Source: an optimization exercise on an open RTL-to-GDS flow (aim: small area). Production flows keep margins and buffers that such runs may drop.
In this exercise RTL edits were held to simulation tests only and were not proved equivalent to the original.
Power figures rest on the tool's default switching activity, not on a simulated workload.

==> design/flow/design.v <==
module UOPCodeFPUDecoder(
  input  [6:0] io_uopc,	 
  output       io_sigs_ren2,	 
               io_sigs_ren3,	 
               io_sigs_swap23,	 
  output [1:0] io_sigs_typeTagIn,	 
               io_sigs_typeTagOut,	 
  output       io_sigs_fromint,	 
               io_sigs_toint,	 
               io_sigs_fastpipe,	 
               io_sigs_fma,	 
               io_sigs_wflags	 
);
  wire [5:0] decoder_decoded_invInputs = ~(io_uopc[5:0]);	 
  wire [4:0] _decoder_decoded_T_6 = {io_uopc[0], io_uopc[2], decoder_decoded_invInputs[4], decoder_decoded_invInputs[5], io_uopc[6]};	 
  wire [3:0] _decoder_decoded_T_28 = {decoder_decoded_invInputs[1], io_uopc[4], decoder_decoded_invInputs[5], io_uopc[6]};	 
  wire [4:0] _decoder_decoded_T_44 = {io_uopc[0], io_uopc[2], io_uopc[4], decoder_decoded_invInputs[5], io_uopc[6]};	 
  wire [3:0] _decoder_decoded_T_50 = {io_uopc[3], io_uopc[4], decoder_decoded_invInputs[5], io_uopc[6]};	 
  wire [5:0] _decoder_decoded_T_54 = {io_uopc[1], decoder_decoded_invInputs[2], io_uopc[3], io_uopc[4], decoder_decoded_invInputs[5], io_uopc[6]};	 
  wire [6:0] _decoder_decoded_T_56 = {decoder_decoded_invInputs[0], decoder_decoded_invInputs[1], io_uopc[2], io_uopc[3], io_uopc[4], decoder_decoded_invInputs[5], io_uopc[6]};	 
  wire [5:0] _decoder_decoded_T_62 = {decoder_decoded_invInputs[0], decoder_decoded_invInputs[1], decoder_decoded_invInputs[3], decoder_decoded_invInputs[4], io_uopc[5], io_uopc[6]};	 
  wire [4:0] _decoder_decoded_T_64 = {decoder_decoded_invInputs[2], decoder_decoded_invInputs[3], decoder_decoded_invInputs[4], io_uopc[5], io_uopc[6]};	 
  wire [5:0] _decoder_decoded_T_66 = {io_uopc[0], decoder_decoded_invInputs[2], decoder_decoded_invInputs[3], decoder_decoded_invInputs[4], io_uopc[5], io_uopc[6]};	 
  wire [5:0] _decoder_decoded_T_68 = {io_uopc[1], decoder_decoded_invInputs[2], decoder_decoded_invInputs[3], decoder_decoded_invInputs[4], io_uopc[5], io_uopc[6]};	 
  assign io_sigs_ren2 = |{&{decoder_decoded_invInputs[1], decoder_decoded_invInputs[2], io_uopc[3], decoder_decoded_invInputs[5], io_uopc[6]}, &_decoder_decoded_T_28, &_decoder_decoded_T_44, &_decoder_decoded_T_50, &_decoder_decoded_T_62, &_decoder_decoded_T_64};	 
  assign io_sigs_ren3 = |{&{io_uopc[0], io_uopc[2], io_uopc[3], io_uopc[4], decoder_decoded_invInputs[5], io_uopc[6]}, &{io_uopc[1], io_uopc[2], io_uopc[3], io_uopc[4], decoder_decoded_invInputs[5], io_uopc[6]}, &_decoder_decoded_T_62, &_decoder_decoded_T_64};	 
  assign io_sigs_swap23 = |{&{io_uopc[0], io_uopc[1], io_uopc[2], decoder_decoded_invInputs[3], io_uopc[4], decoder_decoded_invInputs[5], io_uopc[6]}, &{decoder_decoded_invInputs[0], decoder_decoded_invInputs[2], io_uopc[3], io_uopc[4], decoder_decoded_invInputs[5], io_uopc[6]}, &_decoder_decoded_T_54};	 
  assign io_sigs_typeTagIn = {1'h0, |{&_decoder_decoded_T_6, &{io_uopc[1], io_uopc[2], decoder_decoded_invInputs[3], decoder_decoded_invInputs[4], decoder_decoded_invInputs[5], io_uopc[6]}, &{io_uopc[0], decoder_decoded_invInputs[1], io_uopc[3], decoder_decoded_invInputs[4], decoder_decoded_invInputs[5], io_uopc[6]}, &{decoder_decoded_invInputs[0], io_uopc[1], decoder_decoded_invInputs[2], io_uopc[3], decoder_decoded_invInputs[5], io_uopc[6]}, &{io_uopc[0], decoder_decoded_invInputs[1], decoder_decoded_invInputs[3], io_uopc[4], decoder_decoded_invInputs[5], io_uopc[6]}, &{io_uopc[0], io_uopc[1], decoder_decoded_invInputs[2], io_uopc[4], decoder_decoded_invInputs[5], io_uopc[6]}, &_decoder_decoded_T_56, &_decoder_decoded_T_66, &_decoder_decoded_T_68, &{decoder_decoded_invInputs[0], decoder_decoded_invInputs[1], io_uopc[2], decoder_decoded_invInputs[3], decoder_decoded_invInputs[4], io_uopc[5], io_uopc[6]}}};	 
  assign io_sigs_typeTagOut = {1'h0, |{&{decoder_decoded_invInputs[0], decoder_decoded_invInputs[1], io_uopc[2], decoder_decoded_invInputs[3], decoder_decoded_invInputs[4], io_uopc[6]}, &{io_uopc[0], decoder_decoded_invInputs[1], io_uopc[2], decoder_decoded_invInputs[3], decoder_decoded_invInputs[5], io_uopc[6]}, &_decoder_decoded_T_6, &{io_uopc[0], io_uopc[3], decoder_decoded_invInputs[4], decoder_decoded_invInputs[5], io_uopc[6]}, &{io_uopc[0], decoder_decoded_invInputs[2], decoder_decoded_invInputs[3], io_uopc[4], decoder_decoded_invInputs[5], io_uopc[6]}, &_decoder_decoded_T_54, &_decoder_decoded_T_56, &_decoder_decoded_T_66, &_decoder_decoded_T_68}};	 
  assign io_sigs_fromint = &{decoder_decoded_invInputs[1], io_uopc[2], decoder_decoded_invInputs[4], decoder_decoded_invInputs[5], io_uopc[6]};	 
  assign io_sigs_toint = |{&{io_uopc[1], io_uopc[2], decoder_decoded_invInputs[4], decoder_decoded_invInputs[5], io_uopc[6]}, &{decoder_decoded_invInputs[2], decoder_decoded_invInputs[3], io_uopc[4], decoder_decoded_invInputs[5], io_uopc[6]}};	 
  assign io_sigs_fastpipe = |{&{decoder_decoded_invInputs[2], io_uopc[3], decoder_decoded_invInputs[4], decoder_decoded_invInputs[5], io_uopc[6]}, &{decoder_decoded_invInputs[1], io_uopc[2], decoder_decoded_invInputs[3], io_uopc[4], decoder_decoded_invInputs[5], io_uopc[6]}};	 
  assign io_sigs_fma = |{&{io_uopc[0], io_uopc[1], io_uopc[2], io_uopc[4], decoder_decoded_invInputs[5], io_uopc[6]}, &_decoder_decoded_T_50, &_decoder_decoded_T_62, &_decoder_decoded_T_64};	 
  assign io_sigs_wflags = |{&{io_uopc[1], io_uopc[3], decoder_decoded_invInputs[5], io_uopc[6]}, &{io_uopc[2], io_uopc[3], decoder_decoded_invInputs[5], io_uopc[6]}, &_decoder_decoded_T_28, &_decoder_decoded_T_44, &_decoder_decoded_T_62, &_decoder_decoded_T_64};	 
endmodule
module FMADecoder(
  input  [6:0] io_uopc,	 
  output [1:0] io_cmd	 
);
  wire [5:0] decoder_decoded_invInputs = ~(io_uopc[5:0]);	 
  assign io_cmd = {|{&{io_uopc[0], io_uopc[1], io_uopc[2], io_uopc[3], io_uopc[4], decoder_decoded_invInputs[5], io_uopc[6]}, &{decoder_decoded_invInputs[0], decoder_decoded_invInputs[1], decoder_decoded_invInputs[3], decoder_decoded_invInputs[4], io_uopc[5], io_uopc[6]}, &{io_uopc[0], io_uopc[1], decoder_decoded_invInputs[2], decoder_decoded_invInputs[3], decoder_decoded_invInputs[4], io_uopc[5], io_uopc[6]}}, |{&{decoder_decoded_invInputs[0], decoder_decoded_invInputs[1], decoder_decoded_invInputs[2], io_uopc[3], io_uopc[4], decoder_decoded_invInputs[5], io_uopc[6]}, &{io_uopc[0], io_uopc[1], io_uopc[3], io_uopc[4], decoder_decoded_invInputs[5], io_uopc[6]}, &{io_uopc[1], io_uopc[2], io_uopc[3], io_uopc[4], decoder_decoded_invInputs[5], io_uopc[6]}, &{io_uopc[1], decoder_decoded_invInputs[2], decoder_decoded_invInputs[3], decoder_decoded_invInputs[4], io_uopc[5], io_uopc[6]}}};	 
endmodule
module MulAddRecFNToRaw_preMul(
  input  [1:0]   io_op,	 
  input  [64:0]  io_a,	 
                 io_b,	 
                 io_c,	 
  output [52:0]  io_mulAddA,	 
                 io_mulAddB,	 
  output [105:0] io_mulAddC,	 
  output         io_toPostMul_isSigNaNAny,	 
                 io_toPostMul_isNaNAOrB,	 
                 io_toPostMul_isInfA,	 
                 io_toPostMul_isZeroA,	 
                 io_toPostMul_isInfB,	 
                 io_toPostMul_isZeroB,	 
                 io_toPostMul_signProd,	 
                 io_toPostMul_isNaNC,	 
                 io_toPostMul_isInfC,	 
                 io_toPostMul_isZeroC,	 
  output [12:0]  io_toPostMul_sExpSum,	 
  output         io_toPostMul_doSubMags,	 
                 io_toPostMul_CIsDominant,	 
  output [5:0]   io_toPostMul_CDom_CAlignDist,	 
  output [54:0]  io_toPostMul_highAlignedSigC,	 
  output         io_toPostMul_bit0AlignedSigC	 
);
  wire         rawA_isNaN = (&(io_a[63:62])) & io_a[61];	 
  wire         rawB_isNaN = (&(io_b[63:62])) & io_b[61];	 
  wire         rawC_isNaN = (&(io_c[63:62])) & io_c[61];	 
  wire         signProd = io_a[64] ^ io_b[64] ^ io_op[1];	 
  wire [13:0]  _sExpAlignedProd_T_1 = {2'h0, io_a[63:52]} + {2'h0, io_b[63:52]} - 14'h7C8;	 
  wire         doSubMags = signProd ^ io_c[64] ^ io_op[0];	 
  wire [13:0]  _sNatCAlignDist_T = _sExpAlignedProd_T_1 - {2'h0, io_c[63:52]};	 
  wire         isMinCAlign = ~(|(io_a[63:61])) | ~(|(io_b[63:61])) | $signed(_sNatCAlignDist_T) < 14'sh0;	 
  wire         CIsDominant = (|(io_c[63:61])) & (isMinCAlign | _sNatCAlignDist_T[12:0] < 13'h36);	 
  wire [7:0]   CAlignDist = isMinCAlign ? 8'h0 : _sNatCAlignDist_T[12:0] < 13'hA1 ? _sNatCAlignDist_T[7:0] : 8'hA1;	 
  wire [164:0] mainAlignedSigC = $signed($signed({doSubMags ? {1'h1, ~(|(io_c[63:61])), ~(io_c[51:0])} : {1'h0, |(io_c[63:61]), io_c[51:0]}, {111{doSubMags}}}) >>> CAlignDist);	 
  wire [64:0]  reduced4CExtra_shift = $signed(65'sh10000000000000000 >>> CAlignDist[7:2]);	 
  wire [12:0]  _GEN = {|(io_c[51:48]), |(io_c[47:44]), |(io_c[43:40]), |(io_c[39:36]), |(io_c[35:32]), |(io_c[31:28]), |(io_c[27:24]), |(io_c[23:20]), |(io_c[19:16]), |(io_c[15:12]), |(io_c[11:8]), |(io_c[7:4]), |(io_c[3:0])} & {reduced4CExtra_shift[24], reduced4CExtra_shift[25], reduced4CExtra_shift[26], reduced4CExtra_shift[27], reduced4CExtra_shift[28], reduced4CExtra_shift[29], reduced4CExtra_shift[30], reduced4CExtra_shift[31], reduced4CExtra_shift[32], reduced4CExtra_shift[33], reduced4CExtra_shift[34], reduced4CExtra_shift[35], reduced4CExtra_shift[36]};	 
  assign io_mulAddA = {|(io_a[63:61]), io_a[51:0]};	 
  assign io_mulAddB = {|(io_b[63:61]), io_b[51:0]};	 
  assign io_mulAddC = mainAlignedSigC[108:3];	 
  assign io_toPostMul_isSigNaNAny = rawA_isNaN & ~(io_a[51]) | rawB_isNaN & ~(io_b[51]) | rawC_isNaN & ~(io_c[51]);	 
  assign io_toPostMul_isNaNAOrB = rawA_isNaN | rawB_isNaN;	 
  assign io_toPostMul_isInfA = (&(io_a[63:62])) & ~(io_a[61]);	 
  assign io_toPostMul_isZeroA = ~(|(io_a[63:61]));	 
  assign io_toPostMul_isInfB = (&(io_b[63:62])) & ~(io_b[61]);	 
  assign io_toPostMul_isZeroB = ~(|(io_b[63:61]));	 
  assign io_toPostMul_signProd = signProd;	 
  assign io_toPostMul_isNaNC = rawC_isNaN;	 
  assign io_toPostMul_isInfC = (&(io_c[63:62])) & ~(io_c[61]);	 
  assign io_toPostMul_isZeroC = ~(|(io_c[63:61]));	 
  assign io_toPostMul_sExpSum = CIsDominant ? {1'h0, io_c[63:52]} : _sExpAlignedProd_T_1[12:0] - 13'h35;	 
  assign io_toPostMul_doSubMags = doSubMags;	 
  assign io_toPostMul_CIsDominant = CIsDominant;	 
  assign io_toPostMul_CDom_CAlignDist = CAlignDist[5:0];	 
  assign io_toPostMul_highAlignedSigC = mainAlignedSigC[163:109];	 
  assign io_toPostMul_bit0AlignedSigC = doSubMags ? (&(mainAlignedSigC[2:0])) & ~(|_GEN) : (|(mainAlignedSigC[2:0])) | (|_GEN);	 
endmodule
module MulAddRecFNToRaw_postMul(
  input          io_fromPreMul_isSigNaNAny,	 
                 io_fromPreMul_isNaNAOrB,	 
                 io_fromPreMul_isInfA,	 
                 io_fromPreMul_isZeroA,	 
                 io_fromPreMul_isInfB,	 
                 io_fromPreMul_isZeroB,	 
                 io_fromPreMul_signProd,	 
                 io_fromPreMul_isNaNC,	 
                 io_fromPreMul_isInfC,	 
                 io_fromPreMul_isZeroC,	 
  input  [12:0]  io_fromPreMul_sExpSum,	 
  input          io_fromPreMul_doSubMags,	 
                 io_fromPreMul_CIsDominant,	 
  input  [5:0]   io_fromPreMul_CDom_CAlignDist,	 
  input  [54:0]  io_fromPreMul_highAlignedSigC,	 
  input          io_fromPreMul_bit0AlignedSigC,	 
  input  [106:0] io_mulAddResult,	 
  input  [2:0]   io_roundingMode,	 
  output         io_invalidExc,	 
                 io_rawOut_isNaN,	 
                 io_rawOut_isInf,	 
                 io_rawOut_isZero,	 
                 io_rawOut_sign,	 
  output [12:0]  io_rawOut_sExp,	 
  output [55:0]  io_rawOut_sig	 
);
  wire         roundingMode_min = io_roundingMode == 3'h2;	 
  wire         opSignC = io_fromPreMul_signProd ^ io_fromPreMul_doSubMags;	 
  wire [54:0]  _sigSum_T_3 = io_mulAddResult[106] ? io_fromPreMul_highAlignedSigC + 55'h1 : io_fromPreMul_highAlignedSigC;	 
  wire [107:0] CDom_absSigSum = io_fromPreMul_doSubMags ? ~{_sigSum_T_3, io_mulAddResult[105:53]} : {1'h0, io_fromPreMul_highAlignedSigC[54:53], _sigSum_T_3[52:0], io_mulAddResult[105:54]};	 
  wire [170:0] _CDom_mainSig_T = {63'h0, CDom_absSigSum} << io_fromPreMul_CDom_CAlignDist;	 
  wire [16:0]  CDom_reduced4SigExtra_shift = $signed(17'sh10000 >>> ~(io_fromPreMul_CDom_CAlignDist[5:2]));	 
  wire [108:0] notCDom_absSigSum = _sigSum_T_3[2] ? ~{_sigSum_T_3[1:0], io_mulAddResult[105:0], io_fromPreMul_bit0AlignedSigC} : {_sigSum_T_3[1:0], io_mulAddResult[105:0], io_fromPreMul_bit0AlignedSigC} + {108'h0, io_fromPreMul_doSubMags};	 
  wire [5:0]   notCDom_normDistReduced2 =
    notCDom_absSigSum[108]
      ? 6'h0
      : (|(notCDom_absSigSum[107:106]))
          ? 6'h1
          : (|(notCDom_absSigSum[105:104]))
              ? 6'h2
              : (|(notCDom_absSigSum[103:102])) ? 6'h3 : (|(notCDom_absSigSum[101:100])) ? 6'h4 : (|(notCDom_absSigSum[99:98])) ? 6'h5 : (|(notCDom_absSigSum[97:96])) ? 6'h6 : (|(notCDom_absSigSum[95:94])) ? 6'h7 : (|(notCDom_absSigSum[93:92])) ? 6'h8 : (|(notCDom_absSigSum[91:90])) ? 6'h9 : (|(notCDom_absSigSum[89:88])) ? 6'hA : (|(notCDom_absSigSum[87:86])) ? 6'hB : (|(notCDom_absSigSum[85:84])) ? 6'hC : (|(notCDom_absSigSum[83:82])) ? 6'hD : (|(notCDom_absSigSum[81:80])) ? 6'hE : (|(notCDom_absSigSum[79:78])) ? 6'hF : (|(notCDom_absSigSum[77:76])) ? 6'h10 : (|(notCDom_absSigSum[75:74])) ? 6'h11 : (|(notCDom_absSigSum[73:72])) ? 6'h12 : (|(notCDom_absSigSum[71:70])) ? 6'h13 : (|(notCDom_absSigSum[69:68])) ? 6'h14 : (|(notCDom_absSigSum[67:66])) ? 6'h15 : (|(notCDom_absSigSum[65:64])) ? 6'h16 : (|(notCDom_absSigSum[63:62])) ? 6'h17 : (|(notCDom_absSigSum[61:60])) ? 6'h18 : (|(notCDom_absSigSum[59:58])) ? 6'h19 : (|(notCDom_absSigSum[57:56])) ? 6'h1A : (|(notCDom_absSigSum[55:54])) ? 6'h1B : (|(notCDom_absSigSum[53:52])) ? 6'h1C : (|(notCDom_absSigSum[51:50])) ? 6'h1D : (|(notCDom_absSigSum[49:48])) ? 6'h1E : (|(notCDom_absSigSum[47:46])) ? 6'h1F : (|(notCDom_absSigSum[45:44])) ? 6'h20 : (|(notCDom_absSigSum[43:42])) ? 6'h21 : (|(notCDom_absSigSum[41:40])) ? 6'h22 : (|(notCDom_absSigSum[39:38])) ? 6'h23 : (|(notCDom_absSigSum[37:36])) ? 6'h24 : (|(notCDom_absSigSum[35:34])) ? 6'h25 : (|(notCDom_absSigSum[33:32])) ? 6'h26 : (|(notCDom_absSigSum[31:30])) ? 6'h27 : (|(notCDom_absSigSum[29:28])) ? 6'h28 : (|(notCDom_absSigSum[27:26])) ? 6'h29 : (|(notCDom_absSigSum[25:24])) ? 6'h2A : (|(notCDom_absSigSum[23:22])) ? 6'h2B : (|(notCDom_absSigSum[21:20])) ? 6'h2C : (|(notCDom_absSigSum[19:18])) ? 6'h2D : (|(notCDom_absSigSum[17:16])) ? 6'h2E : (|(notCDom_absSigSum[15:14])) ? 6'h2F : (|(notCDom_absSigSum[13:12])) ? 6'h30 : (|(notCDom_absSigSum[11:10])) ? 6'h31 : (|(notCDom_absSigSum[9:8])) ? 6'h32 : (|(notCDom_absSigSum[7:6])) ? 6'h33 : (|(notCDom_absSigSum[5:4])) ? 6'h34 : (|(notCDom_absSigSum[3:2])) ? 6'h35 : 6'h36;	 
  wire [235:0] _notCDom_mainSig_T = {127'h0, notCDom_absSigSum} << {229'h0, notCDom_normDistReduced2, 1'h0};	 
  wire [32:0]  notCDom_reduced4SigExtra_shift = $signed(33'sh100000000 >>> ~(notCDom_normDistReduced2[5:1]));	 
  wire         notCDom_completeCancellation = _notCDom_mainSig_T[109:108] == 2'h0;	 
  wire         notNaN_isInfProd = io_fromPreMul_isInfA | io_fromPreMul_isInfB;	 
  wire         notNaN_isInfOut = notNaN_isInfProd | io_fromPreMul_isInfC;	 
  wire         notNaN_addZeros = (io_fromPreMul_isZeroA | io_fromPreMul_isZeroB) & io_fromPreMul_isZeroC;	 
  assign io_invalidExc = io_fromPreMul_isSigNaNAny | io_fromPreMul_isInfA & io_fromPreMul_isZeroB | io_fromPreMul_isZeroA & io_fromPreMul_isInfB | ~io_fromPreMul_isNaNAOrB & notNaN_isInfProd & io_fromPreMul_isInfC & io_fromPreMul_doSubMags;	 
  assign io_rawOut_isNaN = io_fromPreMul_isNaNAOrB | io_fromPreMul_isNaNC;	 
  assign io_rawOut_isInf = notNaN_isInfOut;	 
  assign io_rawOut_isZero = notNaN_addZeros | ~io_fromPreMul_CIsDominant & notCDom_completeCancellation;	 
  assign io_rawOut_sign = notNaN_isInfProd & io_fromPreMul_signProd | io_fromPreMul_isInfC & opSignC | notNaN_addZeros & ~roundingMode_min & io_fromPreMul_signProd & opSignC | notNaN_addZeros & roundingMode_min & (io_fromPreMul_signProd | opSignC) | ~notNaN_isInfOut & ~notNaN_addZeros & (io_fromPreMul_CIsDominant ? opSignC : notCDom_completeCancellation ? roundingMode_min : io_fromPreMul_signProd ^ _sigSum_T_3[2]);	 
  assign io_rawOut_sExp = io_fromPreMul_CIsDominant ? io_fromPreMul_sExpSum - {12'h0, io_fromPreMul_doSubMags} : io_fromPreMul_sExpSum - {6'h0, notCDom_normDistReduced2, 1'h0};	 
  assign io_rawOut_sig =
    io_fromPreMul_CIsDominant
      ? {_CDom_mainSig_T[107:53], (|(_CDom_mainSig_T[52:50])) | (|({|(CDom_absSigSum[49:46]), |(CDom_absSigSum[45:42]), |(CDom_absSigSum[41:38]), |(CDom_absSigSum[37:34]), |(CDom_absSigSum[33:30]), |(CDom_absSigSum[29:26]), |(CDom_absSigSum[25:22]), |(CDom_absSigSum[21:18]), |(CDom_absSigSum[17:14]), |(CDom_absSigSum[13:10]), |(CDom_absSigSum[9:6]), |(CDom_absSigSum[5:2]), |(CDom_absSigSum[1:0])} & {CDom_reduced4SigExtra_shift[1], CDom_reduced4SigExtra_shift[2], CDom_reduced4SigExtra_shift[3], CDom_reduced4SigExtra_shift[4], CDom_reduced4SigExtra_shift[5], CDom_reduced4SigExtra_shift[6], CDom_reduced4SigExtra_shift[7], CDom_reduced4SigExtra_shift[8], CDom_reduced4SigExtra_shift[9], CDom_reduced4SigExtra_shift[10], CDom_reduced4SigExtra_shift[11], CDom_reduced4SigExtra_shift[12], CDom_reduced4SigExtra_shift[13]})) | (io_fromPreMul_doSubMags ? io_mulAddResult[52:0] != 53'h1FFFFFFFFFFFFF : (|(io_mulAddResult[53:0])))}
      : {_notCDom_mainSig_T[109:55], (|(_notCDom_mainSig_T[54:52])) | (|({|{|(notCDom_absSigSum[51:50]), |(notCDom_absSigSum[49:48])}, |{|(notCDom_absSigSum[47:46]), |(notCDom_absSigSum[45:44])}, |{|(notCDom_absSigSum[43:42]), |(notCDom_absSigSum[41:40])}, |{|(notCDom_absSigSum[39:38]), |(notCDom_absSigSum[37:36])}, |{|(notCDom_absSigSum[35:34]), |(notCDom_absSigSum[33:32])}, |{|(notCDom_absSigSum[31:30]), |(notCDom_absSigSum[29:28])}, |{|(notCDom_absSigSum[27:26]), |(notCDom_absSigSum[25:24])}, |{|(notCDom_absSigSum[23:22]), |(notCDom_absSigSum[21:20])}, |{|(notCDom_absSigSum[19:18]), |(notCDom_absSigSum[17:16])}, |{|(notCDom_absSigSum[15:14]), |(notCDom_absSigSum[13:12])}, |{|(notCDom_absSigSum[11:10]), |(notCDom_absSigSum[9:8])}, |{|(notCDom_absSigSum[7:6]), |(notCDom_absSigSum[5:4])}, |{|(notCDom_absSigSum[3:2]), |(notCDom_absSigSum[1:0])}} & {notCDom_reduced4SigExtra_shift[1], notCDom_reduced4SigExtra_shift[2], notCDom_reduced4SigExtra_shift[3], notCDom_reduced4SigExtra_shift[4], notCDom_reduced4SigExtra_shift[5], notCDom_reduced4SigExtra_shift[6], notCDom_reduced4SigExtra_shift[7], notCDom_reduced4SigExtra_shift[8], notCDom_reduced4SigExtra_shift[9], notCDom_reduced4SigExtra_shift[10], notCDom_reduced4SigExtra_shift[11], notCDom_reduced4SigExtra_shift[12], notCDom_reduced4SigExtra_shift[13]}))};	 
endmodule
module RoundRawFNToRecFN(
  input         io_invalidExc,	 
                io_in_isNaN,	 
                io_in_isInf,	 
                io_in_isZero,	 
                io_in_sign,	 
  input  [12:0] io_in_sExp,	 
  input  [55:0] io_in_sig,	 
  input  [2:0]  io_roundingMode,	 
  output [64:0] io_out,	 
  output [4:0]  io_exceptionFlags	 
);
  RoundAnyRawFNToRecFN_2 roundAnyRawFNToRecFN (	 
    .io_invalidExc     (io_invalidExc),
    .io_in_isNaN       (io_in_isNaN),
    .io_in_isInf       (io_in_isInf),
    .io_in_isZero      (io_in_isZero),
    .io_in_sign        (io_in_sign),
    .io_in_sExp        (io_in_sExp),
    .io_in_sig         (io_in_sig),
    .io_roundingMode   (io_roundingMode),
    .io_out            (io_out),
    .io_exceptionFlags (io_exceptionFlags)
  );
endmodule
module MulAddRecFNPipe(
  input         clock,
                reset,
                io_validin,	 
  input  [1:0]  io_op,	 
  input  [64:0] io_a,	 
                io_b,	 
                io_c,	 
  input  [2:0]  io_roundingMode,	 
  output [64:0] io_out,	 
  output [4:0]  io_exceptionFlags,	 
  output        io_validout	 
);
  wire         _mulAddRecFNToRaw_postMul_io_invalidExc;	 
  wire         _mulAddRecFNToRaw_postMul_io_rawOut_isNaN;	 
  wire         _mulAddRecFNToRaw_postMul_io_rawOut_isInf;	 
  wire         _mulAddRecFNToRaw_postMul_io_rawOut_isZero;	 
  wire         _mulAddRecFNToRaw_postMul_io_rawOut_sign;	 
  wire [12:0]  _mulAddRecFNToRaw_postMul_io_rawOut_sExp;	 
  wire [55:0]  _mulAddRecFNToRaw_postMul_io_rawOut_sig;	 
  wire [52:0]  _mulAddRecFNToRaw_preMul_io_mulAddA;	 
  wire [52:0]  _mulAddRecFNToRaw_preMul_io_mulAddB;	 
  wire [105:0] _mulAddRecFNToRaw_preMul_io_mulAddC;	 
  wire         _mulAddRecFNToRaw_preMul_io_toPostMul_isSigNaNAny;	 
  wire         _mulAddRecFNToRaw_preMul_io_toPostMul_isNaNAOrB;	 
  wire         _mulAddRecFNToRaw_preMul_io_toPostMul_isInfA;	 
  wire         _mulAddRecFNToRaw_preMul_io_toPostMul_isZeroA;	 
  wire         _mulAddRecFNToRaw_preMul_io_toPostMul_isInfB;	 
  wire         _mulAddRecFNToRaw_preMul_io_toPostMul_isZeroB;	 
  wire         _mulAddRecFNToRaw_preMul_io_toPostMul_signProd;	 
  wire         _mulAddRecFNToRaw_preMul_io_toPostMul_isNaNC;	 
  wire         _mulAddRecFNToRaw_preMul_io_toPostMul_isInfC;	 
  wire         _mulAddRecFNToRaw_preMul_io_toPostMul_isZeroC;	 
  wire [12:0]  _mulAddRecFNToRaw_preMul_io_toPostMul_sExpSum;	 
  wire         _mulAddRecFNToRaw_preMul_io_toPostMul_doSubMags;	 
  wire         _mulAddRecFNToRaw_preMul_io_toPostMul_CIsDominant;	 
  wire [5:0]   _mulAddRecFNToRaw_preMul_io_toPostMul_CDom_CAlignDist;	 
  wire [54:0]  _mulAddRecFNToRaw_preMul_io_toPostMul_highAlignedSigC;	 
  wire         _mulAddRecFNToRaw_preMul_io_toPostMul_bit0AlignedSigC;	 
  reg          mulAddRecFNToRaw_postMul_io_fromPreMul_pipe_b_isSigNaNAny;	 
  reg          mulAddRecFNToRaw_postMul_io_fromPreMul_pipe_b_isNaNAOrB;	 
  reg          mulAddRecFNToRaw_postMul_io_fromPreMul_pipe_b_isInfA;	 
  reg          mulAddRecFNToRaw_postMul_io_fromPreMul_pipe_b_isZeroA;	 
  reg          mulAddRecFNToRaw_postMul_io_fromPreMul_pipe_b_isInfB;	 
  reg          mulAddRecFNToRaw_postMul_io_fromPreMul_pipe_b_isZeroB;	 
  reg          mulAddRecFNToRaw_postMul_io_fromPreMul_pipe_b_signProd;	 
  reg          mulAddRecFNToRaw_postMul_io_fromPreMul_pipe_b_isNaNC;	 
  reg          mulAddRecFNToRaw_postMul_io_fromPreMul_pipe_b_isInfC;	 
  reg          mulAddRecFNToRaw_postMul_io_fromPreMul_pipe_b_isZeroC;	 
  reg  [12:0]  mulAddRecFNToRaw_postMul_io_fromPreMul_pipe_b_sExpSum;	 
  reg          mulAddRecFNToRaw_postMul_io_fromPreMul_pipe_b_doSubMags;	 
  reg          mulAddRecFNToRaw_postMul_io_fromPreMul_pipe_b_CIsDominant;	 
  reg  [5:0]   mulAddRecFNToRaw_postMul_io_fromPreMul_pipe_b_CDom_CAlignDist;	 
  reg  [54:0]  mulAddRecFNToRaw_postMul_io_fromPreMul_pipe_b_highAlignedSigC;	 
  reg          mulAddRecFNToRaw_postMul_io_fromPreMul_pipe_b_bit0AlignedSigC;	 
  reg  [106:0] mulAddRecFNToRaw_postMul_io_mulAddResult_pipe_b;	 
  reg  [2:0]   mulAddRecFNToRaw_postMul_io_roundingMode_pipe_b;	 
  reg  [2:0]   roundingMode_stage0_pipe_b;	 
  reg          valid_stage0_pipe_v;	 
  reg          roundRawFNToRecFN_io_invalidExc_pipe_b;	 
  reg          roundRawFNToRecFN_io_in_pipe_b_isNaN;	 
  reg          roundRawFNToRecFN_io_in_pipe_b_isInf;	 
  reg          roundRawFNToRecFN_io_in_pipe_b_isZero;	 
  reg          roundRawFNToRecFN_io_in_pipe_b_sign;	 
  reg  [12:0]  roundRawFNToRecFN_io_in_pipe_b_sExp;	 
  reg  [55:0]  roundRawFNToRecFN_io_in_pipe_b_sig;	 
  reg  [2:0]   roundRawFNToRecFN_io_roundingMode_pipe_b;	 
  reg          io_validout_pipe_v;	 
  always @(posedge clock) begin
    if (io_validin) begin	 
      mulAddRecFNToRaw_postMul_io_fromPreMul_pipe_b_isSigNaNAny <= _mulAddRecFNToRaw_preMul_io_toPostMul_isSigNaNAny;	 
      mulAddRecFNToRaw_postMul_io_fromPreMul_pipe_b_isNaNAOrB <= _mulAddRecFNToRaw_preMul_io_toPostMul_isNaNAOrB;	 
      mulAddRecFNToRaw_postMul_io_fromPreMul_pipe_b_isInfA <= _mulAddRecFNToRaw_preMul_io_toPostMul_isInfA;	 
      mulAddRecFNToRaw_postMul_io_fromPreMul_pipe_b_isZeroA <= _mulAddRecFNToRaw_preMul_io_toPostMul_isZeroA;	 
      mulAddRecFNToRaw_postMul_io_fromPreMul_pipe_b_isInfB <= _mulAddRecFNToRaw_preMul_io_toPostMul_isInfB;	 
      mulAddRecFNToRaw_postMul_io_fromPreMul_pipe_b_isZeroB <= _mulAddRecFNToRaw_preMul_io_toPostMul_isZeroB;	 
      mulAddRecFNToRaw_postMul_io_fromPreMul_pipe_b_signProd <= _mulAddRecFNToRaw_preMul_io_toPostMul_signProd;	 
      mulAddRecFNToRaw_postMul_io_fromPreMul_pipe_b_isNaNC <= _mulAddRecFNToRaw_preMul_io_toPostMul_isNaNC;	 
      mulAddRecFNToRaw_postMul_io_fromPreMul_pipe_b_isInfC <= _mulAddRecFNToRaw_preMul_io_toPostMul_isInfC;	 
      mulAddRecFNToRaw_postMul_io_fromPreMul_pipe_b_isZeroC <= _mulAddRecFNToRaw_preMul_io_toPostMul_isZeroC;	 
      mulAddRecFNToRaw_postMul_io_fromPreMul_pipe_b_sExpSum <= _mulAddRecFNToRaw_preMul_io_toPostMul_sExpSum;	 
      mulAddRecFNToRaw_postMul_io_fromPreMul_pipe_b_doSubMags <= _mulAddRecFNToRaw_preMul_io_toPostMul_doSubMags;	 
      mulAddRecFNToRaw_postMul_io_fromPreMul_pipe_b_CIsDominant <= _mulAddRecFNToRaw_preMul_io_toPostMul_CIsDominant;	 
      mulAddRecFNToRaw_postMul_io_fromPreMul_pipe_b_CDom_CAlignDist <= _mulAddRecFNToRaw_preMul_io_toPostMul_CDom_CAlignDist;	 
      mulAddRecFNToRaw_postMul_io_fromPreMul_pipe_b_highAlignedSigC <= _mulAddRecFNToRaw_preMul_io_toPostMul_highAlignedSigC;	 
      mulAddRecFNToRaw_postMul_io_fromPreMul_pipe_b_bit0AlignedSigC <= _mulAddRecFNToRaw_preMul_io_toPostMul_bit0AlignedSigC;	 
      mulAddRecFNToRaw_postMul_io_mulAddResult_pipe_b <= {1'h0, {53'h0, _mulAddRecFNToRaw_preMul_io_mulAddA} * {53'h0, _mulAddRecFNToRaw_preMul_io_mulAddB}} + {1'h0, _mulAddRecFNToRaw_preMul_io_mulAddC};	 
      mulAddRecFNToRaw_postMul_io_roundingMode_pipe_b <= io_roundingMode;	 
      roundingMode_stage0_pipe_b <= io_roundingMode;	 
    end
    if (valid_stage0_pipe_v) begin	 
      roundRawFNToRecFN_io_invalidExc_pipe_b <= _mulAddRecFNToRaw_postMul_io_invalidExc;	 
      roundRawFNToRecFN_io_in_pipe_b_isNaN <= _mulAddRecFNToRaw_postMul_io_rawOut_isNaN;	 
      roundRawFNToRecFN_io_in_pipe_b_isInf <= _mulAddRecFNToRaw_postMul_io_rawOut_isInf;	 
      roundRawFNToRecFN_io_in_pipe_b_isZero <= _mulAddRecFNToRaw_postMul_io_rawOut_isZero;	 
      roundRawFNToRecFN_io_in_pipe_b_sign <= _mulAddRecFNToRaw_postMul_io_rawOut_sign;	 
      roundRawFNToRecFN_io_in_pipe_b_sExp <= _mulAddRecFNToRaw_postMul_io_rawOut_sExp;	 
      roundRawFNToRecFN_io_in_pipe_b_sig <= _mulAddRecFNToRaw_postMul_io_rawOut_sig;	 
      roundRawFNToRecFN_io_roundingMode_pipe_b <= roundingMode_stage0_pipe_b;	 
    end
    if (reset) begin
      valid_stage0_pipe_v <= 1'h0;	 
      io_validout_pipe_v <= 1'h0;	 
    end
    else begin
      valid_stage0_pipe_v <= io_validin;	 
      io_validout_pipe_v <= valid_stage0_pipe_v;	 
    end
  end  
  MulAddRecFNToRaw_preMul mulAddRecFNToRaw_preMul (	 
    .io_op                        (io_op),
    .io_a                         (io_a),
    .io_b                         (io_b),
    .io_c                         (io_c),
    .io_mulAddA                   (_mulAddRecFNToRaw_preMul_io_mulAddA),
    .io_mulAddB                   (_mulAddRecFNToRaw_preMul_io_mulAddB),
    .io_mulAddC                   (_mulAddRecFNToRaw_preMul_io_mulAddC),
    .io_toPostMul_isSigNaNAny     (_mulAddRecFNToRaw_preMul_io_toPostMul_isSigNaNAny),
    .io_toPostMul_isNaNAOrB       (_mulAddRecFNToRaw_preMul_io_toPostMul_isNaNAOrB),
    .io_toPostMul_isInfA          (_mulAddRecFNToRaw_preMul_io_toPostMul_isInfA),
    .io_toPostMul_isZeroA         (_mulAddRecFNToRaw_preMul_io_toPostMul_isZeroA),
    .io_toPostMul_isInfB          (_mulAddRecFNToRaw_preMul_io_toPostMul_isInfB),
    .io_toPostMul_isZeroB         (_mulAddRecFNToRaw_preMul_io_toPostMul_isZeroB),
    .io_toPostMul_signProd        (_mulAddRecFNToRaw_preMul_io_toPostMul_signProd),
    .io_toPostMul_isNaNC          (_mulAddRecFNToRaw_preMul_io_toPostMul_isNaNC),
    .io_toPostMul_isInfC          (_mulAddRecFNToRaw_preMul_io_toPostMul_isInfC),
    .io_toPostMul_isZeroC         (_mulAddRecFNToRaw_preMul_io_toPostMul_isZeroC),
    .io_toPostMul_sExpSum         (_mulAddRecFNToRaw_preMul_io_toPostMul_sExpSum),
    .io_toPostMul_doSubMags       (_mulAddRecFNToRaw_preMul_io_toPostMul_doSubMags),
    .io_toPostMul_CIsDominant     (_mulAddRecFNToRaw_preMul_io_toPostMul_CIsDominant),
    .io_toPostMul_CDom_CAlignDist (_mulAddRecFNToRaw_preMul_io_toPostMul_CDom_CAlignDist),
    .io_toPostMul_highAlignedSigC (_mulAddRecFNToRaw_preMul_io_toPostMul_highAlignedSigC),
    .io_toPostMul_bit0AlignedSigC (_mulAddRecFNToRaw_preMul_io_toPostMul_bit0AlignedSigC)
  );
  MulAddRecFNToRaw_postMul mulAddRecFNToRaw_postMul (	 
    .io_fromPreMul_isSigNaNAny     (mulAddRecFNToRaw_postMul_io_fromPreMul_pipe_b_isSigNaNAny),	 
    .io_fromPreMul_isNaNAOrB       (mulAddRecFNToRaw_postMul_io_fromPreMul_pipe_b_isNaNAOrB),	 
    .io_fromPreMul_isInfA          (mulAddRecFNToRaw_postMul_io_fromPreMul_pipe_b_isInfA),	 
    .io_fromPreMul_isZeroA         (mulAddRecFNToRaw_postMul_io_fromPreMul_pipe_b_isZeroA),	 
    .io_fromPreMul_isInfB          (mulAddRecFNToRaw_postMul_io_fromPreMul_pipe_b_isInfB),	 
    .io_fromPreMul_isZeroB         (mulAddRecFNToRaw_postMul_io_fromPreMul_pipe_b_isZeroB),	 
    .io_fromPreMul_signProd        (mulAddRecFNToRaw_postMul_io_fromPreMul_pipe_b_signProd),	 
    .io_fromPreMul_isNaNC          (mulAddRecFNToRaw_postMul_io_fromPreMul_pipe_b_isNaNC),	 
    .io_fromPreMul_isInfC          (mulAddRecFNToRaw_postMul_io_fromPreMul_pipe_b_isInfC),	 
    .io_fromPreMul_isZeroC         (mulAddRecFNToRaw_postMul_io_fromPreMul_pipe_b_isZeroC),	 
    .io_fromPreMul_sExpSum         (mulAddRecFNToRaw_postMul_io_fromPreMul_pipe_b_sExpSum),	 
    .io_fromPreMul_doSubMags       (mulAddRecFNToRaw_postMul_io_fromPreMul_pipe_b_doSubMags),	 
    .io_fromPreMul_CIsDominant     (mulAddRecFNToRaw_postMul_io_fromPreMul_pipe_b_CIsDominant),	 
    .io_fromPreMul_CDom_CAlignDist (mulAddRecFNToRaw_postMul_io_fromPreMul_pipe_b_CDom_CAlignDist),	 
    .io_fromPreMul_highAlignedSigC (mulAddRecFNToRaw_postMul_io_fromPreMul_pipe_b_highAlignedSigC),	 
    .io_fromPreMul_bit0AlignedSigC (mulAddRecFNToRaw_postMul_io_fromPreMul_pipe_b_bit0AlignedSigC),	 
    .io_mulAddResult               (mulAddRecFNToRaw_postMul_io_mulAddResult_pipe_b),	 
    .io_roundingMode               (mulAddRecFNToRaw_postMul_io_roundingMode_pipe_b),	 
    .io_invalidExc                 (_mulAddRecFNToRaw_postMul_io_invalidExc),
    .io_rawOut_isNaN               (_mulAddRecFNToRaw_postMul_io_rawOut_isNaN),
    .io_rawOut_isInf               (_mulAddRecFNToRaw_postMul_io_rawOut_isInf),
    .io_rawOut_isZero              (_mulAddRecFNToRaw_postMul_io_rawOut_isZero),
    .io_rawOut_sign                (_mulAddRecFNToRaw_postMul_io_rawOut_sign),
    .io_rawOut_sExp                (_mulAddRecFNToRaw_postMul_io_rawOut_sExp),
    .io_rawOut_sig                 (_mulAddRecFNToRaw_postMul_io_rawOut_sig)
  );
  RoundRawFNToRecFN roundRawFNToRecFN (	 
    .io_invalidExc     (roundRawFNToRecFN_io_invalidExc_pipe_b),	 
    .io_in_isNaN       (roundRawFNToRecFN_io_in_pipe_b_isNaN),	 
    .io_in_isInf       (roundRawFNToRecFN_io_in_pipe_b_isInf),	 
    .io_in_isZero      (roundRawFNToRecFN_io_in_pipe_b_isZero),	 
    .io_in_sign        (roundRawFNToRecFN_io_in_pipe_b_sign),	 
    .io_in_sExp        (roundRawFNToRecFN_io_in_pipe_b_sExp),	 
    .io_in_sig         (roundRawFNToRecFN_io_in_pipe_b_sig),	 
    .io_roundingMode   (roundRawFNToRecFN_io_roundingMode_pipe_b),	 
    .io_out            (io_out),
    .io_exceptionFlags (io_exceptionFlags)
  );
  assign io_validout = io_validout_pipe_v;	 
endmodule
module FPUFMAPipe(
  input         clock,
                reset,
                io_in_valid,	 
                io_in_bits_ren3,	 
                io_in_bits_swap23,	 
  input  [2:0]  io_in_bits_rm,	 
  input  [1:0]  io_in_bits_fmaCmd,	 
  input  [64:0] io_in_bits_in1,	 
                io_in_bits_in2,	 
                io_in_bits_in3,	 
  output        io_out_valid,	 
  output [64:0] io_out_bits_data,	 
  output [4:0]  io_out_bits_exc	 
);
  wire [64:0] _fma_io_out;	 
  wire [4:0]  _fma_io_exceptionFlags;	 
  wire        _fma_io_validout;	 
  reg         valid;	 
  reg  [2:0]  in_rm;	 
  reg  [1:0]  in_fmaCmd;	 
  reg  [64:0] in_in1;	 
  reg  [64:0] in_in2;	 
  reg  [64:0] in_in3;	 
  reg         io_out_pipe_v;	 
  reg  [64:0] io_out_pipe_b_data;	 
  reg  [4:0]  io_out_pipe_b_exc;	 
  always @(posedge clock) begin
    valid <= io_in_valid;	 
    if (io_in_valid) begin	 
      in_rm <= io_in_bits_rm;	 
      in_fmaCmd <= io_in_bits_fmaCmd;	 
      in_in1 <= io_in_bits_in1;	 
      in_in2 <= io_in_bits_swap23 ? 65'h8000000000000000 : io_in_bits_in2;	 
      in_in3 <= io_in_bits_ren3 | io_in_bits_swap23 ? io_in_bits_in3 : (io_in_bits_in1 ^ io_in_bits_in2) & 65'h10000000000000000;	 
    end
    if (_fma_io_validout) begin	 
      io_out_pipe_b_data <= ({65{_fma_io_out[63:61] != 3'h7}} | 65'h1EFEFFFFFFFFFFFFF) & _fma_io_out;	 
      io_out_pipe_b_exc <= _fma_io_exceptionFlags;	 
    end
    if (reset)
      io_out_pipe_v <= 1'h0;	 
    else
      io_out_pipe_v <= _fma_io_validout;	 
  end  
  MulAddRecFNPipe fma (	 
    .clock             (clock),
    .reset             (reset),
    .io_validin        (valid),	 
    .io_op             (in_fmaCmd),	 
    .io_a              (in_in1),	 
    .io_b              (in_in2),	 
    .io_c              (in_in3),	 
    .io_roundingMode   (in_rm),	 
    .io_out            (_fma_io_out),
    .io_exceptionFlags (_fma_io_exceptionFlags),
    .io_validout       (_fma_io_validout)
  );
  assign io_out_valid = io_out_pipe_v;	 
  assign io_out_bits_data = io_out_pipe_b_data;	 
  assign io_out_bits_exc = io_out_pipe_b_exc;	 
endmodule
module MulAddRecFNToRaw_preMul_1(
  input  [1:0]  io_op,	 
  input  [32:0] io_a,	 
                io_b,	 
                io_c,	 
  output [23:0] io_mulAddA,	 
                io_mulAddB,	 
  output [47:0] io_mulAddC,	 
  output        io_toPostMul_isSigNaNAny,	 
                io_toPostMul_isNaNAOrB,	 
                io_toPostMul_isInfA,	 
                io_toPostMul_isZeroA,	 
                io_toPostMul_isInfB,	 
                io_toPostMul_isZeroB,	 
                io_toPostMul_signProd,	 
                io_toPostMul_isNaNC,	 
                io_toPostMul_isInfC,	 
                io_toPostMul_isZeroC,	 
  output [9:0]  io_toPostMul_sExpSum,	 
  output        io_toPostMul_doSubMags,	 
                io_toPostMul_CIsDominant,	 
  output [4:0]  io_toPostMul_CDom_CAlignDist,	 
  output [25:0] io_toPostMul_highAlignedSigC,	 
  output        io_toPostMul_bit0AlignedSigC	 
);
  wire        rawA_isNaN = (&(io_a[31:30])) & io_a[29];	 
  wire        rawB_isNaN = (&(io_b[31:30])) & io_b[29];	 
  wire        rawC_isNaN = (&(io_c[31:30])) & io_c[29];	 
  wire        signProd = io_a[32] ^ io_b[32] ^ io_op[1];	 
  wire [10:0] _sExpAlignedProd_T_1 = {2'h0, io_a[31:23]} + {2'h0, io_b[31:23]} - 11'hE5;	 
  wire        doSubMags = signProd ^ io_c[32] ^ io_op[0];	 
  wire [10:0] _sNatCAlignDist_T = _sExpAlignedProd_T_1 - {2'h0, io_c[31:23]};	 
  wire        isMinCAlign = ~(|(io_a[31:29])) | ~(|(io_b[31:29])) | $signed(_sNatCAlignDist_T) < 11'sh0;	 
  wire        CIsDominant = (|(io_c[31:29])) & (isMinCAlign | _sNatCAlignDist_T[9:0] < 10'h19);	 
  wire [6:0]  CAlignDist = isMinCAlign ? 7'h0 : _sNatCAlignDist_T[9:0] < 10'h4A ? _sNatCAlignDist_T[6:0] : 7'h4A;	 
  wire [77:0] mainAlignedSigC = $signed($signed({doSubMags ? {1'h1, ~(|(io_c[31:29])), ~(io_c[22:0])} : {1'h0, |(io_c[31:29]), io_c[22:0]}, {53{doSubMags}}}) >>> CAlignDist);	 
  wire [32:0] reduced4CExtra_shift = $signed(33'sh100000000 >>> CAlignDist[6:2]);	 
  wire [5:0]  _GEN = {|(io_c[21:18]), |(io_c[17:14]), |(io_c[13:10]), |(io_c[9:6]), |(io_c[5:2]), |(io_c[1:0])} & {reduced4CExtra_shift[14], reduced4CExtra_shift[15], reduced4CExtra_shift[16], reduced4CExtra_shift[17], reduced4CExtra_shift[18], reduced4CExtra_shift[19]};	 
  assign io_mulAddA = {|(io_a[31:29]), io_a[22:0]};	 
  assign io_mulAddB = {|(io_b[31:29]), io_b[22:0]};	 
  assign io_mulAddC = mainAlignedSigC[50:3];	 
  assign io_toPostMul_isSigNaNAny = rawA_isNaN & ~(io_a[22]) | rawB_isNaN & ~(io_b[22]) | rawC_isNaN & ~(io_c[22]);	 
  assign io_toPostMul_isNaNAOrB = rawA_isNaN | rawB_isNaN;	 
  assign io_toPostMul_isInfA = (&(io_a[31:30])) & ~(io_a[29]);	 
  assign io_toPostMul_isZeroA = ~(|(io_a[31:29]));	 
  assign io_toPostMul_isInfB = (&(io_b[31:30])) & ~(io_b[29]);	 
  assign io_toPostMul_isZeroB = ~(|(io_b[31:29]));	 
  assign io_toPostMul_signProd = signProd;	 
  assign io_toPostMul_isNaNC = rawC_isNaN;	 
  assign io_toPostMul_isInfC = (&(io_c[31:30])) & ~(io_c[29]);	 
  assign io_toPostMul_isZeroC = ~(|(io_c[31:29]));	 
  assign io_toPostMul_sExpSum = CIsDominant ? {1'h0, io_c[31:23]} : _sExpAlignedProd_T_1[9:0] - 10'h18;	 
  assign io_toPostMul_doSubMags = doSubMags;	 
  assign io_toPostMul_CIsDominant = CIsDominant;	 
  assign io_toPostMul_CDom_CAlignDist = CAlignDist[4:0];	 
  assign io_toPostMul_highAlignedSigC = mainAlignedSigC[76:51];	 
  assign io_toPostMul_bit0AlignedSigC = doSubMags ? (&(mainAlignedSigC[2:0])) & ~(|_GEN) : (|(mainAlignedSigC[2:0])) | (|_GEN);	 
endmodule
module MulAddRecFNToRaw_postMul_1(
  input         io_fromPreMul_isSigNaNAny,	 
                io_fromPreMul_isNaNAOrB,	 
                io_fromPreMul_isInfA,	 
                io_fromPreMul_isZeroA,	 
                io_fromPreMul_isInfB,	 
                io_fromPreMul_isZeroB,	 
                io_fromPreMul_signProd,	 
                io_fromPreMul_isNaNC,	 
                io_fromPreMul_isInfC,	 
                io_fromPreMul_isZeroC,	 
  input  [9:0]  io_fromPreMul_sExpSum,	 
  input         io_fromPreMul_doSubMags,	 
                io_fromPreMul_CIsDominant,	 
  input  [4:0]  io_fromPreMul_CDom_CAlignDist,	 
  input  [25:0] io_fromPreMul_highAlignedSigC,	 
  input         io_fromPreMul_bit0AlignedSigC,	 
  input  [48:0] io_mulAddResult,	 
  input  [2:0]  io_roundingMode,	 
  output        io_invalidExc,	 
                io_rawOut_isNaN,	 
                io_rawOut_isInf,	 
                io_rawOut_isZero,	 
                io_rawOut_sign,	 
  output [9:0]  io_rawOut_sExp,	 
  output [26:0] io_rawOut_sig	 
);
  wire         roundingMode_min = io_roundingMode == 3'h2;	 
  wire         opSignC = io_fromPreMul_signProd ^ io_fromPreMul_doSubMags;	 
  wire [25:0]  _sigSum_T_3 = io_mulAddResult[48] ? io_fromPreMul_highAlignedSigC + 26'h1 : io_fromPreMul_highAlignedSigC;	 
  wire [49:0]  CDom_absSigSum = io_fromPreMul_doSubMags ? ~{_sigSum_T_3, io_mulAddResult[47:24]} : {1'h0, io_fromPreMul_highAlignedSigC[25:24], _sigSum_T_3[23:0], io_mulAddResult[47:25]};	 
  wire [80:0]  _CDom_mainSig_T = {31'h0, CDom_absSigSum} << io_fromPreMul_CDom_CAlignDist;	 
  wire [8:0]   CDom_reduced4SigExtra_shift = $signed(9'sh100 >>> ~(io_fromPreMul_CDom_CAlignDist[4:2]));	 
  wire [50:0]  notCDom_absSigSum = _sigSum_T_3[2] ? ~{_sigSum_T_3[1:0], io_mulAddResult[47:0], io_fromPreMul_bit0AlignedSigC} : {_sigSum_T_3[1:0], io_mulAddResult[47:0], io_fromPreMul_bit0AlignedSigC} + {50'h0, io_fromPreMul_doSubMags};	 
  wire [4:0]   notCDom_normDistReduced2 = notCDom_absSigSum[50] ? 5'h0 : (|(notCDom_absSigSum[49:48])) ? 5'h1 : (|(notCDom_absSigSum[47:46])) ? 5'h2 : (|(notCDom_absSigSum[45:44])) ? 5'h3 : (|(notCDom_absSigSum[43:42])) ? 5'h4 : (|(notCDom_absSigSum[41:40])) ? 5'h5 : (|(notCDom_absSigSum[39:38])) ? 5'h6 : (|(notCDom_absSigSum[37:36])) ? 5'h7 : (|(notCDom_absSigSum[35:34])) ? 5'h8 : (|(notCDom_absSigSum[33:32])) ? 5'h9 : (|(notCDom_absSigSum[31:30])) ? 5'hA : (|(notCDom_absSigSum[29:28])) ? 5'hB : (|(notCDom_absSigSum[27:26])) ? 5'hC : (|(notCDom_absSigSum[25:24])) ? 5'hD : (|(notCDom_absSigSum[23:22])) ? 5'hE : (|(notCDom_absSigSum[21:20])) ? 5'hF : (|(notCDom_absSigSum[19:18])) ? 5'h10 : (|(notCDom_absSigSum[17:16])) ? 5'h11 : (|(notCDom_absSigSum[15:14])) ? 5'h12 : (|(notCDom_absSigSum[13:12])) ? 5'h13 : (|(notCDom_absSigSum[11:10])) ? 5'h14 : (|(notCDom_absSigSum[9:8])) ? 5'h15 : (|(notCDom_absSigSum[7:6])) ? 5'h16 : (|(notCDom_absSigSum[5:4])) ? 5'h17 : {4'hC, ~(|(notCDom_absSigSum[3:2]))};	 
  wire [113:0] _notCDom_mainSig_T = {63'h0, notCDom_absSigSum} << {108'h0, notCDom_normDistReduced2, 1'h0};	 
  wire [16:0]  notCDom_reduced4SigExtra_shift = $signed(17'sh10000 >>> ~(notCDom_normDistReduced2[4:1]));	 
  wire         notCDom_completeCancellation = _notCDom_mainSig_T[51:50] == 2'h0;	 
  wire         notNaN_isInfProd = io_fromPreMul_isInfA | io_fromPreMul_isInfB;	 
  wire         notNaN_isInfOut = notNaN_isInfProd | io_fromPreMul_isInfC;	 
  wire         notNaN_addZeros = (io_fromPreMul_isZeroA | io_fromPreMul_isZeroB) & io_fromPreMul_isZeroC;	 
  assign io_invalidExc = io_fromPreMul_isSigNaNAny | io_fromPreMul_isInfA & io_fromPreMul_isZeroB | io_fromPreMul_isZeroA & io_fromPreMul_isInfB | ~io_fromPreMul_isNaNAOrB & notNaN_isInfProd & io_fromPreMul_isInfC & io_fromPreMul_doSubMags;	 
  assign io_rawOut_isNaN = io_fromPreMul_isNaNAOrB | io_fromPreMul_isNaNC;	 
  assign io_rawOut_isInf = notNaN_isInfOut;	 
  assign io_rawOut_isZero = notNaN_addZeros | ~io_fromPreMul_CIsDominant & notCDom_completeCancellation;	 
  assign io_rawOut_sign = notNaN_isInfProd & io_fromPreMul_signProd | io_fromPreMul_isInfC & opSignC | notNaN_addZeros & ~roundingMode_min & io_fromPreMul_signProd & opSignC | notNaN_addZeros & roundingMode_min & (io_fromPreMul_signProd | opSignC) | ~notNaN_isInfOut & ~notNaN_addZeros & (io_fromPreMul_CIsDominant ? opSignC : notCDom_completeCancellation ? roundingMode_min : io_fromPreMul_signProd ^ _sigSum_T_3[2]);	 
  assign io_rawOut_sExp = io_fromPreMul_CIsDominant ? io_fromPreMul_sExpSum - {9'h0, io_fromPreMul_doSubMags} : io_fromPreMul_sExpSum - {4'h0, notCDom_normDistReduced2, 1'h0};	 
  assign io_rawOut_sig = io_fromPreMul_CIsDominant ? {_CDom_mainSig_T[49:24], (|(_CDom_mainSig_T[23:21])) | (|({|(CDom_absSigSum[20:17]), |(CDom_absSigSum[16:13]), |(CDom_absSigSum[12:9]), |(CDom_absSigSum[8:5]), |(CDom_absSigSum[4:1]), CDom_absSigSum[0]} & {CDom_reduced4SigExtra_shift[1], CDom_reduced4SigExtra_shift[2], CDom_reduced4SigExtra_shift[3], CDom_reduced4SigExtra_shift[4], CDom_reduced4SigExtra_shift[5], CDom_reduced4SigExtra_shift[6]})) | (io_fromPreMul_doSubMags ? io_mulAddResult[23:0] != 24'hFFFFFF : (|(io_mulAddResult[24:0])))} : {_notCDom_mainSig_T[51:26], (|(_notCDom_mainSig_T[25:23])) | (|({|{|(notCDom_absSigSum[23:22]), |(notCDom_absSigSum[21:20])}, |{|(notCDom_absSigSum[19:18]), |(notCDom_absSigSum[17:16])}, |{|(notCDom_absSigSum[15:14]), |(notCDom_absSigSum[13:12])}, |{|(notCDom_absSigSum[11:10]), |(notCDom_absSigSum[9:8])}, |{|(notCDom_absSigSum[7:6]), |(notCDom_absSigSum[5:4])}, |{|(notCDom_absSigSum[3:2]), |(notCDom_absSigSum[1:0])}} & {notCDom_reduced4SigExtra_shift[1], notCDom_reduced4SigExtra_shift[2], notCDom_reduced4SigExtra_shift[3], notCDom_reduced4SigExtra_shift[4], notCDom_reduced4SigExtra_shift[5], notCDom_reduced4SigExtra_shift[6]}))};	 
endmodule
module RoundRawFNToRecFN_1(
  input         io_invalidExc,	 
                io_in_isNaN,	 
                io_in_isInf,	 
                io_in_isZero,	 
                io_in_sign,	 
  input  [9:0]  io_in_sExp,	 
  input  [26:0] io_in_sig,	 
  input  [2:0]  io_roundingMode,	 
  output [32:0] io_out,	 
  output [4:0]  io_exceptionFlags	 
);
  RoundAnyRawFNToRecFN_3 roundAnyRawFNToRecFN (	 
    .io_invalidExc     (io_invalidExc),
    .io_in_isNaN       (io_in_isNaN),
    .io_in_isInf       (io_in_isInf),
    .io_in_isZero      (io_in_isZero),
    .io_in_sign        (io_in_sign),
    .io_in_sExp        (io_in_sExp),
    .io_in_sig         (io_in_sig),
    .io_roundingMode   (io_roundingMode),
    .io_out            (io_out),
    .io_exceptionFlags (io_exceptionFlags)
  );
endmodule
module MulAddRecFNPipe_1(
  input         clock,
                reset,
                io_validin,	 
  input  [1:0]  io_op,	 
  input  [32:0] io_a,	 
                io_b,	 
                io_c,	 
  input  [2:0]  io_roundingMode,	 
  output [32:0] io_out,	 
  output [4:0]  io_exceptionFlags,	 
  output        io_validout	 
);
  wire        _mulAddRecFNToRaw_postMul_io_invalidExc;	 
  wire        _mulAddRecFNToRaw_postMul_io_rawOut_isNaN;	 
  wire        _mulAddRecFNToRaw_postMul_io_rawOut_isInf;	 
  wire        _mulAddRecFNToRaw_postMul_io_rawOut_isZero;	 
  wire        _mulAddRecFNToRaw_postMul_io_rawOut_sign;	 
  wire [9:0]  _mulAddRecFNToRaw_postMul_io_rawOut_sExp;	 
  wire [26:0] _mulAddRecFNToRaw_postMul_io_rawOut_sig;	 
  wire [23:0] _mulAddRecFNToRaw_preMul_io_mulAddA;	 
  wire [23:0] _mulAddRecFNToRaw_preMul_io_mulAddB;	 
  wire [47:0] _mulAddRecFNToRaw_preMul_io_mulAddC;	 
  wire        _mulAddRecFNToRaw_preMul_io_toPostMul_isSigNaNAny;	 
  wire        _mulAddRecFNToRaw_preMul_io_toPostMul_isNaNAOrB;	 
  wire        _mulAddRecFNToRaw_preMul_io_toPostMul_isInfA;	 
  wire        _mulAddRecFNToRaw_preMul_io_toPostMul_isZeroA;	 
  wire        _mulAddRecFNToRaw_preMul_io_toPostMul_isInfB;	 
  wire        _mulAddRecFNToRaw_preMul_io_toPostMul_isZeroB;	 
  wire        _mulAddRecFNToRaw_preMul_io_toPostMul_signProd;	 
  wire        _mulAddRecFNToRaw_preMul_io_toPostMul_isNaNC;	 
  wire        _mulAddRecFNToRaw_preMul_io_toPostMul_isInfC;	 
  wire        _mulAddRecFNToRaw_preMul_io_toPostMul_isZeroC;	 
  wire [9:0]  _mulAddRecFNToRaw_preMul_io_toPostMul_sExpSum;	 
  wire        _mulAddRecFNToRaw_preMul_io_toPostMul_doSubMags;	 
  wire        _mulAddRecFNToRaw_preMul_io_toPostMul_CIsDominant;	 
  wire [4:0]  _mulAddRecFNToRaw_preMul_io_toPostMul_CDom_CAlignDist;	 
  wire [25:0] _mulAddRecFNToRaw_preMul_io_toPostMul_highAlignedSigC;	 
  wire        _mulAddRecFNToRaw_preMul_io_toPostMul_bit0AlignedSigC;	 
  reg         mulAddRecFNToRaw_postMul_io_fromPreMul_pipe_b_isSigNaNAny;	 
  reg         mulAddRecFNToRaw_postMul_io_fromPreMul_pipe_b_isNaNAOrB;	 
  reg         mulAddRecFNToRaw_postMul_io_fromPreMul_pipe_b_isInfA;	 
  reg         mulAddRecFNToRaw_postMul_io_fromPreMul_pipe_b_isZeroA;	 
  reg         mulAddRecFNToRaw_postMul_io_fromPreMul_pipe_b_isInfB;	 
  reg         mulAddRecFNToRaw_postMul_io_fromPreMul_pipe_b_isZeroB;	 
  reg         mulAddRecFNToRaw_postMul_io_fromPreMul_pipe_b_signProd;	 
  reg         mulAddRecFNToRaw_postMul_io_fromPreMul_pipe_b_isNaNC;	 
  reg         mulAddRecFNToRaw_postMul_io_fromPreMul_pipe_b_isInfC;	 
  reg         mulAddRecFNToRaw_postMul_io_fromPreMul_pipe_b_isZeroC;	 
  reg  [9:0]  mulAddRecFNToRaw_postMul_io_fromPreMul_pipe_b_sExpSum;	 
  reg         mulAddRecFNToRaw_postMul_io_fromPreMul_pipe_b_doSubMags;	 
  reg         mulAddRecFNToRaw_postMul_io_fromPreMul_pipe_b_CIsDominant;	 
  reg  [4:0]  mulAddRecFNToRaw_postMul_io_fromPreMul_pipe_b_CDom_CAlignDist;	 
  reg  [25:0] mulAddRecFNToRaw_postMul_io_fromPreMul_pipe_b_highAlignedSigC;	 
  reg         mulAddRecFNToRaw_postMul_io_fromPreMul_pipe_b_bit0AlignedSigC;	 
  reg  [48:0] mulAddRecFNToRaw_postMul_io_mulAddResult_pipe_b;	 
  reg  [2:0]  mulAddRecFNToRaw_postMul_io_roundingMode_pipe_b;	 
  reg  [2:0]  roundingMode_stage0_pipe_b;	 
  reg         valid_stage0_pipe_v;	 
  reg         roundRawFNToRecFN_io_invalidExc_pipe_b;	 
  reg         roundRawFNToRecFN_io_in_pipe_b_isNaN;	 
  reg         roundRawFNToRecFN_io_in_pipe_b_isInf;	 
  reg         roundRawFNToRecFN_io_in_pipe_b_isZero;	 
  reg         roundRawFNToRecFN_io_in_pipe_b_sign;	 
  reg  [9:0]  roundRawFNToRecFN_io_in_pipe_b_sExp;	 
  reg  [26:0] roundRawFNToRecFN_io_in_pipe_b_sig;	 
  reg  [2:0]  roundRawFNToRecFN_io_roundingMode_pipe_b;	 
  reg         io_validout_pipe_v;	 
  always @(posedge clock) begin
    if (io_validin) begin	 
      mulAddRecFNToRaw_postMul_io_fromPreMul_pipe_b_isSigNaNAny <= _mulAddRecFNToRaw_preMul_io_toPostMul_isSigNaNAny;	 
      mulAddRecFNToRaw_postMul_io_fromPreMul_pipe_b_isNaNAOrB <= _mulAddRecFNToRaw_preMul_io_toPostMul_isNaNAOrB;	 
      mulAddRecFNToRaw_postMul_io_fromPreMul_pipe_b_isInfA <= _mulAddRecFNToRaw_preMul_io_toPostMul_isInfA;	 
      mulAddRecFNToRaw_postMul_io_fromPreMul_pipe_b_isZeroA <= _mulAddRecFNToRaw_preMul_io_toPostMul_isZeroA;	 
      mulAddRecFNToRaw_postMul_io_fromPreMul_pipe_b_isInfB <= _mulAddRecFNToRaw_preMul_io_toPostMul_isInfB;	 
      mulAddRecFNToRaw_postMul_io_fromPreMul_pipe_b_isZeroB <= _mulAddRecFNToRaw_preMul_io_toPostMul_isZeroB;	 
      mulAddRecFNToRaw_postMul_io_fromPreMul_pipe_b_signProd <= _mulAddRecFNToRaw_preMul_io_toPostMul_signProd;	 
      mulAddRecFNToRaw_postMul_io_fromPreMul_pipe_b_isNaNC <= _mulAddRecFNToRaw_preMul_io_toPostMul_isNaNC;	 
      mulAddRecFNToRaw_postMul_io_fromPreMul_pipe_b_isInfC <= _mulAddRecFNToRaw_preMul_io_toPostMul_isInfC;	 
      mulAddRecFNToRaw_postMul_io_fromPreMul_pipe_b_isZeroC <= _mulAddRecFNToRaw_preMul_io_toPostMul_isZeroC;	 
      mulAddRecFNToRaw_postMul_io_fromPreMul_pipe_b_sExpSum <= _mulAddRecFNToRaw_preMul_io_toPostMul_sExpSum;	 
      mulAddRecFNToRaw_postMul_io_fromPreMul_pipe_b_doSubMags <= _mulAddRecFNToRaw_preMul_io_toPostMul_doSubMags;	 
      mulAddRecFNToRaw_postMul_io_fromPreMul_pipe_b_CIsDominant <= _mulAddRecFNToRaw_preMul_io_toPostMul_CIsDominant;	 
      mulAddRecFNToRaw_postMul_io_fromPreMul_pipe_b_CDom_CAlignDist <= _mulAddRecFNToRaw_preMul_io_toPostMul_CDom_CAlignDist;	 
      mulAddRecFNToRaw_postMul_io_fromPreMul_pipe_b_highAlignedSigC <= _mulAddRecFNToRaw_preMul_io_toPostMul_highAlignedSigC;	 
      mulAddRecFNToRaw_postMul_io_fromPreMul_pipe_b_bit0AlignedSigC <= _mulAddRecFNToRaw_preMul_io_toPostMul_bit0AlignedSigC;	 
      mulAddRecFNToRaw_postMul_io_mulAddResult_pipe_b <= {1'h0, {24'h0, _mulAddRecFNToRaw_preMul_io_mulAddA} * {24'h0, _mulAddRecFNToRaw_preMul_io_mulAddB}} + {1'h0, _mulAddRecFNToRaw_preMul_io_mulAddC};	 
      mulAddRecFNToRaw_postMul_io_roundingMode_pipe_b <= io_roundingMode;	 
      roundingMode_stage0_pipe_b <= io_roundingMode;	 
    end
    if (valid_stage0_pipe_v) begin	 
      roundRawFNToRecFN_io_invalidExc_pipe_b <= _mulAddRecFNToRaw_postMul_io_invalidExc;	 
      roundRawFNToRecFN_io_in_pipe_b_isNaN <= _mulAddRecFNToRaw_postMul_io_rawOut_isNaN;	 
      roundRawFNToRecFN_io_in_pipe_b_isInf <= _mulAddRecFNToRaw_postMul_io_rawOut_isInf;	 
      roundRawFNToRecFN_io_in_pipe_b_isZero <= _mulAddRecFNToRaw_postMul_io_rawOut_isZero;	 
      roundRawFNToRecFN_io_in_pipe_b_sign <= _mulAddRecFNToRaw_postMul_io_rawOut_sign;	 
      roundRawFNToRecFN_io_in_pipe_b_sExp <= _mulAddRecFNToRaw_postMul_io_rawOut_sExp;	 
      roundRawFNToRecFN_io_in_pipe_b_sig <= _mulAddRecFNToRaw_postMul_io_rawOut_sig;	 
      roundRawFNToRecFN_io_roundingMode_pipe_b <= roundingMode_stage0_pipe_b;	 
    end
    if (reset) begin
      valid_stage0_pipe_v <= 1'h0;	 
      io_validout_pipe_v <= 1'h0;	 
    end
    else begin
      valid_stage0_pipe_v <= io_validin;	 
      io_validout_pipe_v <= valid_stage0_pipe_v;	 
    end
  end  
  MulAddRecFNToRaw_preMul_1 mulAddRecFNToRaw_preMul (	 
    .io_op                        (io_op),
    .io_a                         (io_a),
    .io_b                         (io_b),
    .io_c                         (io_c),
    .io_mulAddA                   (_mulAddRecFNToRaw_preMul_io_mulAddA),
    .io_mulAddB                   (_mulAddRecFNToRaw_preMul_io_mulAddB),
    .io_mulAddC                   (_mulAddRecFNToRaw_preMul_io_mulAddC),
    .io_toPostMul_isSigNaNAny     (_mulAddRecFNToRaw_preMul_io_toPostMul_isSigNaNAny),
    .io_toPostMul_isNaNAOrB       (_mulAddRecFNToRaw_preMul_io_toPostMul_isNaNAOrB),
    .io_toPostMul_isInfA          (_mulAddRecFNToRaw_preMul_io_toPostMul_isInfA),
    .io_toPostMul_isZeroA         (_mulAddRecFNToRaw_preMul_io_toPostMul_isZeroA),
    .io_toPostMul_isInfB          (_mulAddRecFNToRaw_preMul_io_toPostMul_isInfB),
    .io_toPostMul_isZeroB         (_mulAddRecFNToRaw_preMul_io_toPostMul_isZeroB),
    .io_toPostMul_signProd        (_mulAddRecFNToRaw_preMul_io_toPostMul_signProd),
    .io_toPostMul_isNaNC          (_mulAddRecFNToRaw_preMul_io_toPostMul_isNaNC),
    .io_toPostMul_isInfC          (_mulAddRecFNToRaw_preMul_io_toPostMul_isInfC),
    .io_toPostMul_isZeroC         (_mulAddRecFNToRaw_preMul_io_toPostMul_isZeroC),
    .io_toPostMul_sExpSum         (_mulAddRecFNToRaw_preMul_io_toPostMul_sExpSum),
    .io_toPostMul_doSubMags       (_mulAddRecFNToRaw_preMul_io_toPostMul_doSubMags),
    .io_toPostMul_CIsDominant     (_mulAddRecFNToRaw_preMul_io_toPostMul_CIsDominant),
    .io_toPostMul_CDom_CAlignDist (_mulAddRecFNToRaw_preMul_io_toPostMul_CDom_CAlignDist),
    .io_toPostMul_highAlignedSigC (_mulAddRecFNToRaw_preMul_io_toPostMul_highAlignedSigC),
    .io_toPostMul_bit0AlignedSigC (_mulAddRecFNToRaw_preMul_io_toPostMul_bit0AlignedSigC)
  );
  MulAddRecFNToRaw_postMul_1 mulAddRecFNToRaw_postMul (	 
    .io_fromPreMul_isSigNaNAny     (mulAddRecFNToRaw_postMul_io_fromPreMul_pipe_b_isSigNaNAny),	 
    .io_fromPreMul_isNaNAOrB       (mulAddRecFNToRaw_postMul_io_fromPreMul_pipe_b_isNaNAOrB),	 
    .io_fromPreMul_isInfA          (mulAddRecFNToRaw_postMul_io_fromPreMul_pipe_b_isInfA),	 
    .io_fromPreMul_isZeroA         (mulAddRecFNToRaw_postMul_io_fromPreMul_pipe_b_isZeroA),	 
    .io_fromPreMul_isInfB          (mulAddRecFNToRaw_postMul_io_fromPreMul_pipe_b_isInfB),	 
    .io_fromPreMul_isZeroB         (mulAddRecFNToRaw_postMul_io_fromPreMul_pipe_b_isZeroB),	 
    .io_fromPreMul_signProd        (mulAddRecFNToRaw_postMul_io_fromPreMul_pipe_b_signProd),	 
    .io_fromPreMul_isNaNC          (mulAddRecFNToRaw_postMul_io_fromPreMul_pipe_b_isNaNC),	 
    .io_fromPreMul_isInfC          (mulAddRecFNToRaw_postMul_io_fromPreMul_pipe_b_isInfC),	 
    .io_fromPreMul_isZeroC         (mulAddRecFNToRaw_postMul_io_fromPreMul_pipe_b_isZeroC),	 
    .io_fromPreMul_sExpSum         (mulAddRecFNToRaw_postMul_io_fromPreMul_pipe_b_sExpSum),	 
    .io_fromPreMul_doSubMags       (mulAddRecFNToRaw_postMul_io_fromPreMul_pipe_b_doSubMags),	 
    .io_fromPreMul_CIsDominant     (mulAddRecFNToRaw_postMul_io_fromPreMul_pipe_b_CIsDominant),	 
    .io_fromPreMul_CDom_CAlignDist (mulAddRecFNToRaw_postMul_io_fromPreMul_pipe_b_CDom_CAlignDist),	 
    .io_fromPreMul_highAlignedSigC (mulAddRecFNToRaw_postMul_io_fromPreMul_pipe_b_highAlignedSigC),	 
    .io_fromPreMul_bit0AlignedSigC (mulAddRecFNToRaw_postMul_io_fromPreMul_pipe_b_bit0AlignedSigC),	 
    .io_mulAddResult               (mulAddRecFNToRaw_postMul_io_mulAddResult_pipe_b),	 
    .io_roundingMode               (mulAddRecFNToRaw_postMul_io_roundingMode_pipe_b),	 
    .io_invalidExc                 (_mulAddRecFNToRaw_postMul_io_invalidExc),
    .io_rawOut_isNaN               (_mulAddRecFNToRaw_postMul_io_rawOut_isNaN),
    .io_rawOut_isInf               (_mulAddRecFNToRaw_postMul_io_rawOut_isInf),
    .io_rawOut_isZero              (_mulAddRecFNToRaw_postMul_io_rawOut_isZero),
    .io_rawOut_sign                (_mulAddRecFNToRaw_postMul_io_rawOut_sign),
    .io_rawOut_sExp                (_mulAddRecFNToRaw_postMul_io_rawOut_sExp),
    .io_rawOut_sig                 (_mulAddRecFNToRaw_postMul_io_rawOut_sig)
  );
  RoundRawFNToRecFN_1 roundRawFNToRecFN (	 
    .io_invalidExc     (roundRawFNToRecFN_io_invalidExc_pipe_b),	 
    .io_in_isNaN       (roundRawFNToRecFN_io_in_pipe_b_isNaN),	 
    .io_in_isInf       (roundRawFNToRecFN_io_in_pipe_b_isInf),	 
    .io_in_isZero      (roundRawFNToRecFN_io_in_pipe_b_isZero),	 
    .io_in_sign        (roundRawFNToRecFN_io_in_pipe_b_sign),	 
    .io_in_sExp        (roundRawFNToRecFN_io_in_pipe_b_sExp),	 
    .io_in_sig         (roundRawFNToRecFN_io_in_pipe_b_sig),	 
    .io_roundingMode   (roundRawFNToRecFN_io_roundingMode_pipe_b),	 
    .io_out            (io_out),
    .io_exceptionFlags (io_exceptionFlags)
  );
  assign io_validout = io_validout_pipe_v;	 
endmodule
module FPUFMAPipe_1(
  input         clock,
                reset,
                io_in_valid,	 
                io_in_bits_ren3,	 
                io_in_bits_swap23,	 
  input  [2:0]  io_in_bits_rm,	 
  input  [1:0]  io_in_bits_fmaCmd,	 
  input  [64:0] io_in_bits_in1,	 
                io_in_bits_in2,	 
                io_in_bits_in3,	 
  output        io_out_valid,	 
  output [64:0] io_out_bits_data,	 
  output [4:0]  io_out_bits_exc	 
);
  wire [32:0] _fma_io_out;	 
  wire [4:0]  _fma_io_exceptionFlags;	 
  wire        _fma_io_validout;	 
  reg         valid;	 
  reg  [2:0]  in_rm;	 
  reg  [1:0]  in_fmaCmd;	 
  reg  [64:0] in_in1;	 
  reg  [64:0] in_in2;	 
  reg  [64:0] in_in3;	 
  reg         io_out_pipe_v;	 
  reg  [64:0] io_out_pipe_b_data;	 
  reg  [4:0]  io_out_pipe_b_exc;	 
  always @(posedge clock) begin
    valid <= io_in_valid;	 
    if (io_in_valid) begin	 
      in_rm <= io_in_bits_rm;	 
      in_fmaCmd <= io_in_bits_fmaCmd;	 
      in_in1 <= io_in_bits_in1;	 
      in_in2 <= io_in_bits_swap23 ? 65'h80000000 : io_in_bits_in2;	 
      in_in3 <= io_in_bits_ren3 | io_in_bits_swap23 ? io_in_bits_in3 : {32'h0, (io_in_bits_in1[32:0] ^ io_in_bits_in2[32:0]) & 33'h100000000};	 
    end
    if (_fma_io_validout) begin	 
      io_out_pipe_b_data <= {32'h0, _fma_io_out};	 
      io_out_pipe_b_exc <= _fma_io_exceptionFlags;	 
    end
    if (reset)
      io_out_pipe_v <= 1'h0;	 
    else
      io_out_pipe_v <= _fma_io_validout;	 
  end  
  MulAddRecFNPipe_1 fma (	 
    .clock             (clock),
    .reset             (reset),
    .io_validin        (valid),	 
    .io_op             (in_fmaCmd),	 
    .io_a              (in_in1[32:0]),	 
    .io_b              (in_in2[32:0]),	 
    .io_c              (in_in3[32:0]),	 
    .io_roundingMode   (in_rm),	 
    .io_out            (_fma_io_out),
    .io_exceptionFlags (_fma_io_exceptionFlags),
    .io_validout       (_fma_io_validout)
  );
  assign io_out_valid = io_out_pipe_v;	 
  assign io_out_bits_data = io_out_pipe_b_data;	 
  assign io_out_bits_exc = io_out_pipe_b_exc;	 
endmodule
module CompareRecFN(
  input  [64:0] io_a,	 
                io_b,	 
  input         io_signaling,	 
  output        io_lt,	 
                io_eq,	 
  output [4:0]  io_exceptionFlags	 
);
  wire        rawA_isNaN = (&(io_a[63:62])) & io_a[61];	 
  wire        rawB_isNaN = (&(io_b[63:62])) & io_b[61];	 
  wire        ordered = ~rawA_isNaN & ~rawB_isNaN;	 
  wire        bothInfs = (&(io_a[63:62])) & ~(io_a[61]) & (&(io_b[63:62])) & ~(io_b[61]);	 
  wire        bothZeros = ~(|(io_a[63:61])) & ~(|(io_b[63:61]));	 
  wire        eqExps = io_a[63:52] == io_b[63:52];	 
  wire [52:0] _GEN = {|(io_a[63:61]), io_a[51:0]};	 
  wire [52:0] _GEN_0 = {|(io_b[63:61]), io_b[51:0]};	 
  wire        common_ltMags = $signed({1'h0, io_a[63:52]}) < $signed({1'h0, io_b[63:52]}) | eqExps & _GEN < _GEN_0;	 
  wire        common_eqMags = eqExps & _GEN == _GEN_0;	 
  assign io_lt = ordered & ~bothZeros & (io_a[64] & ~(io_b[64]) | ~bothInfs & (io_a[64] & ~common_ltMags & ~common_eqMags | ~(io_b[64]) & common_ltMags));	 
  assign io_eq = ordered & (bothZeros | io_a[64] == io_b[64] & (bothInfs | common_eqMags));	 
  assign io_exceptionFlags = {rawA_isNaN & ~(io_a[51]) | rawB_isNaN & ~(io_b[51]) | io_signaling & ~ordered, 4'h0};	 
endmodule
module RecFNToIN(
  input  [64:0] io_in,	 
  input  [2:0]  io_roundingMode,	 
  input         io_signedOut,	 
  output [63:0] io_out,	 
  output [2:0]  io_intExceptionFlags	 
);
  wire         rawIn_isNaN = (&(io_in[63:62])) & io_in[61];	 
  wire         magJustBelowOne = ~(io_in[63]) & (&(io_in[62:52]));	 
  wire         roundingMode_odd = io_roundingMode == 3'h6;	 
  wire [115:0] shiftedSig = {63'h0, io_in[63], io_in[51:0]} << (io_in[63] ? io_in[57:52] : 6'h0);	 
  wire [1:0]   _roundIncr_near_even_T_6 = {shiftedSig[51], |(shiftedSig[50:0])};	 
  wire         common_inexact = io_in[63] ? (|_roundIncr_near_even_T_6) : (|(io_in[63:61]));	 
  wire         roundIncr = io_roundingMode == 3'h0 & (io_in[63] & ((&(shiftedSig[52:51])) | (&_roundIncr_near_even_T_6)) | magJustBelowOne & (|_roundIncr_near_even_T_6)) | io_roundingMode == 3'h4 & (io_in[63] & shiftedSig[51] | magJustBelowOne) | (io_roundingMode == 3'h2 | roundingMode_odd) & io_in[64] & common_inexact | io_roundingMode == 3'h3 & ~(io_in[64]) & common_inexact;	 
  wire [63:0]  complUnroundedInt = {64{io_in[64]}} ^ shiftedSig[115:52];	 
  wire [63:0]  _roundedInt_T_3 = roundIncr ^ io_in[64] ? complUnroundedInt + 64'h1 : complUnroundedInt;	 
  wire         magGeOne_atOverflowEdge = io_in[62:52] == 11'h3F;	 
  wire         roundCarryBut2 = (&(shiftedSig[113:52])) & roundIncr;	 
  wire         common_overflow = io_in[63] ? (|(io_in[62:58])) | (io_signedOut ? (io_in[64] ? magGeOne_atOverflowEdge & ((|(shiftedSig[114:52])) | roundIncr) : magGeOne_atOverflowEdge | io_in[62:52] == 11'h3E & roundCarryBut2) : io_in[64] | magGeOne_atOverflowEdge & shiftedSig[114] & roundCarryBut2) : ~io_signedOut & io_in[64] & roundIncr;	 
  wire         invalidExc = rawIn_isNaN | (&(io_in[63:62])) & ~(io_in[61]);	 
  wire         excSign = ~rawIn_isNaN & io_in[64];	 
  assign io_out = invalidExc | common_overflow ? {io_signedOut == excSign, {63{~excSign}}} : {_roundedInt_T_3[63:1], _roundedInt_T_3[0] | roundingMode_odd & common_inexact};	 
  assign io_intExceptionFlags = {invalidExc, ~invalidExc & common_overflow, ~invalidExc & ~common_overflow & common_inexact};	 
endmodule
module RecFNToIN_1(
  input  [64:0] io_in,	 
  input  [2:0]  io_roundingMode,	 
  input         io_signedOut,	 
  output [2:0]  io_intExceptionFlags	 
);
  wire        magJustBelowOne = ~(io_in[63]) & (&(io_in[62:52]));	 
  wire [83:0] shiftedSig = {31'h0, io_in[63], io_in[51:0]} << (io_in[63] ? io_in[56:52] : 5'h0);	 
  wire [1:0]  _roundIncr_near_even_T_6 = {shiftedSig[51], |(shiftedSig[50:0])};	 
  wire        common_inexact = io_in[63] ? (|_roundIncr_near_even_T_6) : (|(io_in[63:61]));	 
  wire        roundIncr = io_roundingMode == 3'h0 & (io_in[63] & ((&(shiftedSig[52:51])) | (&_roundIncr_near_even_T_6)) | magJustBelowOne & (|_roundIncr_near_even_T_6)) | io_roundingMode == 3'h4 & (io_in[63] & shiftedSig[51] | magJustBelowOne) | (io_roundingMode == 3'h2 | io_roundingMode == 3'h6) & io_in[64] & common_inexact | io_roundingMode == 3'h3 & ~(io_in[64]) & common_inexact;	 
  wire        magGeOne_atOverflowEdge = io_in[62:52] == 11'h1F;	 
  wire        roundCarryBut2 = (&(shiftedSig[81:52])) & roundIncr;	 
  wire        common_overflow = io_in[63] ? (|(io_in[62:57])) | (io_signedOut ? (io_in[64] ? magGeOne_atOverflowEdge & ((|(shiftedSig[82:52])) | roundIncr) : magGeOne_atOverflowEdge | io_in[62:52] == 11'h1E & roundCarryBut2) : io_in[64] | magGeOne_atOverflowEdge & shiftedSig[82] & roundCarryBut2) : ~io_signedOut & io_in[64] & roundIncr;	 
  wire        invalidExc = (&(io_in[63:62])) & io_in[61] | (&(io_in[63:62])) & ~(io_in[61]);	 
  assign io_intExceptionFlags = {invalidExc, ~invalidExc & common_overflow, ~invalidExc & ~common_overflow & common_inexact};	 
endmodule
module FPToInt(
  input         clock,
                io_in_valid,	 
                io_in_bits_ren2,	 
  input  [1:0]  io_in_bits_typeTagOut,	 
  input         io_in_bits_wflags,	 
  input  [2:0]  io_in_bits_rm,	 
  input  [1:0]  io_in_bits_typ,	 
                io_in_bits_fmt,	 
  input  [64:0] io_in_bits_in1,	 
                io_in_bits_in2,	 
  output        io_out_bits_lt,	 
  output [63:0] io_out_bits_toint,	 
  output [4:0]  io_out_bits_exc	 
);
  wire [63:0] toint;	 
  wire        _narrow_io_signedOut_T;	 
  wire        intType;	 
  wire [2:0]  _narrow_io_intExceptionFlags;	 
  wire [63:0] _conv_io_out;	 
  wire [2:0]  _conv_io_intExceptionFlags;	 
  wire        _dcmp_io_lt;	 
  wire        _dcmp_io_eq;	 
  wire [4:0]  _dcmp_io_exceptionFlags;	 
  reg         in_ren2;	 
  reg  [1:0]  in_typeTagOut;	 
  reg         in_wflags;	 
  reg  [2:0]  in_rm;	 
  reg  [1:0]  in_typ;	 
  reg  [1:0]  in_fmt;	 
  reg  [64:0] in_in1;	 
  reg  [64:0] in_in2;	 
  wire [12:0] store_unrecoded_rawIn_1_sExp = {1'h0, in_in1[63:52]};	 
  wire [52:0] _store_unrecoded_denormFract_T_1 = {1'h0, |(in_in1[63:61]), in_in1[51:1]} >> 6'h1 - in_in1[57:52];	 
  wire [1:0]  _store_prevUnrecoded_rawIn_isSpecial_T = {in_in1[52], in_in1[30]};	 
  wire        store_prevUnrecoded_rawIn_isInf = (&_store_prevUnrecoded_rawIn_isSpecial_T) & ~(in_in1[29]);	 
  wire        store_prevUnrecoded_isSubnormal = $signed({1'h0, in_in1[52], in_in1[30:23]}) < 10'sh82;	 
  wire [23:0] _store_prevUnrecoded_denormFract_T_1 = {1'h0, |{in_in1[52], in_in1[30:29]}, in_in1[22:1]} >> 5'h1 - in_in1[27:23];	 
  wire        store_unrecoded_rawIn_1_isInf = (&(in_in1[63:62])) & ~(in_in1[61]);	 
  wire        store_unrecoded_isSubnormal_1 = $signed(store_unrecoded_rawIn_1_sExp) < 13'sh402;	 
  wire [52:0] _store_unrecoded_denormFract_T_3 = {1'h0, |(in_in1[63:61]), in_in1[51:1]} >> 6'h1 - in_in1[57:52];	 
  wire [51:0] store_unrecoded_fractOut_1 = store_unrecoded_isSubnormal_1 ? _store_unrecoded_denormFract_T_3[51:0] : store_unrecoded_rawIn_1_isInf ? 52'h0 : in_in1[51:0];	 
  wire [1:0]  _store_prevUnrecoded_rawIn_isSpecial_T_1 = {in_in1[52], in_in1[30]};	 
  wire        store_prevUnrecoded_rawIn_1_isInf = (&_store_prevUnrecoded_rawIn_isSpecial_T_1) & ~(in_in1[29]);	 
  wire        store_prevUnrecoded_isSubnormal_1 = $signed({1'h0, in_in1[52], in_in1[30:23]}) < 10'sh82;	 
  wire [23:0] _store_prevUnrecoded_denormFract_T_3 = {1'h0, |{in_in1[52], in_in1[30:29]}, in_in1[22:1]} >> 5'h1 - in_in1[27:23];	 
  wire [63:0] store = in_typeTagOut[0] ? {in_in1[64], (store_unrecoded_isSubnormal_1 ? 11'h0 : in_in1[62:52] + 11'h3FF) | {11{(&(in_in1[63:62])) & in_in1[61] | store_unrecoded_rawIn_1_isInf}}, store_unrecoded_fractOut_1[51:32], (&(in_in1[63:61])) ? {in_in1[31], (store_prevUnrecoded_isSubnormal_1 ? 8'h0 : in_in1[30:23] + 8'h7F) | {8{(&_store_prevUnrecoded_rawIn_isSpecial_T_1) & in_in1[29] | store_prevUnrecoded_rawIn_1_isInf}}, store_prevUnrecoded_isSubnormal_1 ? _store_prevUnrecoded_denormFract_T_3[22:0] : store_prevUnrecoded_rawIn_1_isInf ? 23'h0 : in_in1[22:0]} : store_unrecoded_fractOut_1[31:0]} : {2{(&(in_in1[63:61])) ? {in_in1[31], (store_prevUnrecoded_isSubnormal ? 8'h0 : in_in1[30:23] + 8'h7F) | {8{(&_store_prevUnrecoded_rawIn_isSpecial_T) & in_in1[29] | store_prevUnrecoded_rawIn_isInf}}, store_prevUnrecoded_isSubnormal ? _store_prevUnrecoded_denormFract_T_1[22:0] : store_prevUnrecoded_rawIn_isInf ? 23'h0 : in_in1[22:0]} : $signed(store_unrecoded_rawIn_1_sExp) < 13'sh402 ? _store_unrecoded_denormFract_T_1[31:0] : (&(in_in1[63:62])) & ~(in_in1[61]) ? 32'h0 : in_in1[31:0]}};	 
  wire [8:0]  _classify_out_expOut_commonCase_T = in_in1[60:52] - 9'h100;	 
  wire [8:0]  classify_out_expOut = in_in1[63:61] == 3'h0 | in_in1[63:61] > 3'h5 ? {in_in1[63:61], _classify_out_expOut_commonCase_T[5:0]} : _classify_out_expOut_commonCase_T;	 
  wire        classify_out_isHighSubnormalIn = classify_out_expOut[6:0] < 7'h2;	 
  wire        _classify_out_isNormal_T = classify_out_expOut[8:7] == 2'h1;	 
  wire        classify_out_isSubnormal = classify_out_expOut[8:6] == 3'h1 | _classify_out_isNormal_T & classify_out_isHighSubnormalIn;	 
  wire        classify_out_isNormal = _classify_out_isNormal_T & ~classify_out_isHighSubnormalIn | classify_out_expOut[8:7] == 2'h2;	 
  wire        classify_out_isZero = classify_out_expOut[8:6] == 3'h0;	 
  wire        classify_out_isInf = (&(classify_out_expOut[8:7])) & ~(classify_out_expOut[6]);	 
  wire        classify_out_isHighSubnormalIn_1 = in_in1[61:52] < 10'h2;	 
  wire        _classify_out_isNormal_T_4 = in_in1[63:62] == 2'h1;	 
  wire        classify_out_isSubnormal_1 = in_in1[63:61] == 3'h1 | _classify_out_isNormal_T_4 & classify_out_isHighSubnormalIn_1;	 
  wire        classify_out_isNormal_1 = _classify_out_isNormal_T_4 & ~classify_out_isHighSubnormalIn_1 | in_in1[63:62] == 2'h2;	 
  wire        classify_out_isZero_1 = in_in1[63:61] == 3'h0;	 
  wire        classify_out_isInf_1 = (&(in_in1[63:62])) & ~(in_in1[61]);	 
  assign intType = in_wflags ? ~in_ren2 & in_typ[1] : ~(in_rm[0]) & in_fmt[0];	 
  assign _narrow_io_signedOut_T = in_typ[0];	 
  wire        excSign = in_in1[64] & in_in1[63:61] != 3'h7;	 
  wire        invalid = _conv_io_intExceptionFlags[2] | _narrow_io_intExceptionFlags[1];	 
  assign toint = in_wflags ? (in_ren2 ? {store[63:32], 31'h0, |(~(in_rm[1:0]) & {_dcmp_io_lt, _dcmp_io_eq})} : ~(in_typ[1]) & invalid ? {_conv_io_out[63:32], ~_narrow_io_signedOut_T == excSign, {31{~excSign}}} : _conv_io_out) : in_rm[0] ? {store[63:32], 22'h0, in_typeTagOut[0] ? {(&(in_in1[63:61])) & in_in1[51], (&(in_in1[63:61])) & ~(in_in1[51]), classify_out_isInf_1 & ~(in_in1[64]), classify_out_isNormal_1 & ~(in_in1[64]), classify_out_isSubnormal_1 & ~(in_in1[64]), classify_out_isZero_1 & ~(in_in1[64]), classify_out_isZero_1 & in_in1[64], classify_out_isSubnormal_1 & in_in1[64], classify_out_isNormal_1 & in_in1[64], classify_out_isInf_1 & in_in1[64]} : {(&(classify_out_expOut[8:6])) & in_in1[51], (&(classify_out_expOut[8:6])) & ~(in_in1[51]), classify_out_isInf & ~(in_in1[64]), classify_out_isNormal & ~(in_in1[64]), classify_out_isSubnormal & ~(in_in1[64]), classify_out_isZero & ~(in_in1[64]), classify_out_isZero & in_in1[64], classify_out_isSubnormal & in_in1[64], classify_out_isNormal & in_in1[64], classify_out_isInf & in_in1[64]}} : store;	 
  always @(posedge clock) begin
    if (io_in_valid) begin	 
      in_ren2 <= io_in_bits_ren2;	 
      in_typeTagOut <= io_in_bits_typeTagOut;	 
      in_wflags <= io_in_bits_wflags;	 
      in_rm <= io_in_bits_rm;	 
      in_typ <= io_in_bits_typ;	 
      in_fmt <= io_in_bits_fmt;	 
      in_in1 <= io_in_bits_in1;	 
      in_in2 <= io_in_bits_in2;	 
    end
  end  
  CompareRecFN dcmp (	 
    .io_a              (in_in1),	 
    .io_b              (in_in2),	 
    .io_signaling      (~(in_rm[1])),	 
    .io_lt             (_dcmp_io_lt),
    .io_eq             (_dcmp_io_eq),
    .io_exceptionFlags (_dcmp_io_exceptionFlags)
  );
  RecFNToIN conv (	 
    .io_in                (in_in1),	 
    .io_roundingMode      (in_rm),	 
    .io_signedOut         (~_narrow_io_signedOut_T),	 
    .io_out               (_conv_io_out),
    .io_intExceptionFlags (_conv_io_intExceptionFlags)
  );
  RecFNToIN_1 narrow (	 
    .io_in                (in_in1),	 
    .io_roundingMode      (in_rm),	 
    .io_signedOut         (~_narrow_io_signedOut_T),	 
    .io_intExceptionFlags (_narrow_io_intExceptionFlags)
  );
  assign io_out_bits_lt = _dcmp_io_lt | $signed(in_in1) < 65'sh0 & $signed(in_in2) > -65'sh1;	 
  assign io_out_bits_toint = intType ? toint : {{32{toint[31]}}, toint[31:0]};	 
  assign io_out_bits_exc = in_wflags ? (in_ren2 ? _dcmp_io_exceptionFlags : in_typ[1] ? {|(_conv_io_intExceptionFlags[2:1]), 3'h0, _conv_io_intExceptionFlags[0]} : {invalid, 3'h0, ~invalid & _conv_io_intExceptionFlags[0]}) : 5'h0;	 
endmodule
module RoundAnyRawFNToRecFN_2(
  input         io_invalidExc,	 
                io_in_isNaN,	 
                io_in_isInf,	 
                io_in_isZero,	 
                io_in_sign,	 
  input  [12:0] io_in_sExp,	 
  input  [55:0] io_in_sig,	 
  input  [2:0]  io_roundingMode,	 
  output [64:0] io_out,	 
  output [4:0]  io_exceptionFlags	 
);
  wire        roundingMode_near_even = io_roundingMode == 3'h0;	 
  wire        roundingMode_odd = io_roundingMode == 3'h6;	 
  wire        roundMagUp = io_roundingMode == 3'h2 & io_in_sign | io_roundingMode == 3'h3 & ~io_in_sign;	 
  wire [11:0] _roundMask_T_1 = ~(io_in_sExp[11:0]);	 
  wire [64:0] roundMask_shift = $signed(65'sh10000000000000000 >>> _roundMask_T_1[5:0]);	 
  wire [7:0]  _GEN = {{roundMask_shift[24:21], roundMask_shift[28:27]} & 6'h33, 2'h0} | {roundMask_shift[28:25], roundMask_shift[32:29]} & 8'h33;	 
  wire [18:0] _GEN_0 = {roundMask_shift[18:17], roundMask_shift[20:19], roundMask_shift[22:21], _GEN, roundMask_shift[32:31], roundMask_shift[34:33], roundMask_shift[36]} & 19'h55555;	 
  wire [64:0] roundMask_shift_1 = $signed(65'sh10000000000000000 >>> _roundMask_T_1[5:0]);	 
  wire [53:0] _roundMask_T_128 = _roundMask_T_1[11] ? (_roundMask_T_1[10] ? {~(_roundMask_T_1[9] | _roundMask_T_1[8] | _roundMask_T_1[7] | _roundMask_T_1[6] ? 51'h0 : ~{roundMask_shift[13], roundMask_shift[14], roundMask_shift[15], roundMask_shift[16], roundMask_shift[17], _GEN_0[18:15] | {roundMask_shift[20:19], roundMask_shift[22:21]} & 4'h5, _GEN_0[14:7] | _GEN & 8'h55, _GEN[1], _GEN_0[5] | roundMask_shift[31], roundMask_shift[32], roundMask_shift[33], {_GEN_0[2:0], 1'h0} | {roundMask_shift[36:35], roundMask_shift[38:37]} & 4'h5, roundMask_shift[38], roundMask_shift[39], roundMask_shift[40], roundMask_shift[41], roundMask_shift[42], roundMask_shift[43], roundMask_shift[44], roundMask_shift[45], roundMask_shift[46], roundMask_shift[47], roundMask_shift[48], roundMask_shift[49], {{roundMask_shift[50:49], roundMask_shift[52]} & 3'h5, 1'h0} | {roundMask_shift[52:51], roundMask_shift[54:53]} & 4'h5, roundMask_shift[54], roundMask_shift[55], roundMask_shift[56], roundMask_shift[57], roundMask_shift[58], roundMask_shift[59], roundMask_shift[60], roundMask_shift[61], roundMask_shift[62], roundMask_shift[63]}), 3'h7} : {51'h0, _roundMask_T_1[9] & _roundMask_T_1[8] & _roundMask_T_1[7] & _roundMask_T_1[6] ? {roundMask_shift_1[0], roundMask_shift_1[1], roundMask_shift_1[2]} : 3'h0}) : 54'h0;	 
  wire        _common_underflow_T_4 = _roundMask_T_128[0] | io_in_sig[55];	 
  wire [54:0] _GEN_1 = {1'h1, ~(_roundMask_T_128[53:1]), ~_common_underflow_T_4};	 
  wire [54:0] _GEN_2 = {_roundMask_T_128[53:1], _common_underflow_T_4, 1'h1};	 
  wire [54:0] _roundPosBit_T = io_in_sig[55:1] & _GEN_1 & _GEN_2;	 
  wire [54:0] _anyRoundExtra_T = io_in_sig[54:0] & _GEN_2;	 
  wire        anyRound = (|_roundPosBit_T) | (|_anyRoundExtra_T);	 
  wire        _overflow_roundMagUp_T = roundingMode_near_even | io_roundingMode == 3'h4;	 
  wire [54:0] roundedSig = _overflow_roundMagUp_T & (|_roundPosBit_T) | roundMagUp & anyRound ? {1'h0, io_in_sig[55:2] | {_roundMask_T_128[53:1], _common_underflow_T_4}} + 55'h1 & ~(roundingMode_near_even & (|_roundPosBit_T) & ~(|_anyRoundExtra_T) ? {_roundMask_T_128[53:1], _common_underflow_T_4, 1'h1} : 55'h0) : {1'h0, io_in_sig[55:2] & {~(_roundMask_T_128[53:1]), ~_common_underflow_T_4}} | (roundingMode_odd & anyRound ? _GEN_1 & _GEN_2 : 55'h0);	 
  wire [13:0] sRoundedExp = {io_in_sExp[12], io_in_sExp} + {12'h0, roundedSig[54:53]};	 
  wire        common_totalUnderflow = $signed(sRoundedExp) < 14'sh3CE;	 
  wire        isNaNOut = io_invalidExc | io_in_isNaN;	 
  wire        commonCase = ~isNaNOut & ~io_in_isInf & ~io_in_isZero;	 
  wire        overflow = commonCase & $signed(sRoundedExp[13:10]) > 4'sh2;	 
  wire        overflow_roundMagUp = _overflow_roundMagUp_T | roundMagUp;	 
  wire        pegMinNonzeroMagOut = commonCase & common_totalUnderflow & (roundMagUp | roundingMode_odd);	 
  wire        pegMaxFiniteMagOut = overflow & ~overflow_roundMagUp;	 
  wire        notNaN_isInfOut = io_in_isInf | overflow & overflow_roundMagUp;	 
  assign io_out = {~isNaNOut & io_in_sign, sRoundedExp[11:0] & ~(io_in_isZero | common_totalUnderflow ? 12'hE00 : 12'h0) & ~(pegMinNonzeroMagOut ? 12'hC31 : 12'h0) & {1'h1, ~pegMaxFiniteMagOut, 10'h3FF} & {2'h3, ~notNaN_isInfOut, 9'h1FF} | (pegMinNonzeroMagOut ? 12'h3CE : 12'h0) | (pegMaxFiniteMagOut ? 12'hBFF : 12'h0) | (notNaN_isInfOut ? 12'hC00 : 12'h0) | (isNaNOut ? 12'hE00 : 12'h0), (isNaNOut | io_in_isZero | common_totalUnderflow ? {isNaNOut, 51'h0} : io_in_sig[55] ? roundedSig[52:1] : roundedSig[51:0]) | {52{pegMaxFiniteMagOut}}};	 
  assign io_exceptionFlags = {io_invalidExc, 1'h0, overflow, commonCase & (common_totalUnderflow | anyRound & io_in_sExp[12:11] != 2'h1 & (io_in_sig[55] ? _roundMask_T_128[1] : _common_underflow_T_4) & ~(~(io_in_sig[55] ? _roundMask_T_128[2] : _roundMask_T_128[1]) & (io_in_sig[55] ? roundedSig[54] : roundedSig[53]) & (|_roundPosBit_T) & (_overflow_roundMagUp_T & (io_in_sig[55] ? io_in_sig[2] : io_in_sig[1]) | roundMagUp & (io_in_sig[55] & io_in_sig[2] | (|(io_in_sig[1:0])))))), overflow | commonCase & (common_totalUnderflow | anyRound)};	 
endmodule
module RoundAnyRawFNToRecFN_3(
  input         io_invalidExc,	 
                io_in_isNaN,	 
                io_in_isInf,	 
                io_in_isZero,	 
                io_in_sign,	 
  input  [9:0]  io_in_sExp,	 
  input  [26:0] io_in_sig,	 
  input  [2:0]  io_roundingMode,	 
  output [32:0] io_out,	 
  output [4:0]  io_exceptionFlags	 
);
  wire        roundingMode_near_even = io_roundingMode == 3'h0;	 
  wire        roundingMode_odd = io_roundingMode == 3'h6;	 
  wire        roundMagUp = io_roundingMode == 3'h2 & io_in_sign | io_roundingMode == 3'h3 & ~io_in_sign;	 
  wire [8:0]  _roundMask_T_1 = ~(io_in_sExp[8:0]);	 
  wire [64:0] _GEN = {59'h0, _roundMask_T_1[5:0]};	 
  wire [64:0] roundMask_shift = $signed(65'sh10000000000000000 >>> _GEN);	 
  wire [64:0] roundMask_shift_1 = $signed(65'sh10000000000000000 >>> _GEN);	 
  wire [24:0] _roundMask_T_73 = _roundMask_T_1[8] ? (_roundMask_T_1[7] ? {~(_roundMask_T_1[6] ? 22'h0 : ~{roundMask_shift[42], roundMask_shift[43], roundMask_shift[44], roundMask_shift[45], roundMask_shift[46], {{roundMask_shift[47:46], roundMask_shift[49]} & 3'h5, 1'h0} | {roundMask_shift[49:48], roundMask_shift[51:50]} & 4'h5, roundMask_shift[51], roundMask_shift[52], roundMask_shift[53], roundMask_shift[54], roundMask_shift[55], roundMask_shift[56], roundMask_shift[57], roundMask_shift[58], roundMask_shift[59], roundMask_shift[60], roundMask_shift[61], roundMask_shift[62], roundMask_shift[63]}), 3'h7} : {22'h0, _roundMask_T_1[6] ? {roundMask_shift_1[0], roundMask_shift_1[1], roundMask_shift_1[2]} : 3'h0}) : 25'h0;	 
  wire        _common_underflow_T_4 = _roundMask_T_73[0] | io_in_sig[26];	 
  wire [25:0] _GEN_0 = {1'h1, ~(_roundMask_T_73[24:1]), ~_common_underflow_T_4};	 
  wire [25:0] _GEN_1 = {_roundMask_T_73[24:1], _common_underflow_T_4, 1'h1};	 
  wire [25:0] _roundPosBit_T = io_in_sig[26:1] & _GEN_0 & _GEN_1;	 
  wire [25:0] _anyRoundExtra_T = io_in_sig[25:0] & _GEN_1;	 
  wire        anyRound = (|_roundPosBit_T) | (|_anyRoundExtra_T);	 
  wire        _overflow_roundMagUp_T = roundingMode_near_even | io_roundingMode == 3'h4;	 
  wire [25:0] roundedSig = _overflow_roundMagUp_T & (|_roundPosBit_T) | roundMagUp & anyRound ? {1'h0, io_in_sig[26:2] | {_roundMask_T_73[24:1], _common_underflow_T_4}} + 26'h1 & ~(roundingMode_near_even & (|_roundPosBit_T) & ~(|_anyRoundExtra_T) ? {_roundMask_T_73[24:1], _common_underflow_T_4, 1'h1} : 26'h0) : {1'h0, io_in_sig[26:2] & {~(_roundMask_T_73[24:1]), ~_common_underflow_T_4}} | (roundingMode_odd & anyRound ? _GEN_0 & _GEN_1 : 26'h0);	 
  wire [10:0] sRoundedExp = {io_in_sExp[9], io_in_sExp} + {9'h0, roundedSig[25:24]};	 
  wire        common_totalUnderflow = $signed(sRoundedExp) < 11'sh6B;	 
  wire        isNaNOut = io_invalidExc | io_in_isNaN;	 
  wire        commonCase = ~isNaNOut & ~io_in_isInf & ~io_in_isZero;	 
  wire        overflow = commonCase & $signed(sRoundedExp[10:7]) > 4'sh2;	 
  wire        overflow_roundMagUp = _overflow_roundMagUp_T | roundMagUp;	 
  wire        pegMinNonzeroMagOut = commonCase & common_totalUnderflow & (roundMagUp | roundingMode_odd);	 
  wire        pegMaxFiniteMagOut = overflow & ~overflow_roundMagUp;	 
  wire        notNaN_isInfOut = io_in_isInf | overflow & overflow_roundMagUp;	 
  assign io_out = {~isNaNOut & io_in_sign, sRoundedExp[8:0] & ~(io_in_isZero | common_totalUnderflow ? 9'h1C0 : 9'h0) & ~(pegMinNonzeroMagOut ? 9'h194 : 9'h0) & {1'h1, ~pegMaxFiniteMagOut, 7'h7F} & {2'h3, ~notNaN_isInfOut, 6'h3F} | (pegMinNonzeroMagOut ? 9'h6B : 9'h0) | (pegMaxFiniteMagOut ? 9'h17F : 9'h0) | (notNaN_isInfOut ? 9'h180 : 9'h0) | (isNaNOut ? 9'h1C0 : 9'h0), (isNaNOut | io_in_isZero | common_totalUnderflow ? {isNaNOut, 22'h0} : io_in_sig[26] ? roundedSig[23:1] : roundedSig[22:0]) | {23{pegMaxFiniteMagOut}}};	 
  assign io_exceptionFlags = {io_invalidExc, 1'h0, overflow, commonCase & (common_totalUnderflow | anyRound & io_in_sExp[9:8] != 2'h1 & (io_in_sig[26] ? _roundMask_T_73[1] : _common_underflow_T_4) & ~(~(io_in_sig[26] ? _roundMask_T_73[2] : _roundMask_T_73[1]) & (io_in_sig[26] ? roundedSig[25] : roundedSig[24]) & (|_roundPosBit_T) & (_overflow_roundMagUp_T & (io_in_sig[26] ? io_in_sig[2] : io_in_sig[1]) | roundMagUp & (io_in_sig[26] & io_in_sig[2] | (|(io_in_sig[1:0])))))), overflow | commonCase & (common_totalUnderflow | anyRound)};	 
endmodule
module RoundAnyRawFNToRecFN_4(
  input         io_invalidExc,	 
                io_in_isNaN,	 
                io_in_isInf,	 
                io_in_isZero,	 
                io_in_sign,	 
  input  [12:0] io_in_sExp,	 
  input  [53:0] io_in_sig,	 
  input  [2:0]  io_roundingMode,	 
  input         io_detectTininess,	 
  output [32:0] io_out,	 
  output [4:0]  io_exceptionFlags	 
);
  wire        roundingMode_near_even = io_roundingMode == 3'h0;	 
  wire        roundingMode_odd = io_roundingMode == 3'h6;	 
  wire        roundMagUp = io_roundingMode == 3'h2 & io_in_sign | io_roundingMode == 3'h3 & ~io_in_sign;	 
  wire [13:0] sAdjustedExp = {io_in_sExp[12], io_in_sExp} - 14'h700;	 
  wire [8:0]  _roundMask_T_1 = ~(sAdjustedExp[8:0]);	 
  wire [64:0] _GEN = {59'h0, _roundMask_T_1[5:0]};	 
  wire [64:0] roundMask_shift = $signed(65'sh10000000000000000 >>> _GEN);	 
  wire [64:0] roundMask_shift_1 = $signed(65'sh10000000000000000 >>> _GEN);	 
  wire [24:0] _roundMask_T_74 = _roundMask_T_1[8] ? (_roundMask_T_1[7] ? {~(_roundMask_T_1[6] ? 22'h0 : ~{roundMask_shift[42], roundMask_shift[43], roundMask_shift[44], roundMask_shift[45], roundMask_shift[46], {{roundMask_shift[47:46], roundMask_shift[49]} & 3'h5, 1'h0} | {roundMask_shift[49:48], roundMask_shift[51:50]} & 4'h5, roundMask_shift[51], roundMask_shift[52], roundMask_shift[53], roundMask_shift[54], roundMask_shift[55], roundMask_shift[56], roundMask_shift[57], roundMask_shift[58], roundMask_shift[59], roundMask_shift[60], roundMask_shift[61], roundMask_shift[62], roundMask_shift[63]}), 3'h7} : {22'h0, _roundMask_T_1[6] ? {roundMask_shift_1[0], roundMask_shift_1[1], roundMask_shift_1[2]} : 3'h0}) : 25'h0;	 
  wire [25:0] _GEN_0 = {1'h1, ~_roundMask_T_74};	 
  wire [25:0] _GEN_1 = {_roundMask_T_74, 1'h1};	 
  wire [25:0] _roundPosBit_T = io_in_sig[53:28] & _GEN_0 & _GEN_1;	 
  wire [25:0] _anyRoundExtra_T = {io_in_sig[52:28], |(io_in_sig[27:0])} & _GEN_1;	 
  wire        anyRound = (|_roundPosBit_T) | (|_anyRoundExtra_T);	 
  wire        _overflow_roundMagUp_T = roundingMode_near_even | io_roundingMode == 3'h4;	 
  wire [25:0] roundedSig = _overflow_roundMagUp_T & (|_roundPosBit_T) | roundMagUp & anyRound ? {1'h0, io_in_sig[53:29] | _roundMask_T_74} + 26'h1 & ~(roundingMode_near_even & (|_roundPosBit_T) & ~(|_anyRoundExtra_T) ? {_roundMask_T_74, 1'h1} : 26'h0) : {1'h0, io_in_sig[53:29] & ~_roundMask_T_74} | (roundingMode_odd & anyRound ? _GEN_0 & _GEN_1 : 26'h0);	 
  wire [14:0] sRoundedExp = {sAdjustedExp[13], sAdjustedExp} + {13'h0, roundedSig[25:24]};	 
  wire        common_totalUnderflow = $signed(sRoundedExp) < 15'sh6B;	 
  wire        isNaNOut = io_invalidExc | io_in_isNaN;	 
  wire        commonCase = ~isNaNOut & ~io_in_isInf & ~io_in_isZero;	 
  wire        overflow = commonCase & $signed(sRoundedExp[14:7]) > 8'sh2;	 
  wire        overflow_roundMagUp = _overflow_roundMagUp_T | roundMagUp;	 
  wire        pegMinNonzeroMagOut = commonCase & common_totalUnderflow & (roundMagUp | roundingMode_odd);	 
  wire        pegMaxFiniteMagOut = overflow & ~overflow_roundMagUp;	 
  wire        notNaN_isInfOut = io_in_isInf | overflow & overflow_roundMagUp;	 
  assign io_out = {~isNaNOut & io_in_sign, sRoundedExp[8:0] & ~(io_in_isZero | common_totalUnderflow ? 9'h1C0 : 9'h0) & ~(pegMinNonzeroMagOut ? 9'h194 : 9'h0) & {1'h1, ~pegMaxFiniteMagOut, 7'h7F} & {2'h3, ~notNaN_isInfOut, 6'h3F} | (pegMinNonzeroMagOut ? 9'h6B : 9'h0) | (pegMaxFiniteMagOut ? 9'h17F : 9'h0) | (notNaN_isInfOut ? 9'h180 : 9'h0) | (isNaNOut ? 9'h1C0 : 9'h0), (isNaNOut | io_in_isZero | common_totalUnderflow ? {isNaNOut, 22'h0} : roundedSig[22:0]) | {23{pegMaxFiniteMagOut}}};	 
  assign io_exceptionFlags = {io_invalidExc, 1'h0, overflow, commonCase & (common_totalUnderflow | anyRound & $signed(sAdjustedExp[13:8]) < 6'sh1 & _roundMask_T_74[0] & ~(io_detectTininess & ~(_roundMask_T_74[1]) & roundedSig[24] & (|_roundPosBit_T) & (_overflow_roundMagUp_T & io_in_sig[28] | roundMagUp & (|{io_in_sig[28], |(io_in_sig[27:0])})))), overflow | commonCase & (common_totalUnderflow | anyRound)};	 
endmodule
module RecFNToRecFN(
  input  [64:0] io_in,	 
  input  [2:0]  io_roundingMode,	 
  input         io_detectTininess,	 
  output [32:0] io_out,	 
  output [4:0]  io_exceptionFlags	 
);
  wire rawIn_isNaN = (&(io_in[63:62])) & io_in[61];	 
  RoundAnyRawFNToRecFN_4 roundAnyRawFNToRecFN (	 
    .io_invalidExc     (rawIn_isNaN & ~(io_in[51])),	 
    .io_in_isNaN       (rawIn_isNaN),	 
    .io_in_isInf       ((&(io_in[63:62])) & ~(io_in[61])),	 
    .io_in_isZero      (~(|(io_in[63:61]))),	 
    .io_in_sign        (io_in[64]),	 
    .io_in_sExp        ({1'h0, io_in[63:52]}),	 
    .io_in_sig         ({1'h0, |(io_in[63:61]), io_in[51:0]}),	 
    .io_roundingMode   (io_roundingMode),
    .io_detectTininess (io_detectTininess),
    .io_out            (io_out),
    .io_exceptionFlags (io_exceptionFlags)
  );
endmodule
module FPToFP(
  input         clock,
                reset,
                io_in_valid,	 
                io_in_bits_ren2,	 
  input  [1:0]  io_in_bits_typeTagOut,	 
  input         io_in_bits_wflags,	 
  input  [2:0]  io_in_bits_rm,	 
  input  [64:0] io_in_bits_in1,	 
                io_in_bits_in2,	 
  output        io_out_valid,	 
  output [64:0] io_out_bits_data,	 
  output [4:0]  io_out_bits_exc,	 
  input         io_lt	 
);
  wire [32:0] _narrower_io_out;	 
  wire [4:0]  _narrower_io_exceptionFlags;	 
  reg         in_pipe_v;	 
  reg         in_pipe_b_ren2;	 
  reg  [1:0]  in_pipe_b_typeTagOut;	 
  reg         in_pipe_b_wflags;	 
  reg  [2:0]  in_pipe_b_rm;	 
  reg  [64:0] in_pipe_b_in1;	 
  reg  [64:0] in_pipe_b_in2;	 
  wire        _GEN = in_pipe_b_wflags & ~in_pipe_b_ren2;	 
  wire [64:0] fsgnjMux_data = _GEN ? ((&(in_pipe_b_in1[63:61])) ? 65'hE008000000000000 : in_pipe_b_in1) : in_pipe_b_wflags ? ((&(in_pipe_b_in1[63:61])) & (&(in_pipe_b_in2[63:61])) ? 65'hE008000000000000 : (&(in_pipe_b_in2[63:61])) | in_pipe_b_rm[0] != io_lt & ~(&(in_pipe_b_in1[63:61])) ? in_pipe_b_in1 : in_pipe_b_in2) : {in_pipe_b_rm[1] ? in_pipe_b_in1[64] ^ in_pipe_b_in2[64] : in_pipe_b_rm[0] ^ in_pipe_b_in2[64], in_pipe_b_in1[63:0]};	 
  reg         io_out_pipe_v;	 
  reg  [64:0] io_out_pipe_b_data;	 
  reg  [4:0]  io_out_pipe_b_exc;	 
  reg         io_out_pipe_pipe_v;	 
  reg  [64:0] io_out_pipe_pipe_b_data;	 
  reg  [4:0]  io_out_pipe_pipe_b_exc;	 
  reg         io_out_pipe_pipe_pipe_v;	 
  reg  [64:0] io_out_pipe_pipe_pipe_b_data;	 
  reg  [4:0]  io_out_pipe_pipe_pipe_b_exc;	 
  wire        _GEN_0 = in_pipe_b_typeTagOut == 2'h0;	 
  wire [8:0]  _mux_data_expOut_commonCase_T = fsgnjMux_data[60:52] - 9'h100;	 
  always @(posedge clock) begin
    if (reset) begin
      in_pipe_v <= 1'h0;	 
      io_out_pipe_v <= 1'h0;	 
      io_out_pipe_pipe_v <= 1'h0;	 
      io_out_pipe_pipe_pipe_v <= 1'h0;	 
    end
    else begin
      in_pipe_v <= io_in_valid;	 
      io_out_pipe_v <= in_pipe_v;	 
      io_out_pipe_pipe_v <= io_out_pipe_v;	 
      io_out_pipe_pipe_pipe_v <= io_out_pipe_pipe_v;	 
    end
    if (io_in_valid) begin	 
      in_pipe_b_ren2 <= io_in_bits_ren2;	 
      in_pipe_b_typeTagOut <= io_in_bits_typeTagOut;	 
      in_pipe_b_wflags <= io_in_bits_wflags;	 
      in_pipe_b_rm <= io_in_bits_rm;	 
      in_pipe_b_in1 <= io_in_bits_in1;	 
      in_pipe_b_in2 <= io_in_bits_in2;	 
    end
    if (in_pipe_v) begin	 
      io_out_pipe_b_data <= _GEN_0 ? (_GEN ? {fsgnjMux_data[64:33], _narrower_io_out} : {fsgnjMux_data[64:33], fsgnjMux_data[64], fsgnjMux_data[63:61] == 3'h0 | fsgnjMux_data[63:61] > 3'h5 ? {fsgnjMux_data[63:61], _mux_data_expOut_commonCase_T[5:0]} : _mux_data_expOut_commonCase_T, fsgnjMux_data[51:29]}) : fsgnjMux_data;	 
      io_out_pipe_b_exc <= _GEN & _GEN_0 ? _narrower_io_exceptionFlags : _GEN ? {(&(in_pipe_b_in1[63:61])) & ~(in_pipe_b_in1[51]), 4'h0} : in_pipe_b_wflags ? {(&(in_pipe_b_in1[63:61])) & ~(in_pipe_b_in1[51]) | (&(in_pipe_b_in2[63:61])) & ~(in_pipe_b_in2[51]), 4'h0} : 5'h0;	 
    end
    if (io_out_pipe_v) begin	 
      io_out_pipe_pipe_b_data <= io_out_pipe_b_data;	 
      io_out_pipe_pipe_b_exc <= io_out_pipe_b_exc;	 
    end
    if (io_out_pipe_pipe_v) begin	 
      io_out_pipe_pipe_pipe_b_data <= io_out_pipe_pipe_b_data;	 
      io_out_pipe_pipe_pipe_b_exc <= io_out_pipe_pipe_b_exc;	 
    end
  end  
  RecFNToRecFN narrower (	 
    .io_in             (in_pipe_b_in1),	 
    .io_roundingMode   (in_pipe_b_rm),	 
    .io_detectTininess (1'h1),	 
    .io_out            (_narrower_io_out),
    .io_exceptionFlags (_narrower_io_exceptionFlags)
  );
  assign io_out_valid = io_out_pipe_pipe_pipe_v;	 
  assign io_out_bits_data = io_out_pipe_pipe_pipe_b_data;	 
  assign io_out_bits_exc = io_out_pipe_pipe_pipe_b_exc;	 
endmodule
module FPU(
  input         clock,
                reset,
                io_req_valid,	 
  input  [6:0]  io_req_bits_uop_uopc,	 
  input  [19:0] io_req_bits_uop_imm_packed,	 
  input  [64:0] io_req_bits_rs1_data,	 
                io_req_bits_rs2_data,	 
                io_req_bits_rs3_data,	 
  input  [2:0]  io_req_bits_fcsr_rm,	 
  output [64:0] io_resp_bits_data,	 
  output        io_resp_bits_fflags_valid,	 
  output [4:0]  io_resp_bits_fflags_bits_flags	 
);
  wire        _fpmu_io_out_valid;	 
  wire [64:0] _fpmu_io_out_bits_data;	 
  wire [4:0]  _fpmu_io_out_bits_exc;	 
  wire        _fpiu_io_out_bits_lt;	 
  wire [63:0] _fpiu_io_out_bits_toint;	 
  wire [4:0]  _fpiu_io_out_bits_exc;	 
  wire [1:0]  _sfma_io_in_bits_fma_decoder_io_cmd;	 
  wire        _sfma_io_out_valid;	 
  wire [64:0] _sfma_io_out_bits_data;	 
  wire [4:0]  _sfma_io_out_bits_exc;	 
  wire [1:0]  _dfma_io_in_bits_fma_decoder_io_cmd;	 
  wire        _dfma_io_out_valid;	 
  wire [64:0] _dfma_io_out_bits_data;	 
  wire [4:0]  _dfma_io_out_bits_exc;	 
  wire        _fp_decoder_io_sigs_ren2;	 
  wire        _fp_decoder_io_sigs_ren3;	 
  wire        _fp_decoder_io_sigs_swap23;	 
  wire [1:0]  _fp_decoder_io_sigs_typeTagIn;	 
  wire [1:0]  _fp_decoder_io_sigs_typeTagOut;	 
  wire        _fp_decoder_io_sigs_toint;	 
  wire        _fp_decoder_io_sigs_fastpipe;	 
  wire        _fp_decoder_io_sigs_fma;	 
  wire        _fp_decoder_io_sigs_wflags;	 
  wire [2:0]  fpiu_io_in_bits_req_rm = (&(io_req_bits_uop_imm_packed[2:0])) ? io_req_bits_fcsr_rm : io_req_bits_uop_imm_packed[2:0];	 
  wire        _sfma_io_in_valid_T = io_req_valid & _fp_decoder_io_sigs_fma;	 
  wire        _fpmu_double_T_1 = _fp_decoder_io_sigs_typeTagOut == 2'h1;	 
  wire [32:0] _sfma_io_in_bits_req_in2_T_1 = {io_req_bits_rs2_data[31], io_req_bits_rs2_data[52], io_req_bits_rs2_data[30:0]} | ((&(io_req_bits_rs2_data[64:60])) ? 33'h0 : 33'hE0400000);	 
  wire        _fpiu_io_in_valid_T_2 = io_req_valid & (_fp_decoder_io_sigs_toint | _fp_decoder_io_sigs_fastpipe & _fp_decoder_io_sigs_wflags);	 
  wire [2:0]  fpiu_io_in_bits_req_in1_expOut_expCode = {io_req_bits_rs1_data[52], io_req_bits_rs1_data[30:29]};	 
  wire [11:0] _fpiu_io_in_bits_req_in1_expOut_commonCase_T_2 = {3'h0, io_req_bits_rs1_data[52], io_req_bits_rs1_data[30:23]} + 12'h700;	 
  wire [64:0] fpiu_io_in_bits_req_in1 = _fp_decoder_io_sigs_typeTagIn[0] | (&(io_req_bits_rs1_data[64:60])) ? (_fp_decoder_io_sigs_typeTagIn[0] ? io_req_bits_rs1_data : {io_req_bits_rs1_data[31], fpiu_io_in_bits_req_in1_expOut_expCode == 3'h0 | fpiu_io_in_bits_req_in1_expOut_expCode > 3'h5 ? {io_req_bits_rs1_data[52], io_req_bits_rs1_data[30:29], _fpiu_io_in_bits_req_in1_expOut_commonCase_T_2[8:0]} : _fpiu_io_in_bits_req_in1_expOut_commonCase_T_2, io_req_bits_rs1_data[22:0], 29'h0}) : 65'hE008000000000000;	 
  wire [2:0]  fpiu_io_in_bits_req_in2_expOut_expCode = {io_req_bits_rs2_data[52], io_req_bits_rs2_data[30:29]};	 
  wire [11:0] _fpiu_io_in_bits_req_in2_expOut_commonCase_T_2 = {3'h0, io_req_bits_rs2_data[52], io_req_bits_rs2_data[30:23]} + 12'h700;	 
  wire [64:0] fpiu_io_in_bits_req_in2 = _fp_decoder_io_sigs_typeTagIn[0] | (&(io_req_bits_rs2_data[64:60])) ? (_fp_decoder_io_sigs_typeTagIn[0] ? io_req_bits_rs2_data : {io_req_bits_rs2_data[31], fpiu_io_in_bits_req_in2_expOut_expCode == 3'h0 | fpiu_io_in_bits_req_in2_expOut_expCode > 3'h5 ? {io_req_bits_rs2_data[52], io_req_bits_rs2_data[30:29], _fpiu_io_in_bits_req_in2_expOut_commonCase_T_2[8:0]} : _fpiu_io_in_bits_req_in2_expOut_commonCase_T_2, io_req_bits_rs2_data[22:0], 29'h0}) : 65'hE008000000000000;	 
  reg         fpiu_out_REG;	 
  reg         fpiu_out_pipe_v;	 
  reg  [63:0] fpiu_out_pipe_b_toint;	 
  reg  [4:0]  fpiu_out_pipe_b_exc;	 
  reg         fpiu_out_pipe_pipe_v;	 
  reg  [63:0] fpiu_out_pipe_pipe_b_toint;	 
  reg  [4:0]  fpiu_out_pipe_pipe_b_exc;	 
  reg         fpiu_out_pipe_pipe_pipe_v;	 
  reg  [63:0] fpiu_out_pipe_pipe_pipe_b_toint;	 
  reg  [4:0]  fpiu_out_pipe_pipe_pipe_b_exc;	 
  wire        _fpmu_double_T = io_req_valid & _fp_decoder_io_sigs_fastpipe;	 
  reg         fpmu_double_pipe_v;	 
  reg         fpmu_double_pipe_b;	 
  reg         fpmu_double_pipe_pipe_v;	 
  reg         fpmu_double_pipe_pipe_b;	 
  reg         fpmu_double_pipe_pipe_pipe_v;	 
  reg         fpmu_double_pipe_pipe_pipe_b;	 
  reg         fpmu_double_pipe_pipe_pipe_pipe_b;	 
  always @(posedge clock) begin
    fpiu_out_REG <= _fpiu_io_in_valid_T_2 & ~_fp_decoder_io_sigs_fastpipe;	 
    if (fpiu_out_REG) begin	 
      fpiu_out_pipe_b_toint <= _fpiu_io_out_bits_toint;	 
      fpiu_out_pipe_b_exc <= _fpiu_io_out_bits_exc;	 
    end
    if (fpiu_out_pipe_v) begin	 
      fpiu_out_pipe_pipe_b_toint <= fpiu_out_pipe_b_toint;	 
      fpiu_out_pipe_pipe_b_exc <= fpiu_out_pipe_b_exc;	 
    end
    if (fpiu_out_pipe_pipe_v) begin	 
      fpiu_out_pipe_pipe_pipe_b_toint <= fpiu_out_pipe_pipe_b_toint;	 
      fpiu_out_pipe_pipe_pipe_b_exc <= fpiu_out_pipe_pipe_b_exc;	 
    end
    if (_fpmu_double_T)	 
      fpmu_double_pipe_b <= _fpmu_double_T_1;	 
    if (fpmu_double_pipe_v)	 
      fpmu_double_pipe_pipe_b <= fpmu_double_pipe_b;	 
    if (fpmu_double_pipe_pipe_v)	 
      fpmu_double_pipe_pipe_pipe_b <= fpmu_double_pipe_pipe_b;	 
    if (fpmu_double_pipe_pipe_pipe_v)	 
      fpmu_double_pipe_pipe_pipe_pipe_b <= fpmu_double_pipe_pipe_pipe_b;	 
    if (reset) begin
      fpiu_out_pipe_v <= 1'h0;	 
      fpiu_out_pipe_pipe_v <= 1'h0;	 
      fpiu_out_pipe_pipe_pipe_v <= 1'h0;	 
      fpmu_double_pipe_v <= 1'h0;	 
      fpmu_double_pipe_pipe_v <= 1'h0;	 
      fpmu_double_pipe_pipe_pipe_v <= 1'h0;	 
    end
    else begin
      fpiu_out_pipe_v <= fpiu_out_REG;	 
      fpiu_out_pipe_pipe_v <= fpiu_out_pipe_v;	 
      fpiu_out_pipe_pipe_pipe_v <= fpiu_out_pipe_pipe_v;	 
      fpmu_double_pipe_v <= _fpmu_double_T;	 
      fpmu_double_pipe_pipe_v <= fpmu_double_pipe_v;	 
      fpmu_double_pipe_pipe_pipe_v <= fpmu_double_pipe_pipe_v;	 
    end
  end  
  UOPCodeFPUDecoder fp_decoder (	 
    .io_uopc            (io_req_bits_uop_uopc),
    .io_sigs_ren2       (_fp_decoder_io_sigs_ren2),
    .io_sigs_ren3       (_fp_decoder_io_sigs_ren3),
    .io_sigs_swap23     (_fp_decoder_io_sigs_swap23),
    .io_sigs_typeTagIn  (_fp_decoder_io_sigs_typeTagIn),
    .io_sigs_typeTagOut (_fp_decoder_io_sigs_typeTagOut),
    .io_sigs_fromint    ( ),
    .io_sigs_toint      (_fp_decoder_io_sigs_toint),
    .io_sigs_fastpipe   (_fp_decoder_io_sigs_fastpipe),
    .io_sigs_fma        (_fp_decoder_io_sigs_fma),
    .io_sigs_wflags     (_fp_decoder_io_sigs_wflags)
  );
  FPUFMAPipe dfma (	 
    .clock             (clock),
    .reset             (reset),
    .io_in_valid       (_sfma_io_in_valid_T & _fpmu_double_T_1),	 
    .io_in_bits_ren3   (_fp_decoder_io_sigs_ren3),	 
    .io_in_bits_swap23 (_fp_decoder_io_sigs_swap23),	 
    .io_in_bits_rm     (fpiu_io_in_bits_req_rm),	 
    .io_in_bits_fmaCmd (_dfma_io_in_bits_fma_decoder_io_cmd),	 
    .io_in_bits_in1    (io_req_bits_rs1_data),
    .io_in_bits_in2    (io_req_bits_rs2_data),
    .io_in_bits_in3    (_fp_decoder_io_sigs_swap23 ? io_req_bits_rs2_data : io_req_bits_rs3_data),	 
    .io_out_valid      (_dfma_io_out_valid),
    .io_out_bits_data  (_dfma_io_out_bits_data),
    .io_out_bits_exc   (_dfma_io_out_bits_exc)
  );
  FMADecoder dfma_io_in_bits_fma_decoder (	 
    .io_uopc (io_req_bits_uop_uopc),
    .io_cmd  (_dfma_io_in_bits_fma_decoder_io_cmd)
  );
  FPUFMAPipe_1 sfma (	 
    .clock             (clock),
    .reset             (reset),
    .io_in_valid       (_sfma_io_in_valid_T & _fp_decoder_io_sigs_typeTagOut == 2'h0),	 
    .io_in_bits_ren3   (_fp_decoder_io_sigs_ren3),	 
    .io_in_bits_swap23 (_fp_decoder_io_sigs_swap23),	 
    .io_in_bits_rm     (fpiu_io_in_bits_req_rm),	 
    .io_in_bits_fmaCmd (_sfma_io_in_bits_fma_decoder_io_cmd),	 
    .io_in_bits_in1    ({32'h0, {io_req_bits_rs1_data[31], io_req_bits_rs1_data[52], io_req_bits_rs1_data[30:0]} | ((&(io_req_bits_rs1_data[64:60])) ? 33'h0 : 33'hE0400000)}),	 
    .io_in_bits_in2    ({32'h0, _sfma_io_in_bits_req_in2_T_1}),	 
    .io_in_bits_in3    ({32'h0, _fp_decoder_io_sigs_swap23 ? _sfma_io_in_bits_req_in2_T_1 : {io_req_bits_rs3_data[31], io_req_bits_rs3_data[52], io_req_bits_rs3_data[30:0]} | ((&(io_req_bits_rs3_data[64:60])) ? 33'h0 : 33'hE0400000)}),	 
    .io_out_valid      (_sfma_io_out_valid),
    .io_out_bits_data  (_sfma_io_out_bits_data),
    .io_out_bits_exc   (_sfma_io_out_bits_exc)
  );
  FMADecoder sfma_io_in_bits_fma_decoder (	 
    .io_uopc (io_req_bits_uop_uopc),
    .io_cmd  (_sfma_io_in_bits_fma_decoder_io_cmd)
  );
  FPToInt fpiu (	 
    .clock                 (clock),
    .io_in_valid           (_fpiu_io_in_valid_T_2),	 
    .io_in_bits_ren2       (_fp_decoder_io_sigs_ren2),	 
    .io_in_bits_typeTagOut (_fp_decoder_io_sigs_typeTagOut),	 
    .io_in_bits_wflags     (_fp_decoder_io_sigs_wflags),	 
    .io_in_bits_rm         (fpiu_io_in_bits_req_rm),	 
    .io_in_bits_typ        (io_req_bits_uop_imm_packed[9:8]),	 
    .io_in_bits_fmt        (io_req_bits_uop_uopc == 7'h46 ? 2'h0 : {1'h0, |_fp_decoder_io_sigs_typeTagIn}),	 
    .io_in_bits_in1        (fpiu_io_in_bits_req_in1),	 
    .io_in_bits_in2        (fpiu_io_in_bits_req_in2),	 
    .io_out_bits_lt        (_fpiu_io_out_bits_lt),
    .io_out_bits_toint     (_fpiu_io_out_bits_toint),
    .io_out_bits_exc       (_fpiu_io_out_bits_exc)
  );
  FPToFP fpmu (	 
    .clock                 (clock),
    .reset                 (reset),
    .io_in_valid           (_fpmu_double_T),	 
    .io_in_bits_ren2       (_fp_decoder_io_sigs_ren2),	 
    .io_in_bits_typeTagOut (_fp_decoder_io_sigs_typeTagOut),	 
    .io_in_bits_wflags     (_fp_decoder_io_sigs_wflags),	 
    .io_in_bits_rm         (fpiu_io_in_bits_req_rm),	 
    .io_in_bits_in1        (fpiu_io_in_bits_req_in1),	 
    .io_in_bits_in2        (fpiu_io_in_bits_req_in2),	 
    .io_out_valid          (_fpmu_io_out_valid),
    .io_out_bits_data      (_fpmu_io_out_bits_data),
    .io_out_bits_exc       (_fpmu_io_out_bits_exc),
    .io_lt                 (_fpiu_io_out_bits_lt)	 
  );
  assign io_resp_bits_data = _dfma_io_out_valid ? _dfma_io_out_bits_data : _sfma_io_out_valid ? {12'hFFF, _sfma_io_out_bits_data[31], 20'hFFFFF, _sfma_io_out_bits_data[32], _sfma_io_out_bits_data[30:0]} : fpiu_out_pipe_pipe_pipe_v ? {1'h0, fpiu_out_pipe_pipe_pipe_b_toint} : fpmu_double_pipe_pipe_pipe_pipe_b ? _fpmu_io_out_bits_data : {12'hFFF, _fpmu_io_out_bits_data[31], 20'hFFFFF, _fpmu_io_out_bits_data[32], _fpmu_io_out_bits_data[30:0]};	 
  assign io_resp_bits_fflags_valid = fpiu_out_pipe_pipe_pipe_v | _fpmu_io_out_valid | _sfma_io_out_valid | _dfma_io_out_valid;	 
  assign io_resp_bits_fflags_bits_flags = _dfma_io_out_valid ? _dfma_io_out_bits_exc : _sfma_io_out_valid ? _sfma_io_out_bits_exc : fpiu_out_pipe_pipe_pipe_v ? fpiu_out_pipe_pipe_pipe_b_exc : _fpmu_io_out_bits_exc;	 
endmodule
==> design/flow/run.sh <==
#!/bin/bash
# synth_recipe.tcl (not shown) runs the flow's synth.tcl, then flattens the netlist and writes it again
# the make line also repeats each setting of config.mk as NAME=value (left out here)
make -C /OpenROAD-flow-scripts/flow DESIGN_CONFIG=/design/flow/config.mk WORK_HOME=/design/flow/orfs CLKGATE_MAP_FILE= SYNTH_SCRIPT=/design/flow/synth_recipe.tcl finish
==> design/flow/config.mk <==
export PLATFORM = sky130hd
export DESIGN_NAME = FPU
export DESIGN_NICKNAME = FPU
export VERILOG_FILES = /design/flow/design.v
export SDC_FILE = /design/flow/constraint.sdc
export NUM_CORES = 8
export LEC_CHECK = 0
export CAP_MARGIN = 20
export CORE_MARGIN = 2
export CORE_UTILIZATION = 40
export SLEW_MARGIN = 20
==> design/flow/constraint.sdc <==
create_clock -name core_clock -period 17.0 [get_ports {clock}]
set_input_delay 3.4000 -clock core_clock [delete_from_list [all_inputs] [get_ports {clock}]]
set_output_delay 3.4000 -clock core_clock [all_outputs]
set_load 0.01 [all_outputs]
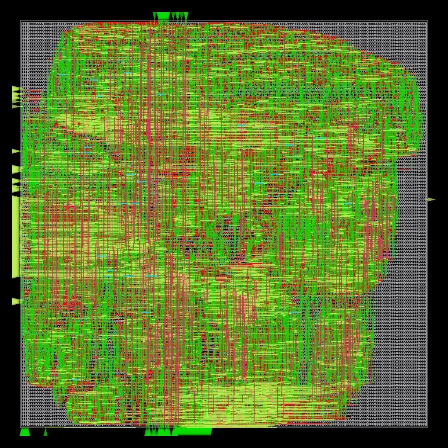
(signal routing as the flow saved it)
met3 wire len: 105000 µm
WL/cell: 30.2 µm

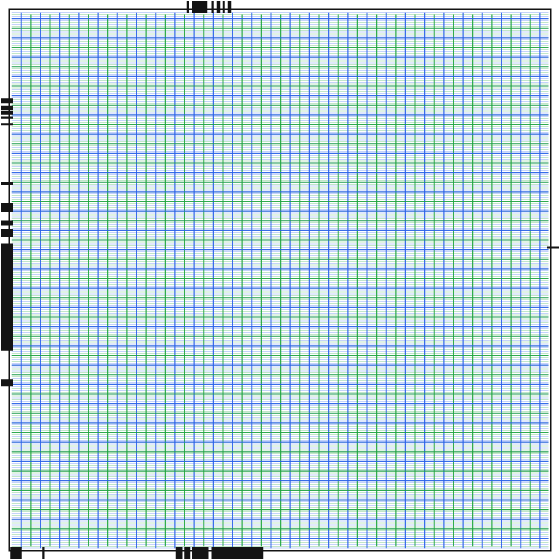
(PDN straps and rails)
Pins as bars on the die edge.
green -> VDD
blue -> VSS
met1 rails = 279
signal pins = 299
met5 straps = 55
rows = 278

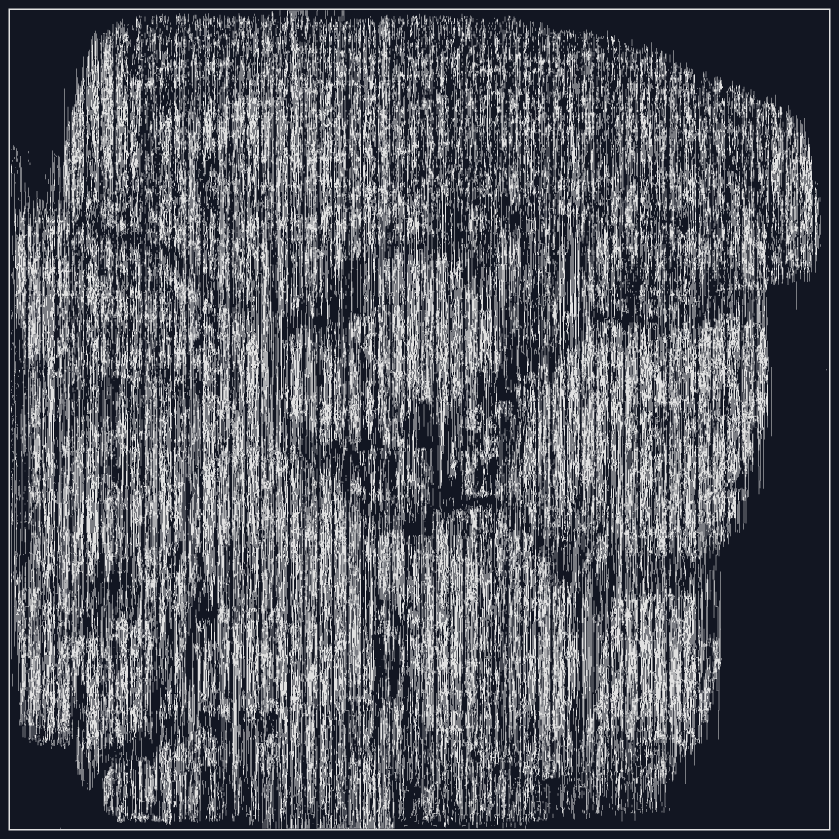
(M2 wires)
longest straight run = 174 µm
share of all routed wire = 43%
main direction = vertical

flip-flops by register name (all words and copies together), names as in the netlist, 49 cells and up, named ones only:
signal / count
fpiu_out_pipe_pipe_pipe_b_toint: 64
fpiu_out_pipe_pipe_b_toint: 64
fpiu.in_in1: 65
fpiu_out_pipe_b_toint: 64
dfma.in_in3: 65
fpmu.io_out_pipe_pipe_pipe_b_data: 65
dfma.io_out_pipe_b_data: 65
sfma.fma.mulAddRecFNToRaw_postMul_io_mulAddResult_pipe_b: 49
fpmu.io_out_pipe_b_data: 65
fpmu.io_out_pipe_pipe_b_data: 65
dfma.in_in2: 65
dfma.fma.roundRawFNToRecFN_io_in_pipe_b_sig: 56
fpmu.in_pipe_b_in1: 65
dfma.fma.mulAddRecFNToRaw_postMul_io_mulAddResult_pipe_b: 107
dfma.in_in1: 65
fpmu.in_pipe_b_in2: 65
fpiu.in_in2: 65
power by group:
group / internal, W / total (W) / switching (W)
registers: 0.00565 / 0.00587 / 0.000228
clock network: 0.00217 / 0.00395 / 0.00178
logic: 0.0127 / 0.0371 / 0.0244
total: 0.0205 / 0.0469 / 0.0264
final cells by class:
cell class / instances / area, µm²
fill: 56400 / 325000
clock inverter: 126 / 1270
multi-input combinational: 19100 / 165000
tap: 7560 / 9460
sequential: 1534 / 45900
timing repair buffer: 1079 / 9000
clock buffer: 194 / 4490
antenna: 60 / 150
inverter: 3557 / 13400
worst max-delay path, delay by kind of cell, from the launching register on:
family	cells	cell delay, ps
buffers and inverters	13	1800
adders and majority gates	13	5950
xor gates and xnor gates	4	640
muxes	2	660
AOI/OAI and AO/OA	21	4510
and+or+nand+nor	12	1960
DFF	1	370
per-layer routing:
layer / track usage / up-vias
met5: 0 / -
met4: 0.173 / 50
met3: 0.0830 / 1831
met2: 0.504 / 10500
met1: 0.454 / 101000
li1: - / 84900
logic make-up after synthesis:
group                      synth area share
adders and majority gates             0.325
muxes                                0.0689
and+or+nand+nor                       0.166
DFF                                   0.199
AOI/OAI and AO/OA                     0.125
buffers and inverters                0.0884
other                             0.0000163
xor gates and xnor gates             0.0275
layout by cell type, fill, tap and decap left out, types with 193 or more instances in the layout:
cell,netlist,routed
nor3_1,282,275
xor2_1,196,193
mux2i_1,1047,1022
ha_1,793,793
xnor2_1,525,514
clkdlybuf4s50_1,0,282
buf_4,14,777
nor2_1,1507,1488
o21ai_0,1222,1196
nand2_1,4163,4157
fa_1,3247,3246
and2_1,1078,1076
nand3_1,319,313
mux2_2,248,248
inv_1,3531,3523
a21oi_1,1273,1250
edfxtp_1,1518,1518
worst max path at each step:
stage,startpoint,end,slack [ps],depth (start not counted)
after detailed placement,dfma.in_in1[52],register,140,59
after global routing,dfma.in_in2[52],register,-70,68
after global placement,dfma.in_in1[52],register,290,61
after floorplan,dfma.in_in1[52],register,2240,58
final,dfma.in_in1[52],register,680,65
after CTS,dfma.in_in1[52],register,2,59
timing repair:
action | in CTS | in global routing
setup endpoints to repair | 0 | 27
hold buffers | 0 | 0
resized for setup | 0 | 124
buffers inserted | 0 | 23
stage by stage:
step	hold slack, ps	setup TNS (ps)	setup slack, ps	cells	power, W
2_1_floorplan	400	0	2240	26000	0.0249
3_3_place_gp	401	0	288	32800	0.0419
3_5_place_dp	405	0	140	32800	0.0419
4_1_cts	401	0	1.53	33100	0.0460
5_1_grt	400	-228	-72.5	33200	0.0492
6_report	396	0	675	33200	0.0469
==> results.ini <==
[synth]
syn-num-nets = 30300
yosys_warnings = 7
syn_avg_cell_area_um2 = 8.86
ys_types = 126
syn_inst = 26000
yosysTopAreaCellShare = 0.282
yosys_register_bits = 1534
synth.most_common_cell = nand2_1
synthTopCellsByCount = 4163 x nand2_1, 3531 x inv_1, 3247 x fa_1

[placement]
port_buffers = 282
gp_congestion = 1.03

[sta]
min_period_over_period = 0.960
final-setup-viol-count = 0
relSlewSlack = 0.144
finalMaxSlewViolations = 0

[routing]
post_drt_via_cell_ratio = 5.96
first_pass_iters = 9
highest_layer = met5
wl_met1_um = 401000
drt-total-wl_um = 1000000
drc = 0
vias = 198000
wl_met2_um = 433000
drtIter0Drc = 24300
ant_nets = 0

[worst_setup_path]
r2r-start = dfma.in_in1[52]
critical_path_class = reg -> reg
critical_path.most_common_cell = fa_1
r2r_slack_ps = 680
reg2reg_depth = 65
cp-end-kind = register
arrival_ps = 16900
startpoint_type = register

[die]
die_y_um = 763
start_util = 0.402
die_area_mm2 = 0.582

[clock_network]
clk_path_buf_depth = 4
insertion_delay_ps = 980
clk_pin_slew_ps = 80
cts_buffers = 176
cts_root_buffer = clkbuf_16

[pwr]
p_leak_nw = 107
powerDensity_mw_per_mm2 = 189

[run]
maxCapViolCount = 0

[final_layout]
final_core_util = 0.434
area_growth_pct = 7.97
design_area_mm2 = 0.249

[grt]
track_usage = 0.337
grt_pass1_vias = 190000
grt_pass1_wl_um = 1420000
antenna_found_initial = 122

[status]
run_status = complete, no violations

separate check: timing with driven ports:
Ports are ideal in the flow. The routed layout listed here was re-timed in OpenROAD. Step 1 sets driving cells, clkbuf_16 on the clock port and buf_2 on the other inputs (assumed; they add their load-dependent delay and slew). Step 2 also shifts input and output timing later by t, the mid clock arrival at the registers, as if the neighbouring blocks saw the same clock. Slacks: no drivers / after step 1 / after step 2; pairs: no drivers / after step 1.
t (ns): 1.023
setup slack, ns: 0.675 / 0.675 / 0.675
worst setup path at the end: register to register
clock arrival spread, ns: 0.149 / 0.150
After both steps this run still meets setup and hold. The setup slack of this run moves by 0.000 ns with the drivers and by 0.000 ns with both steps.
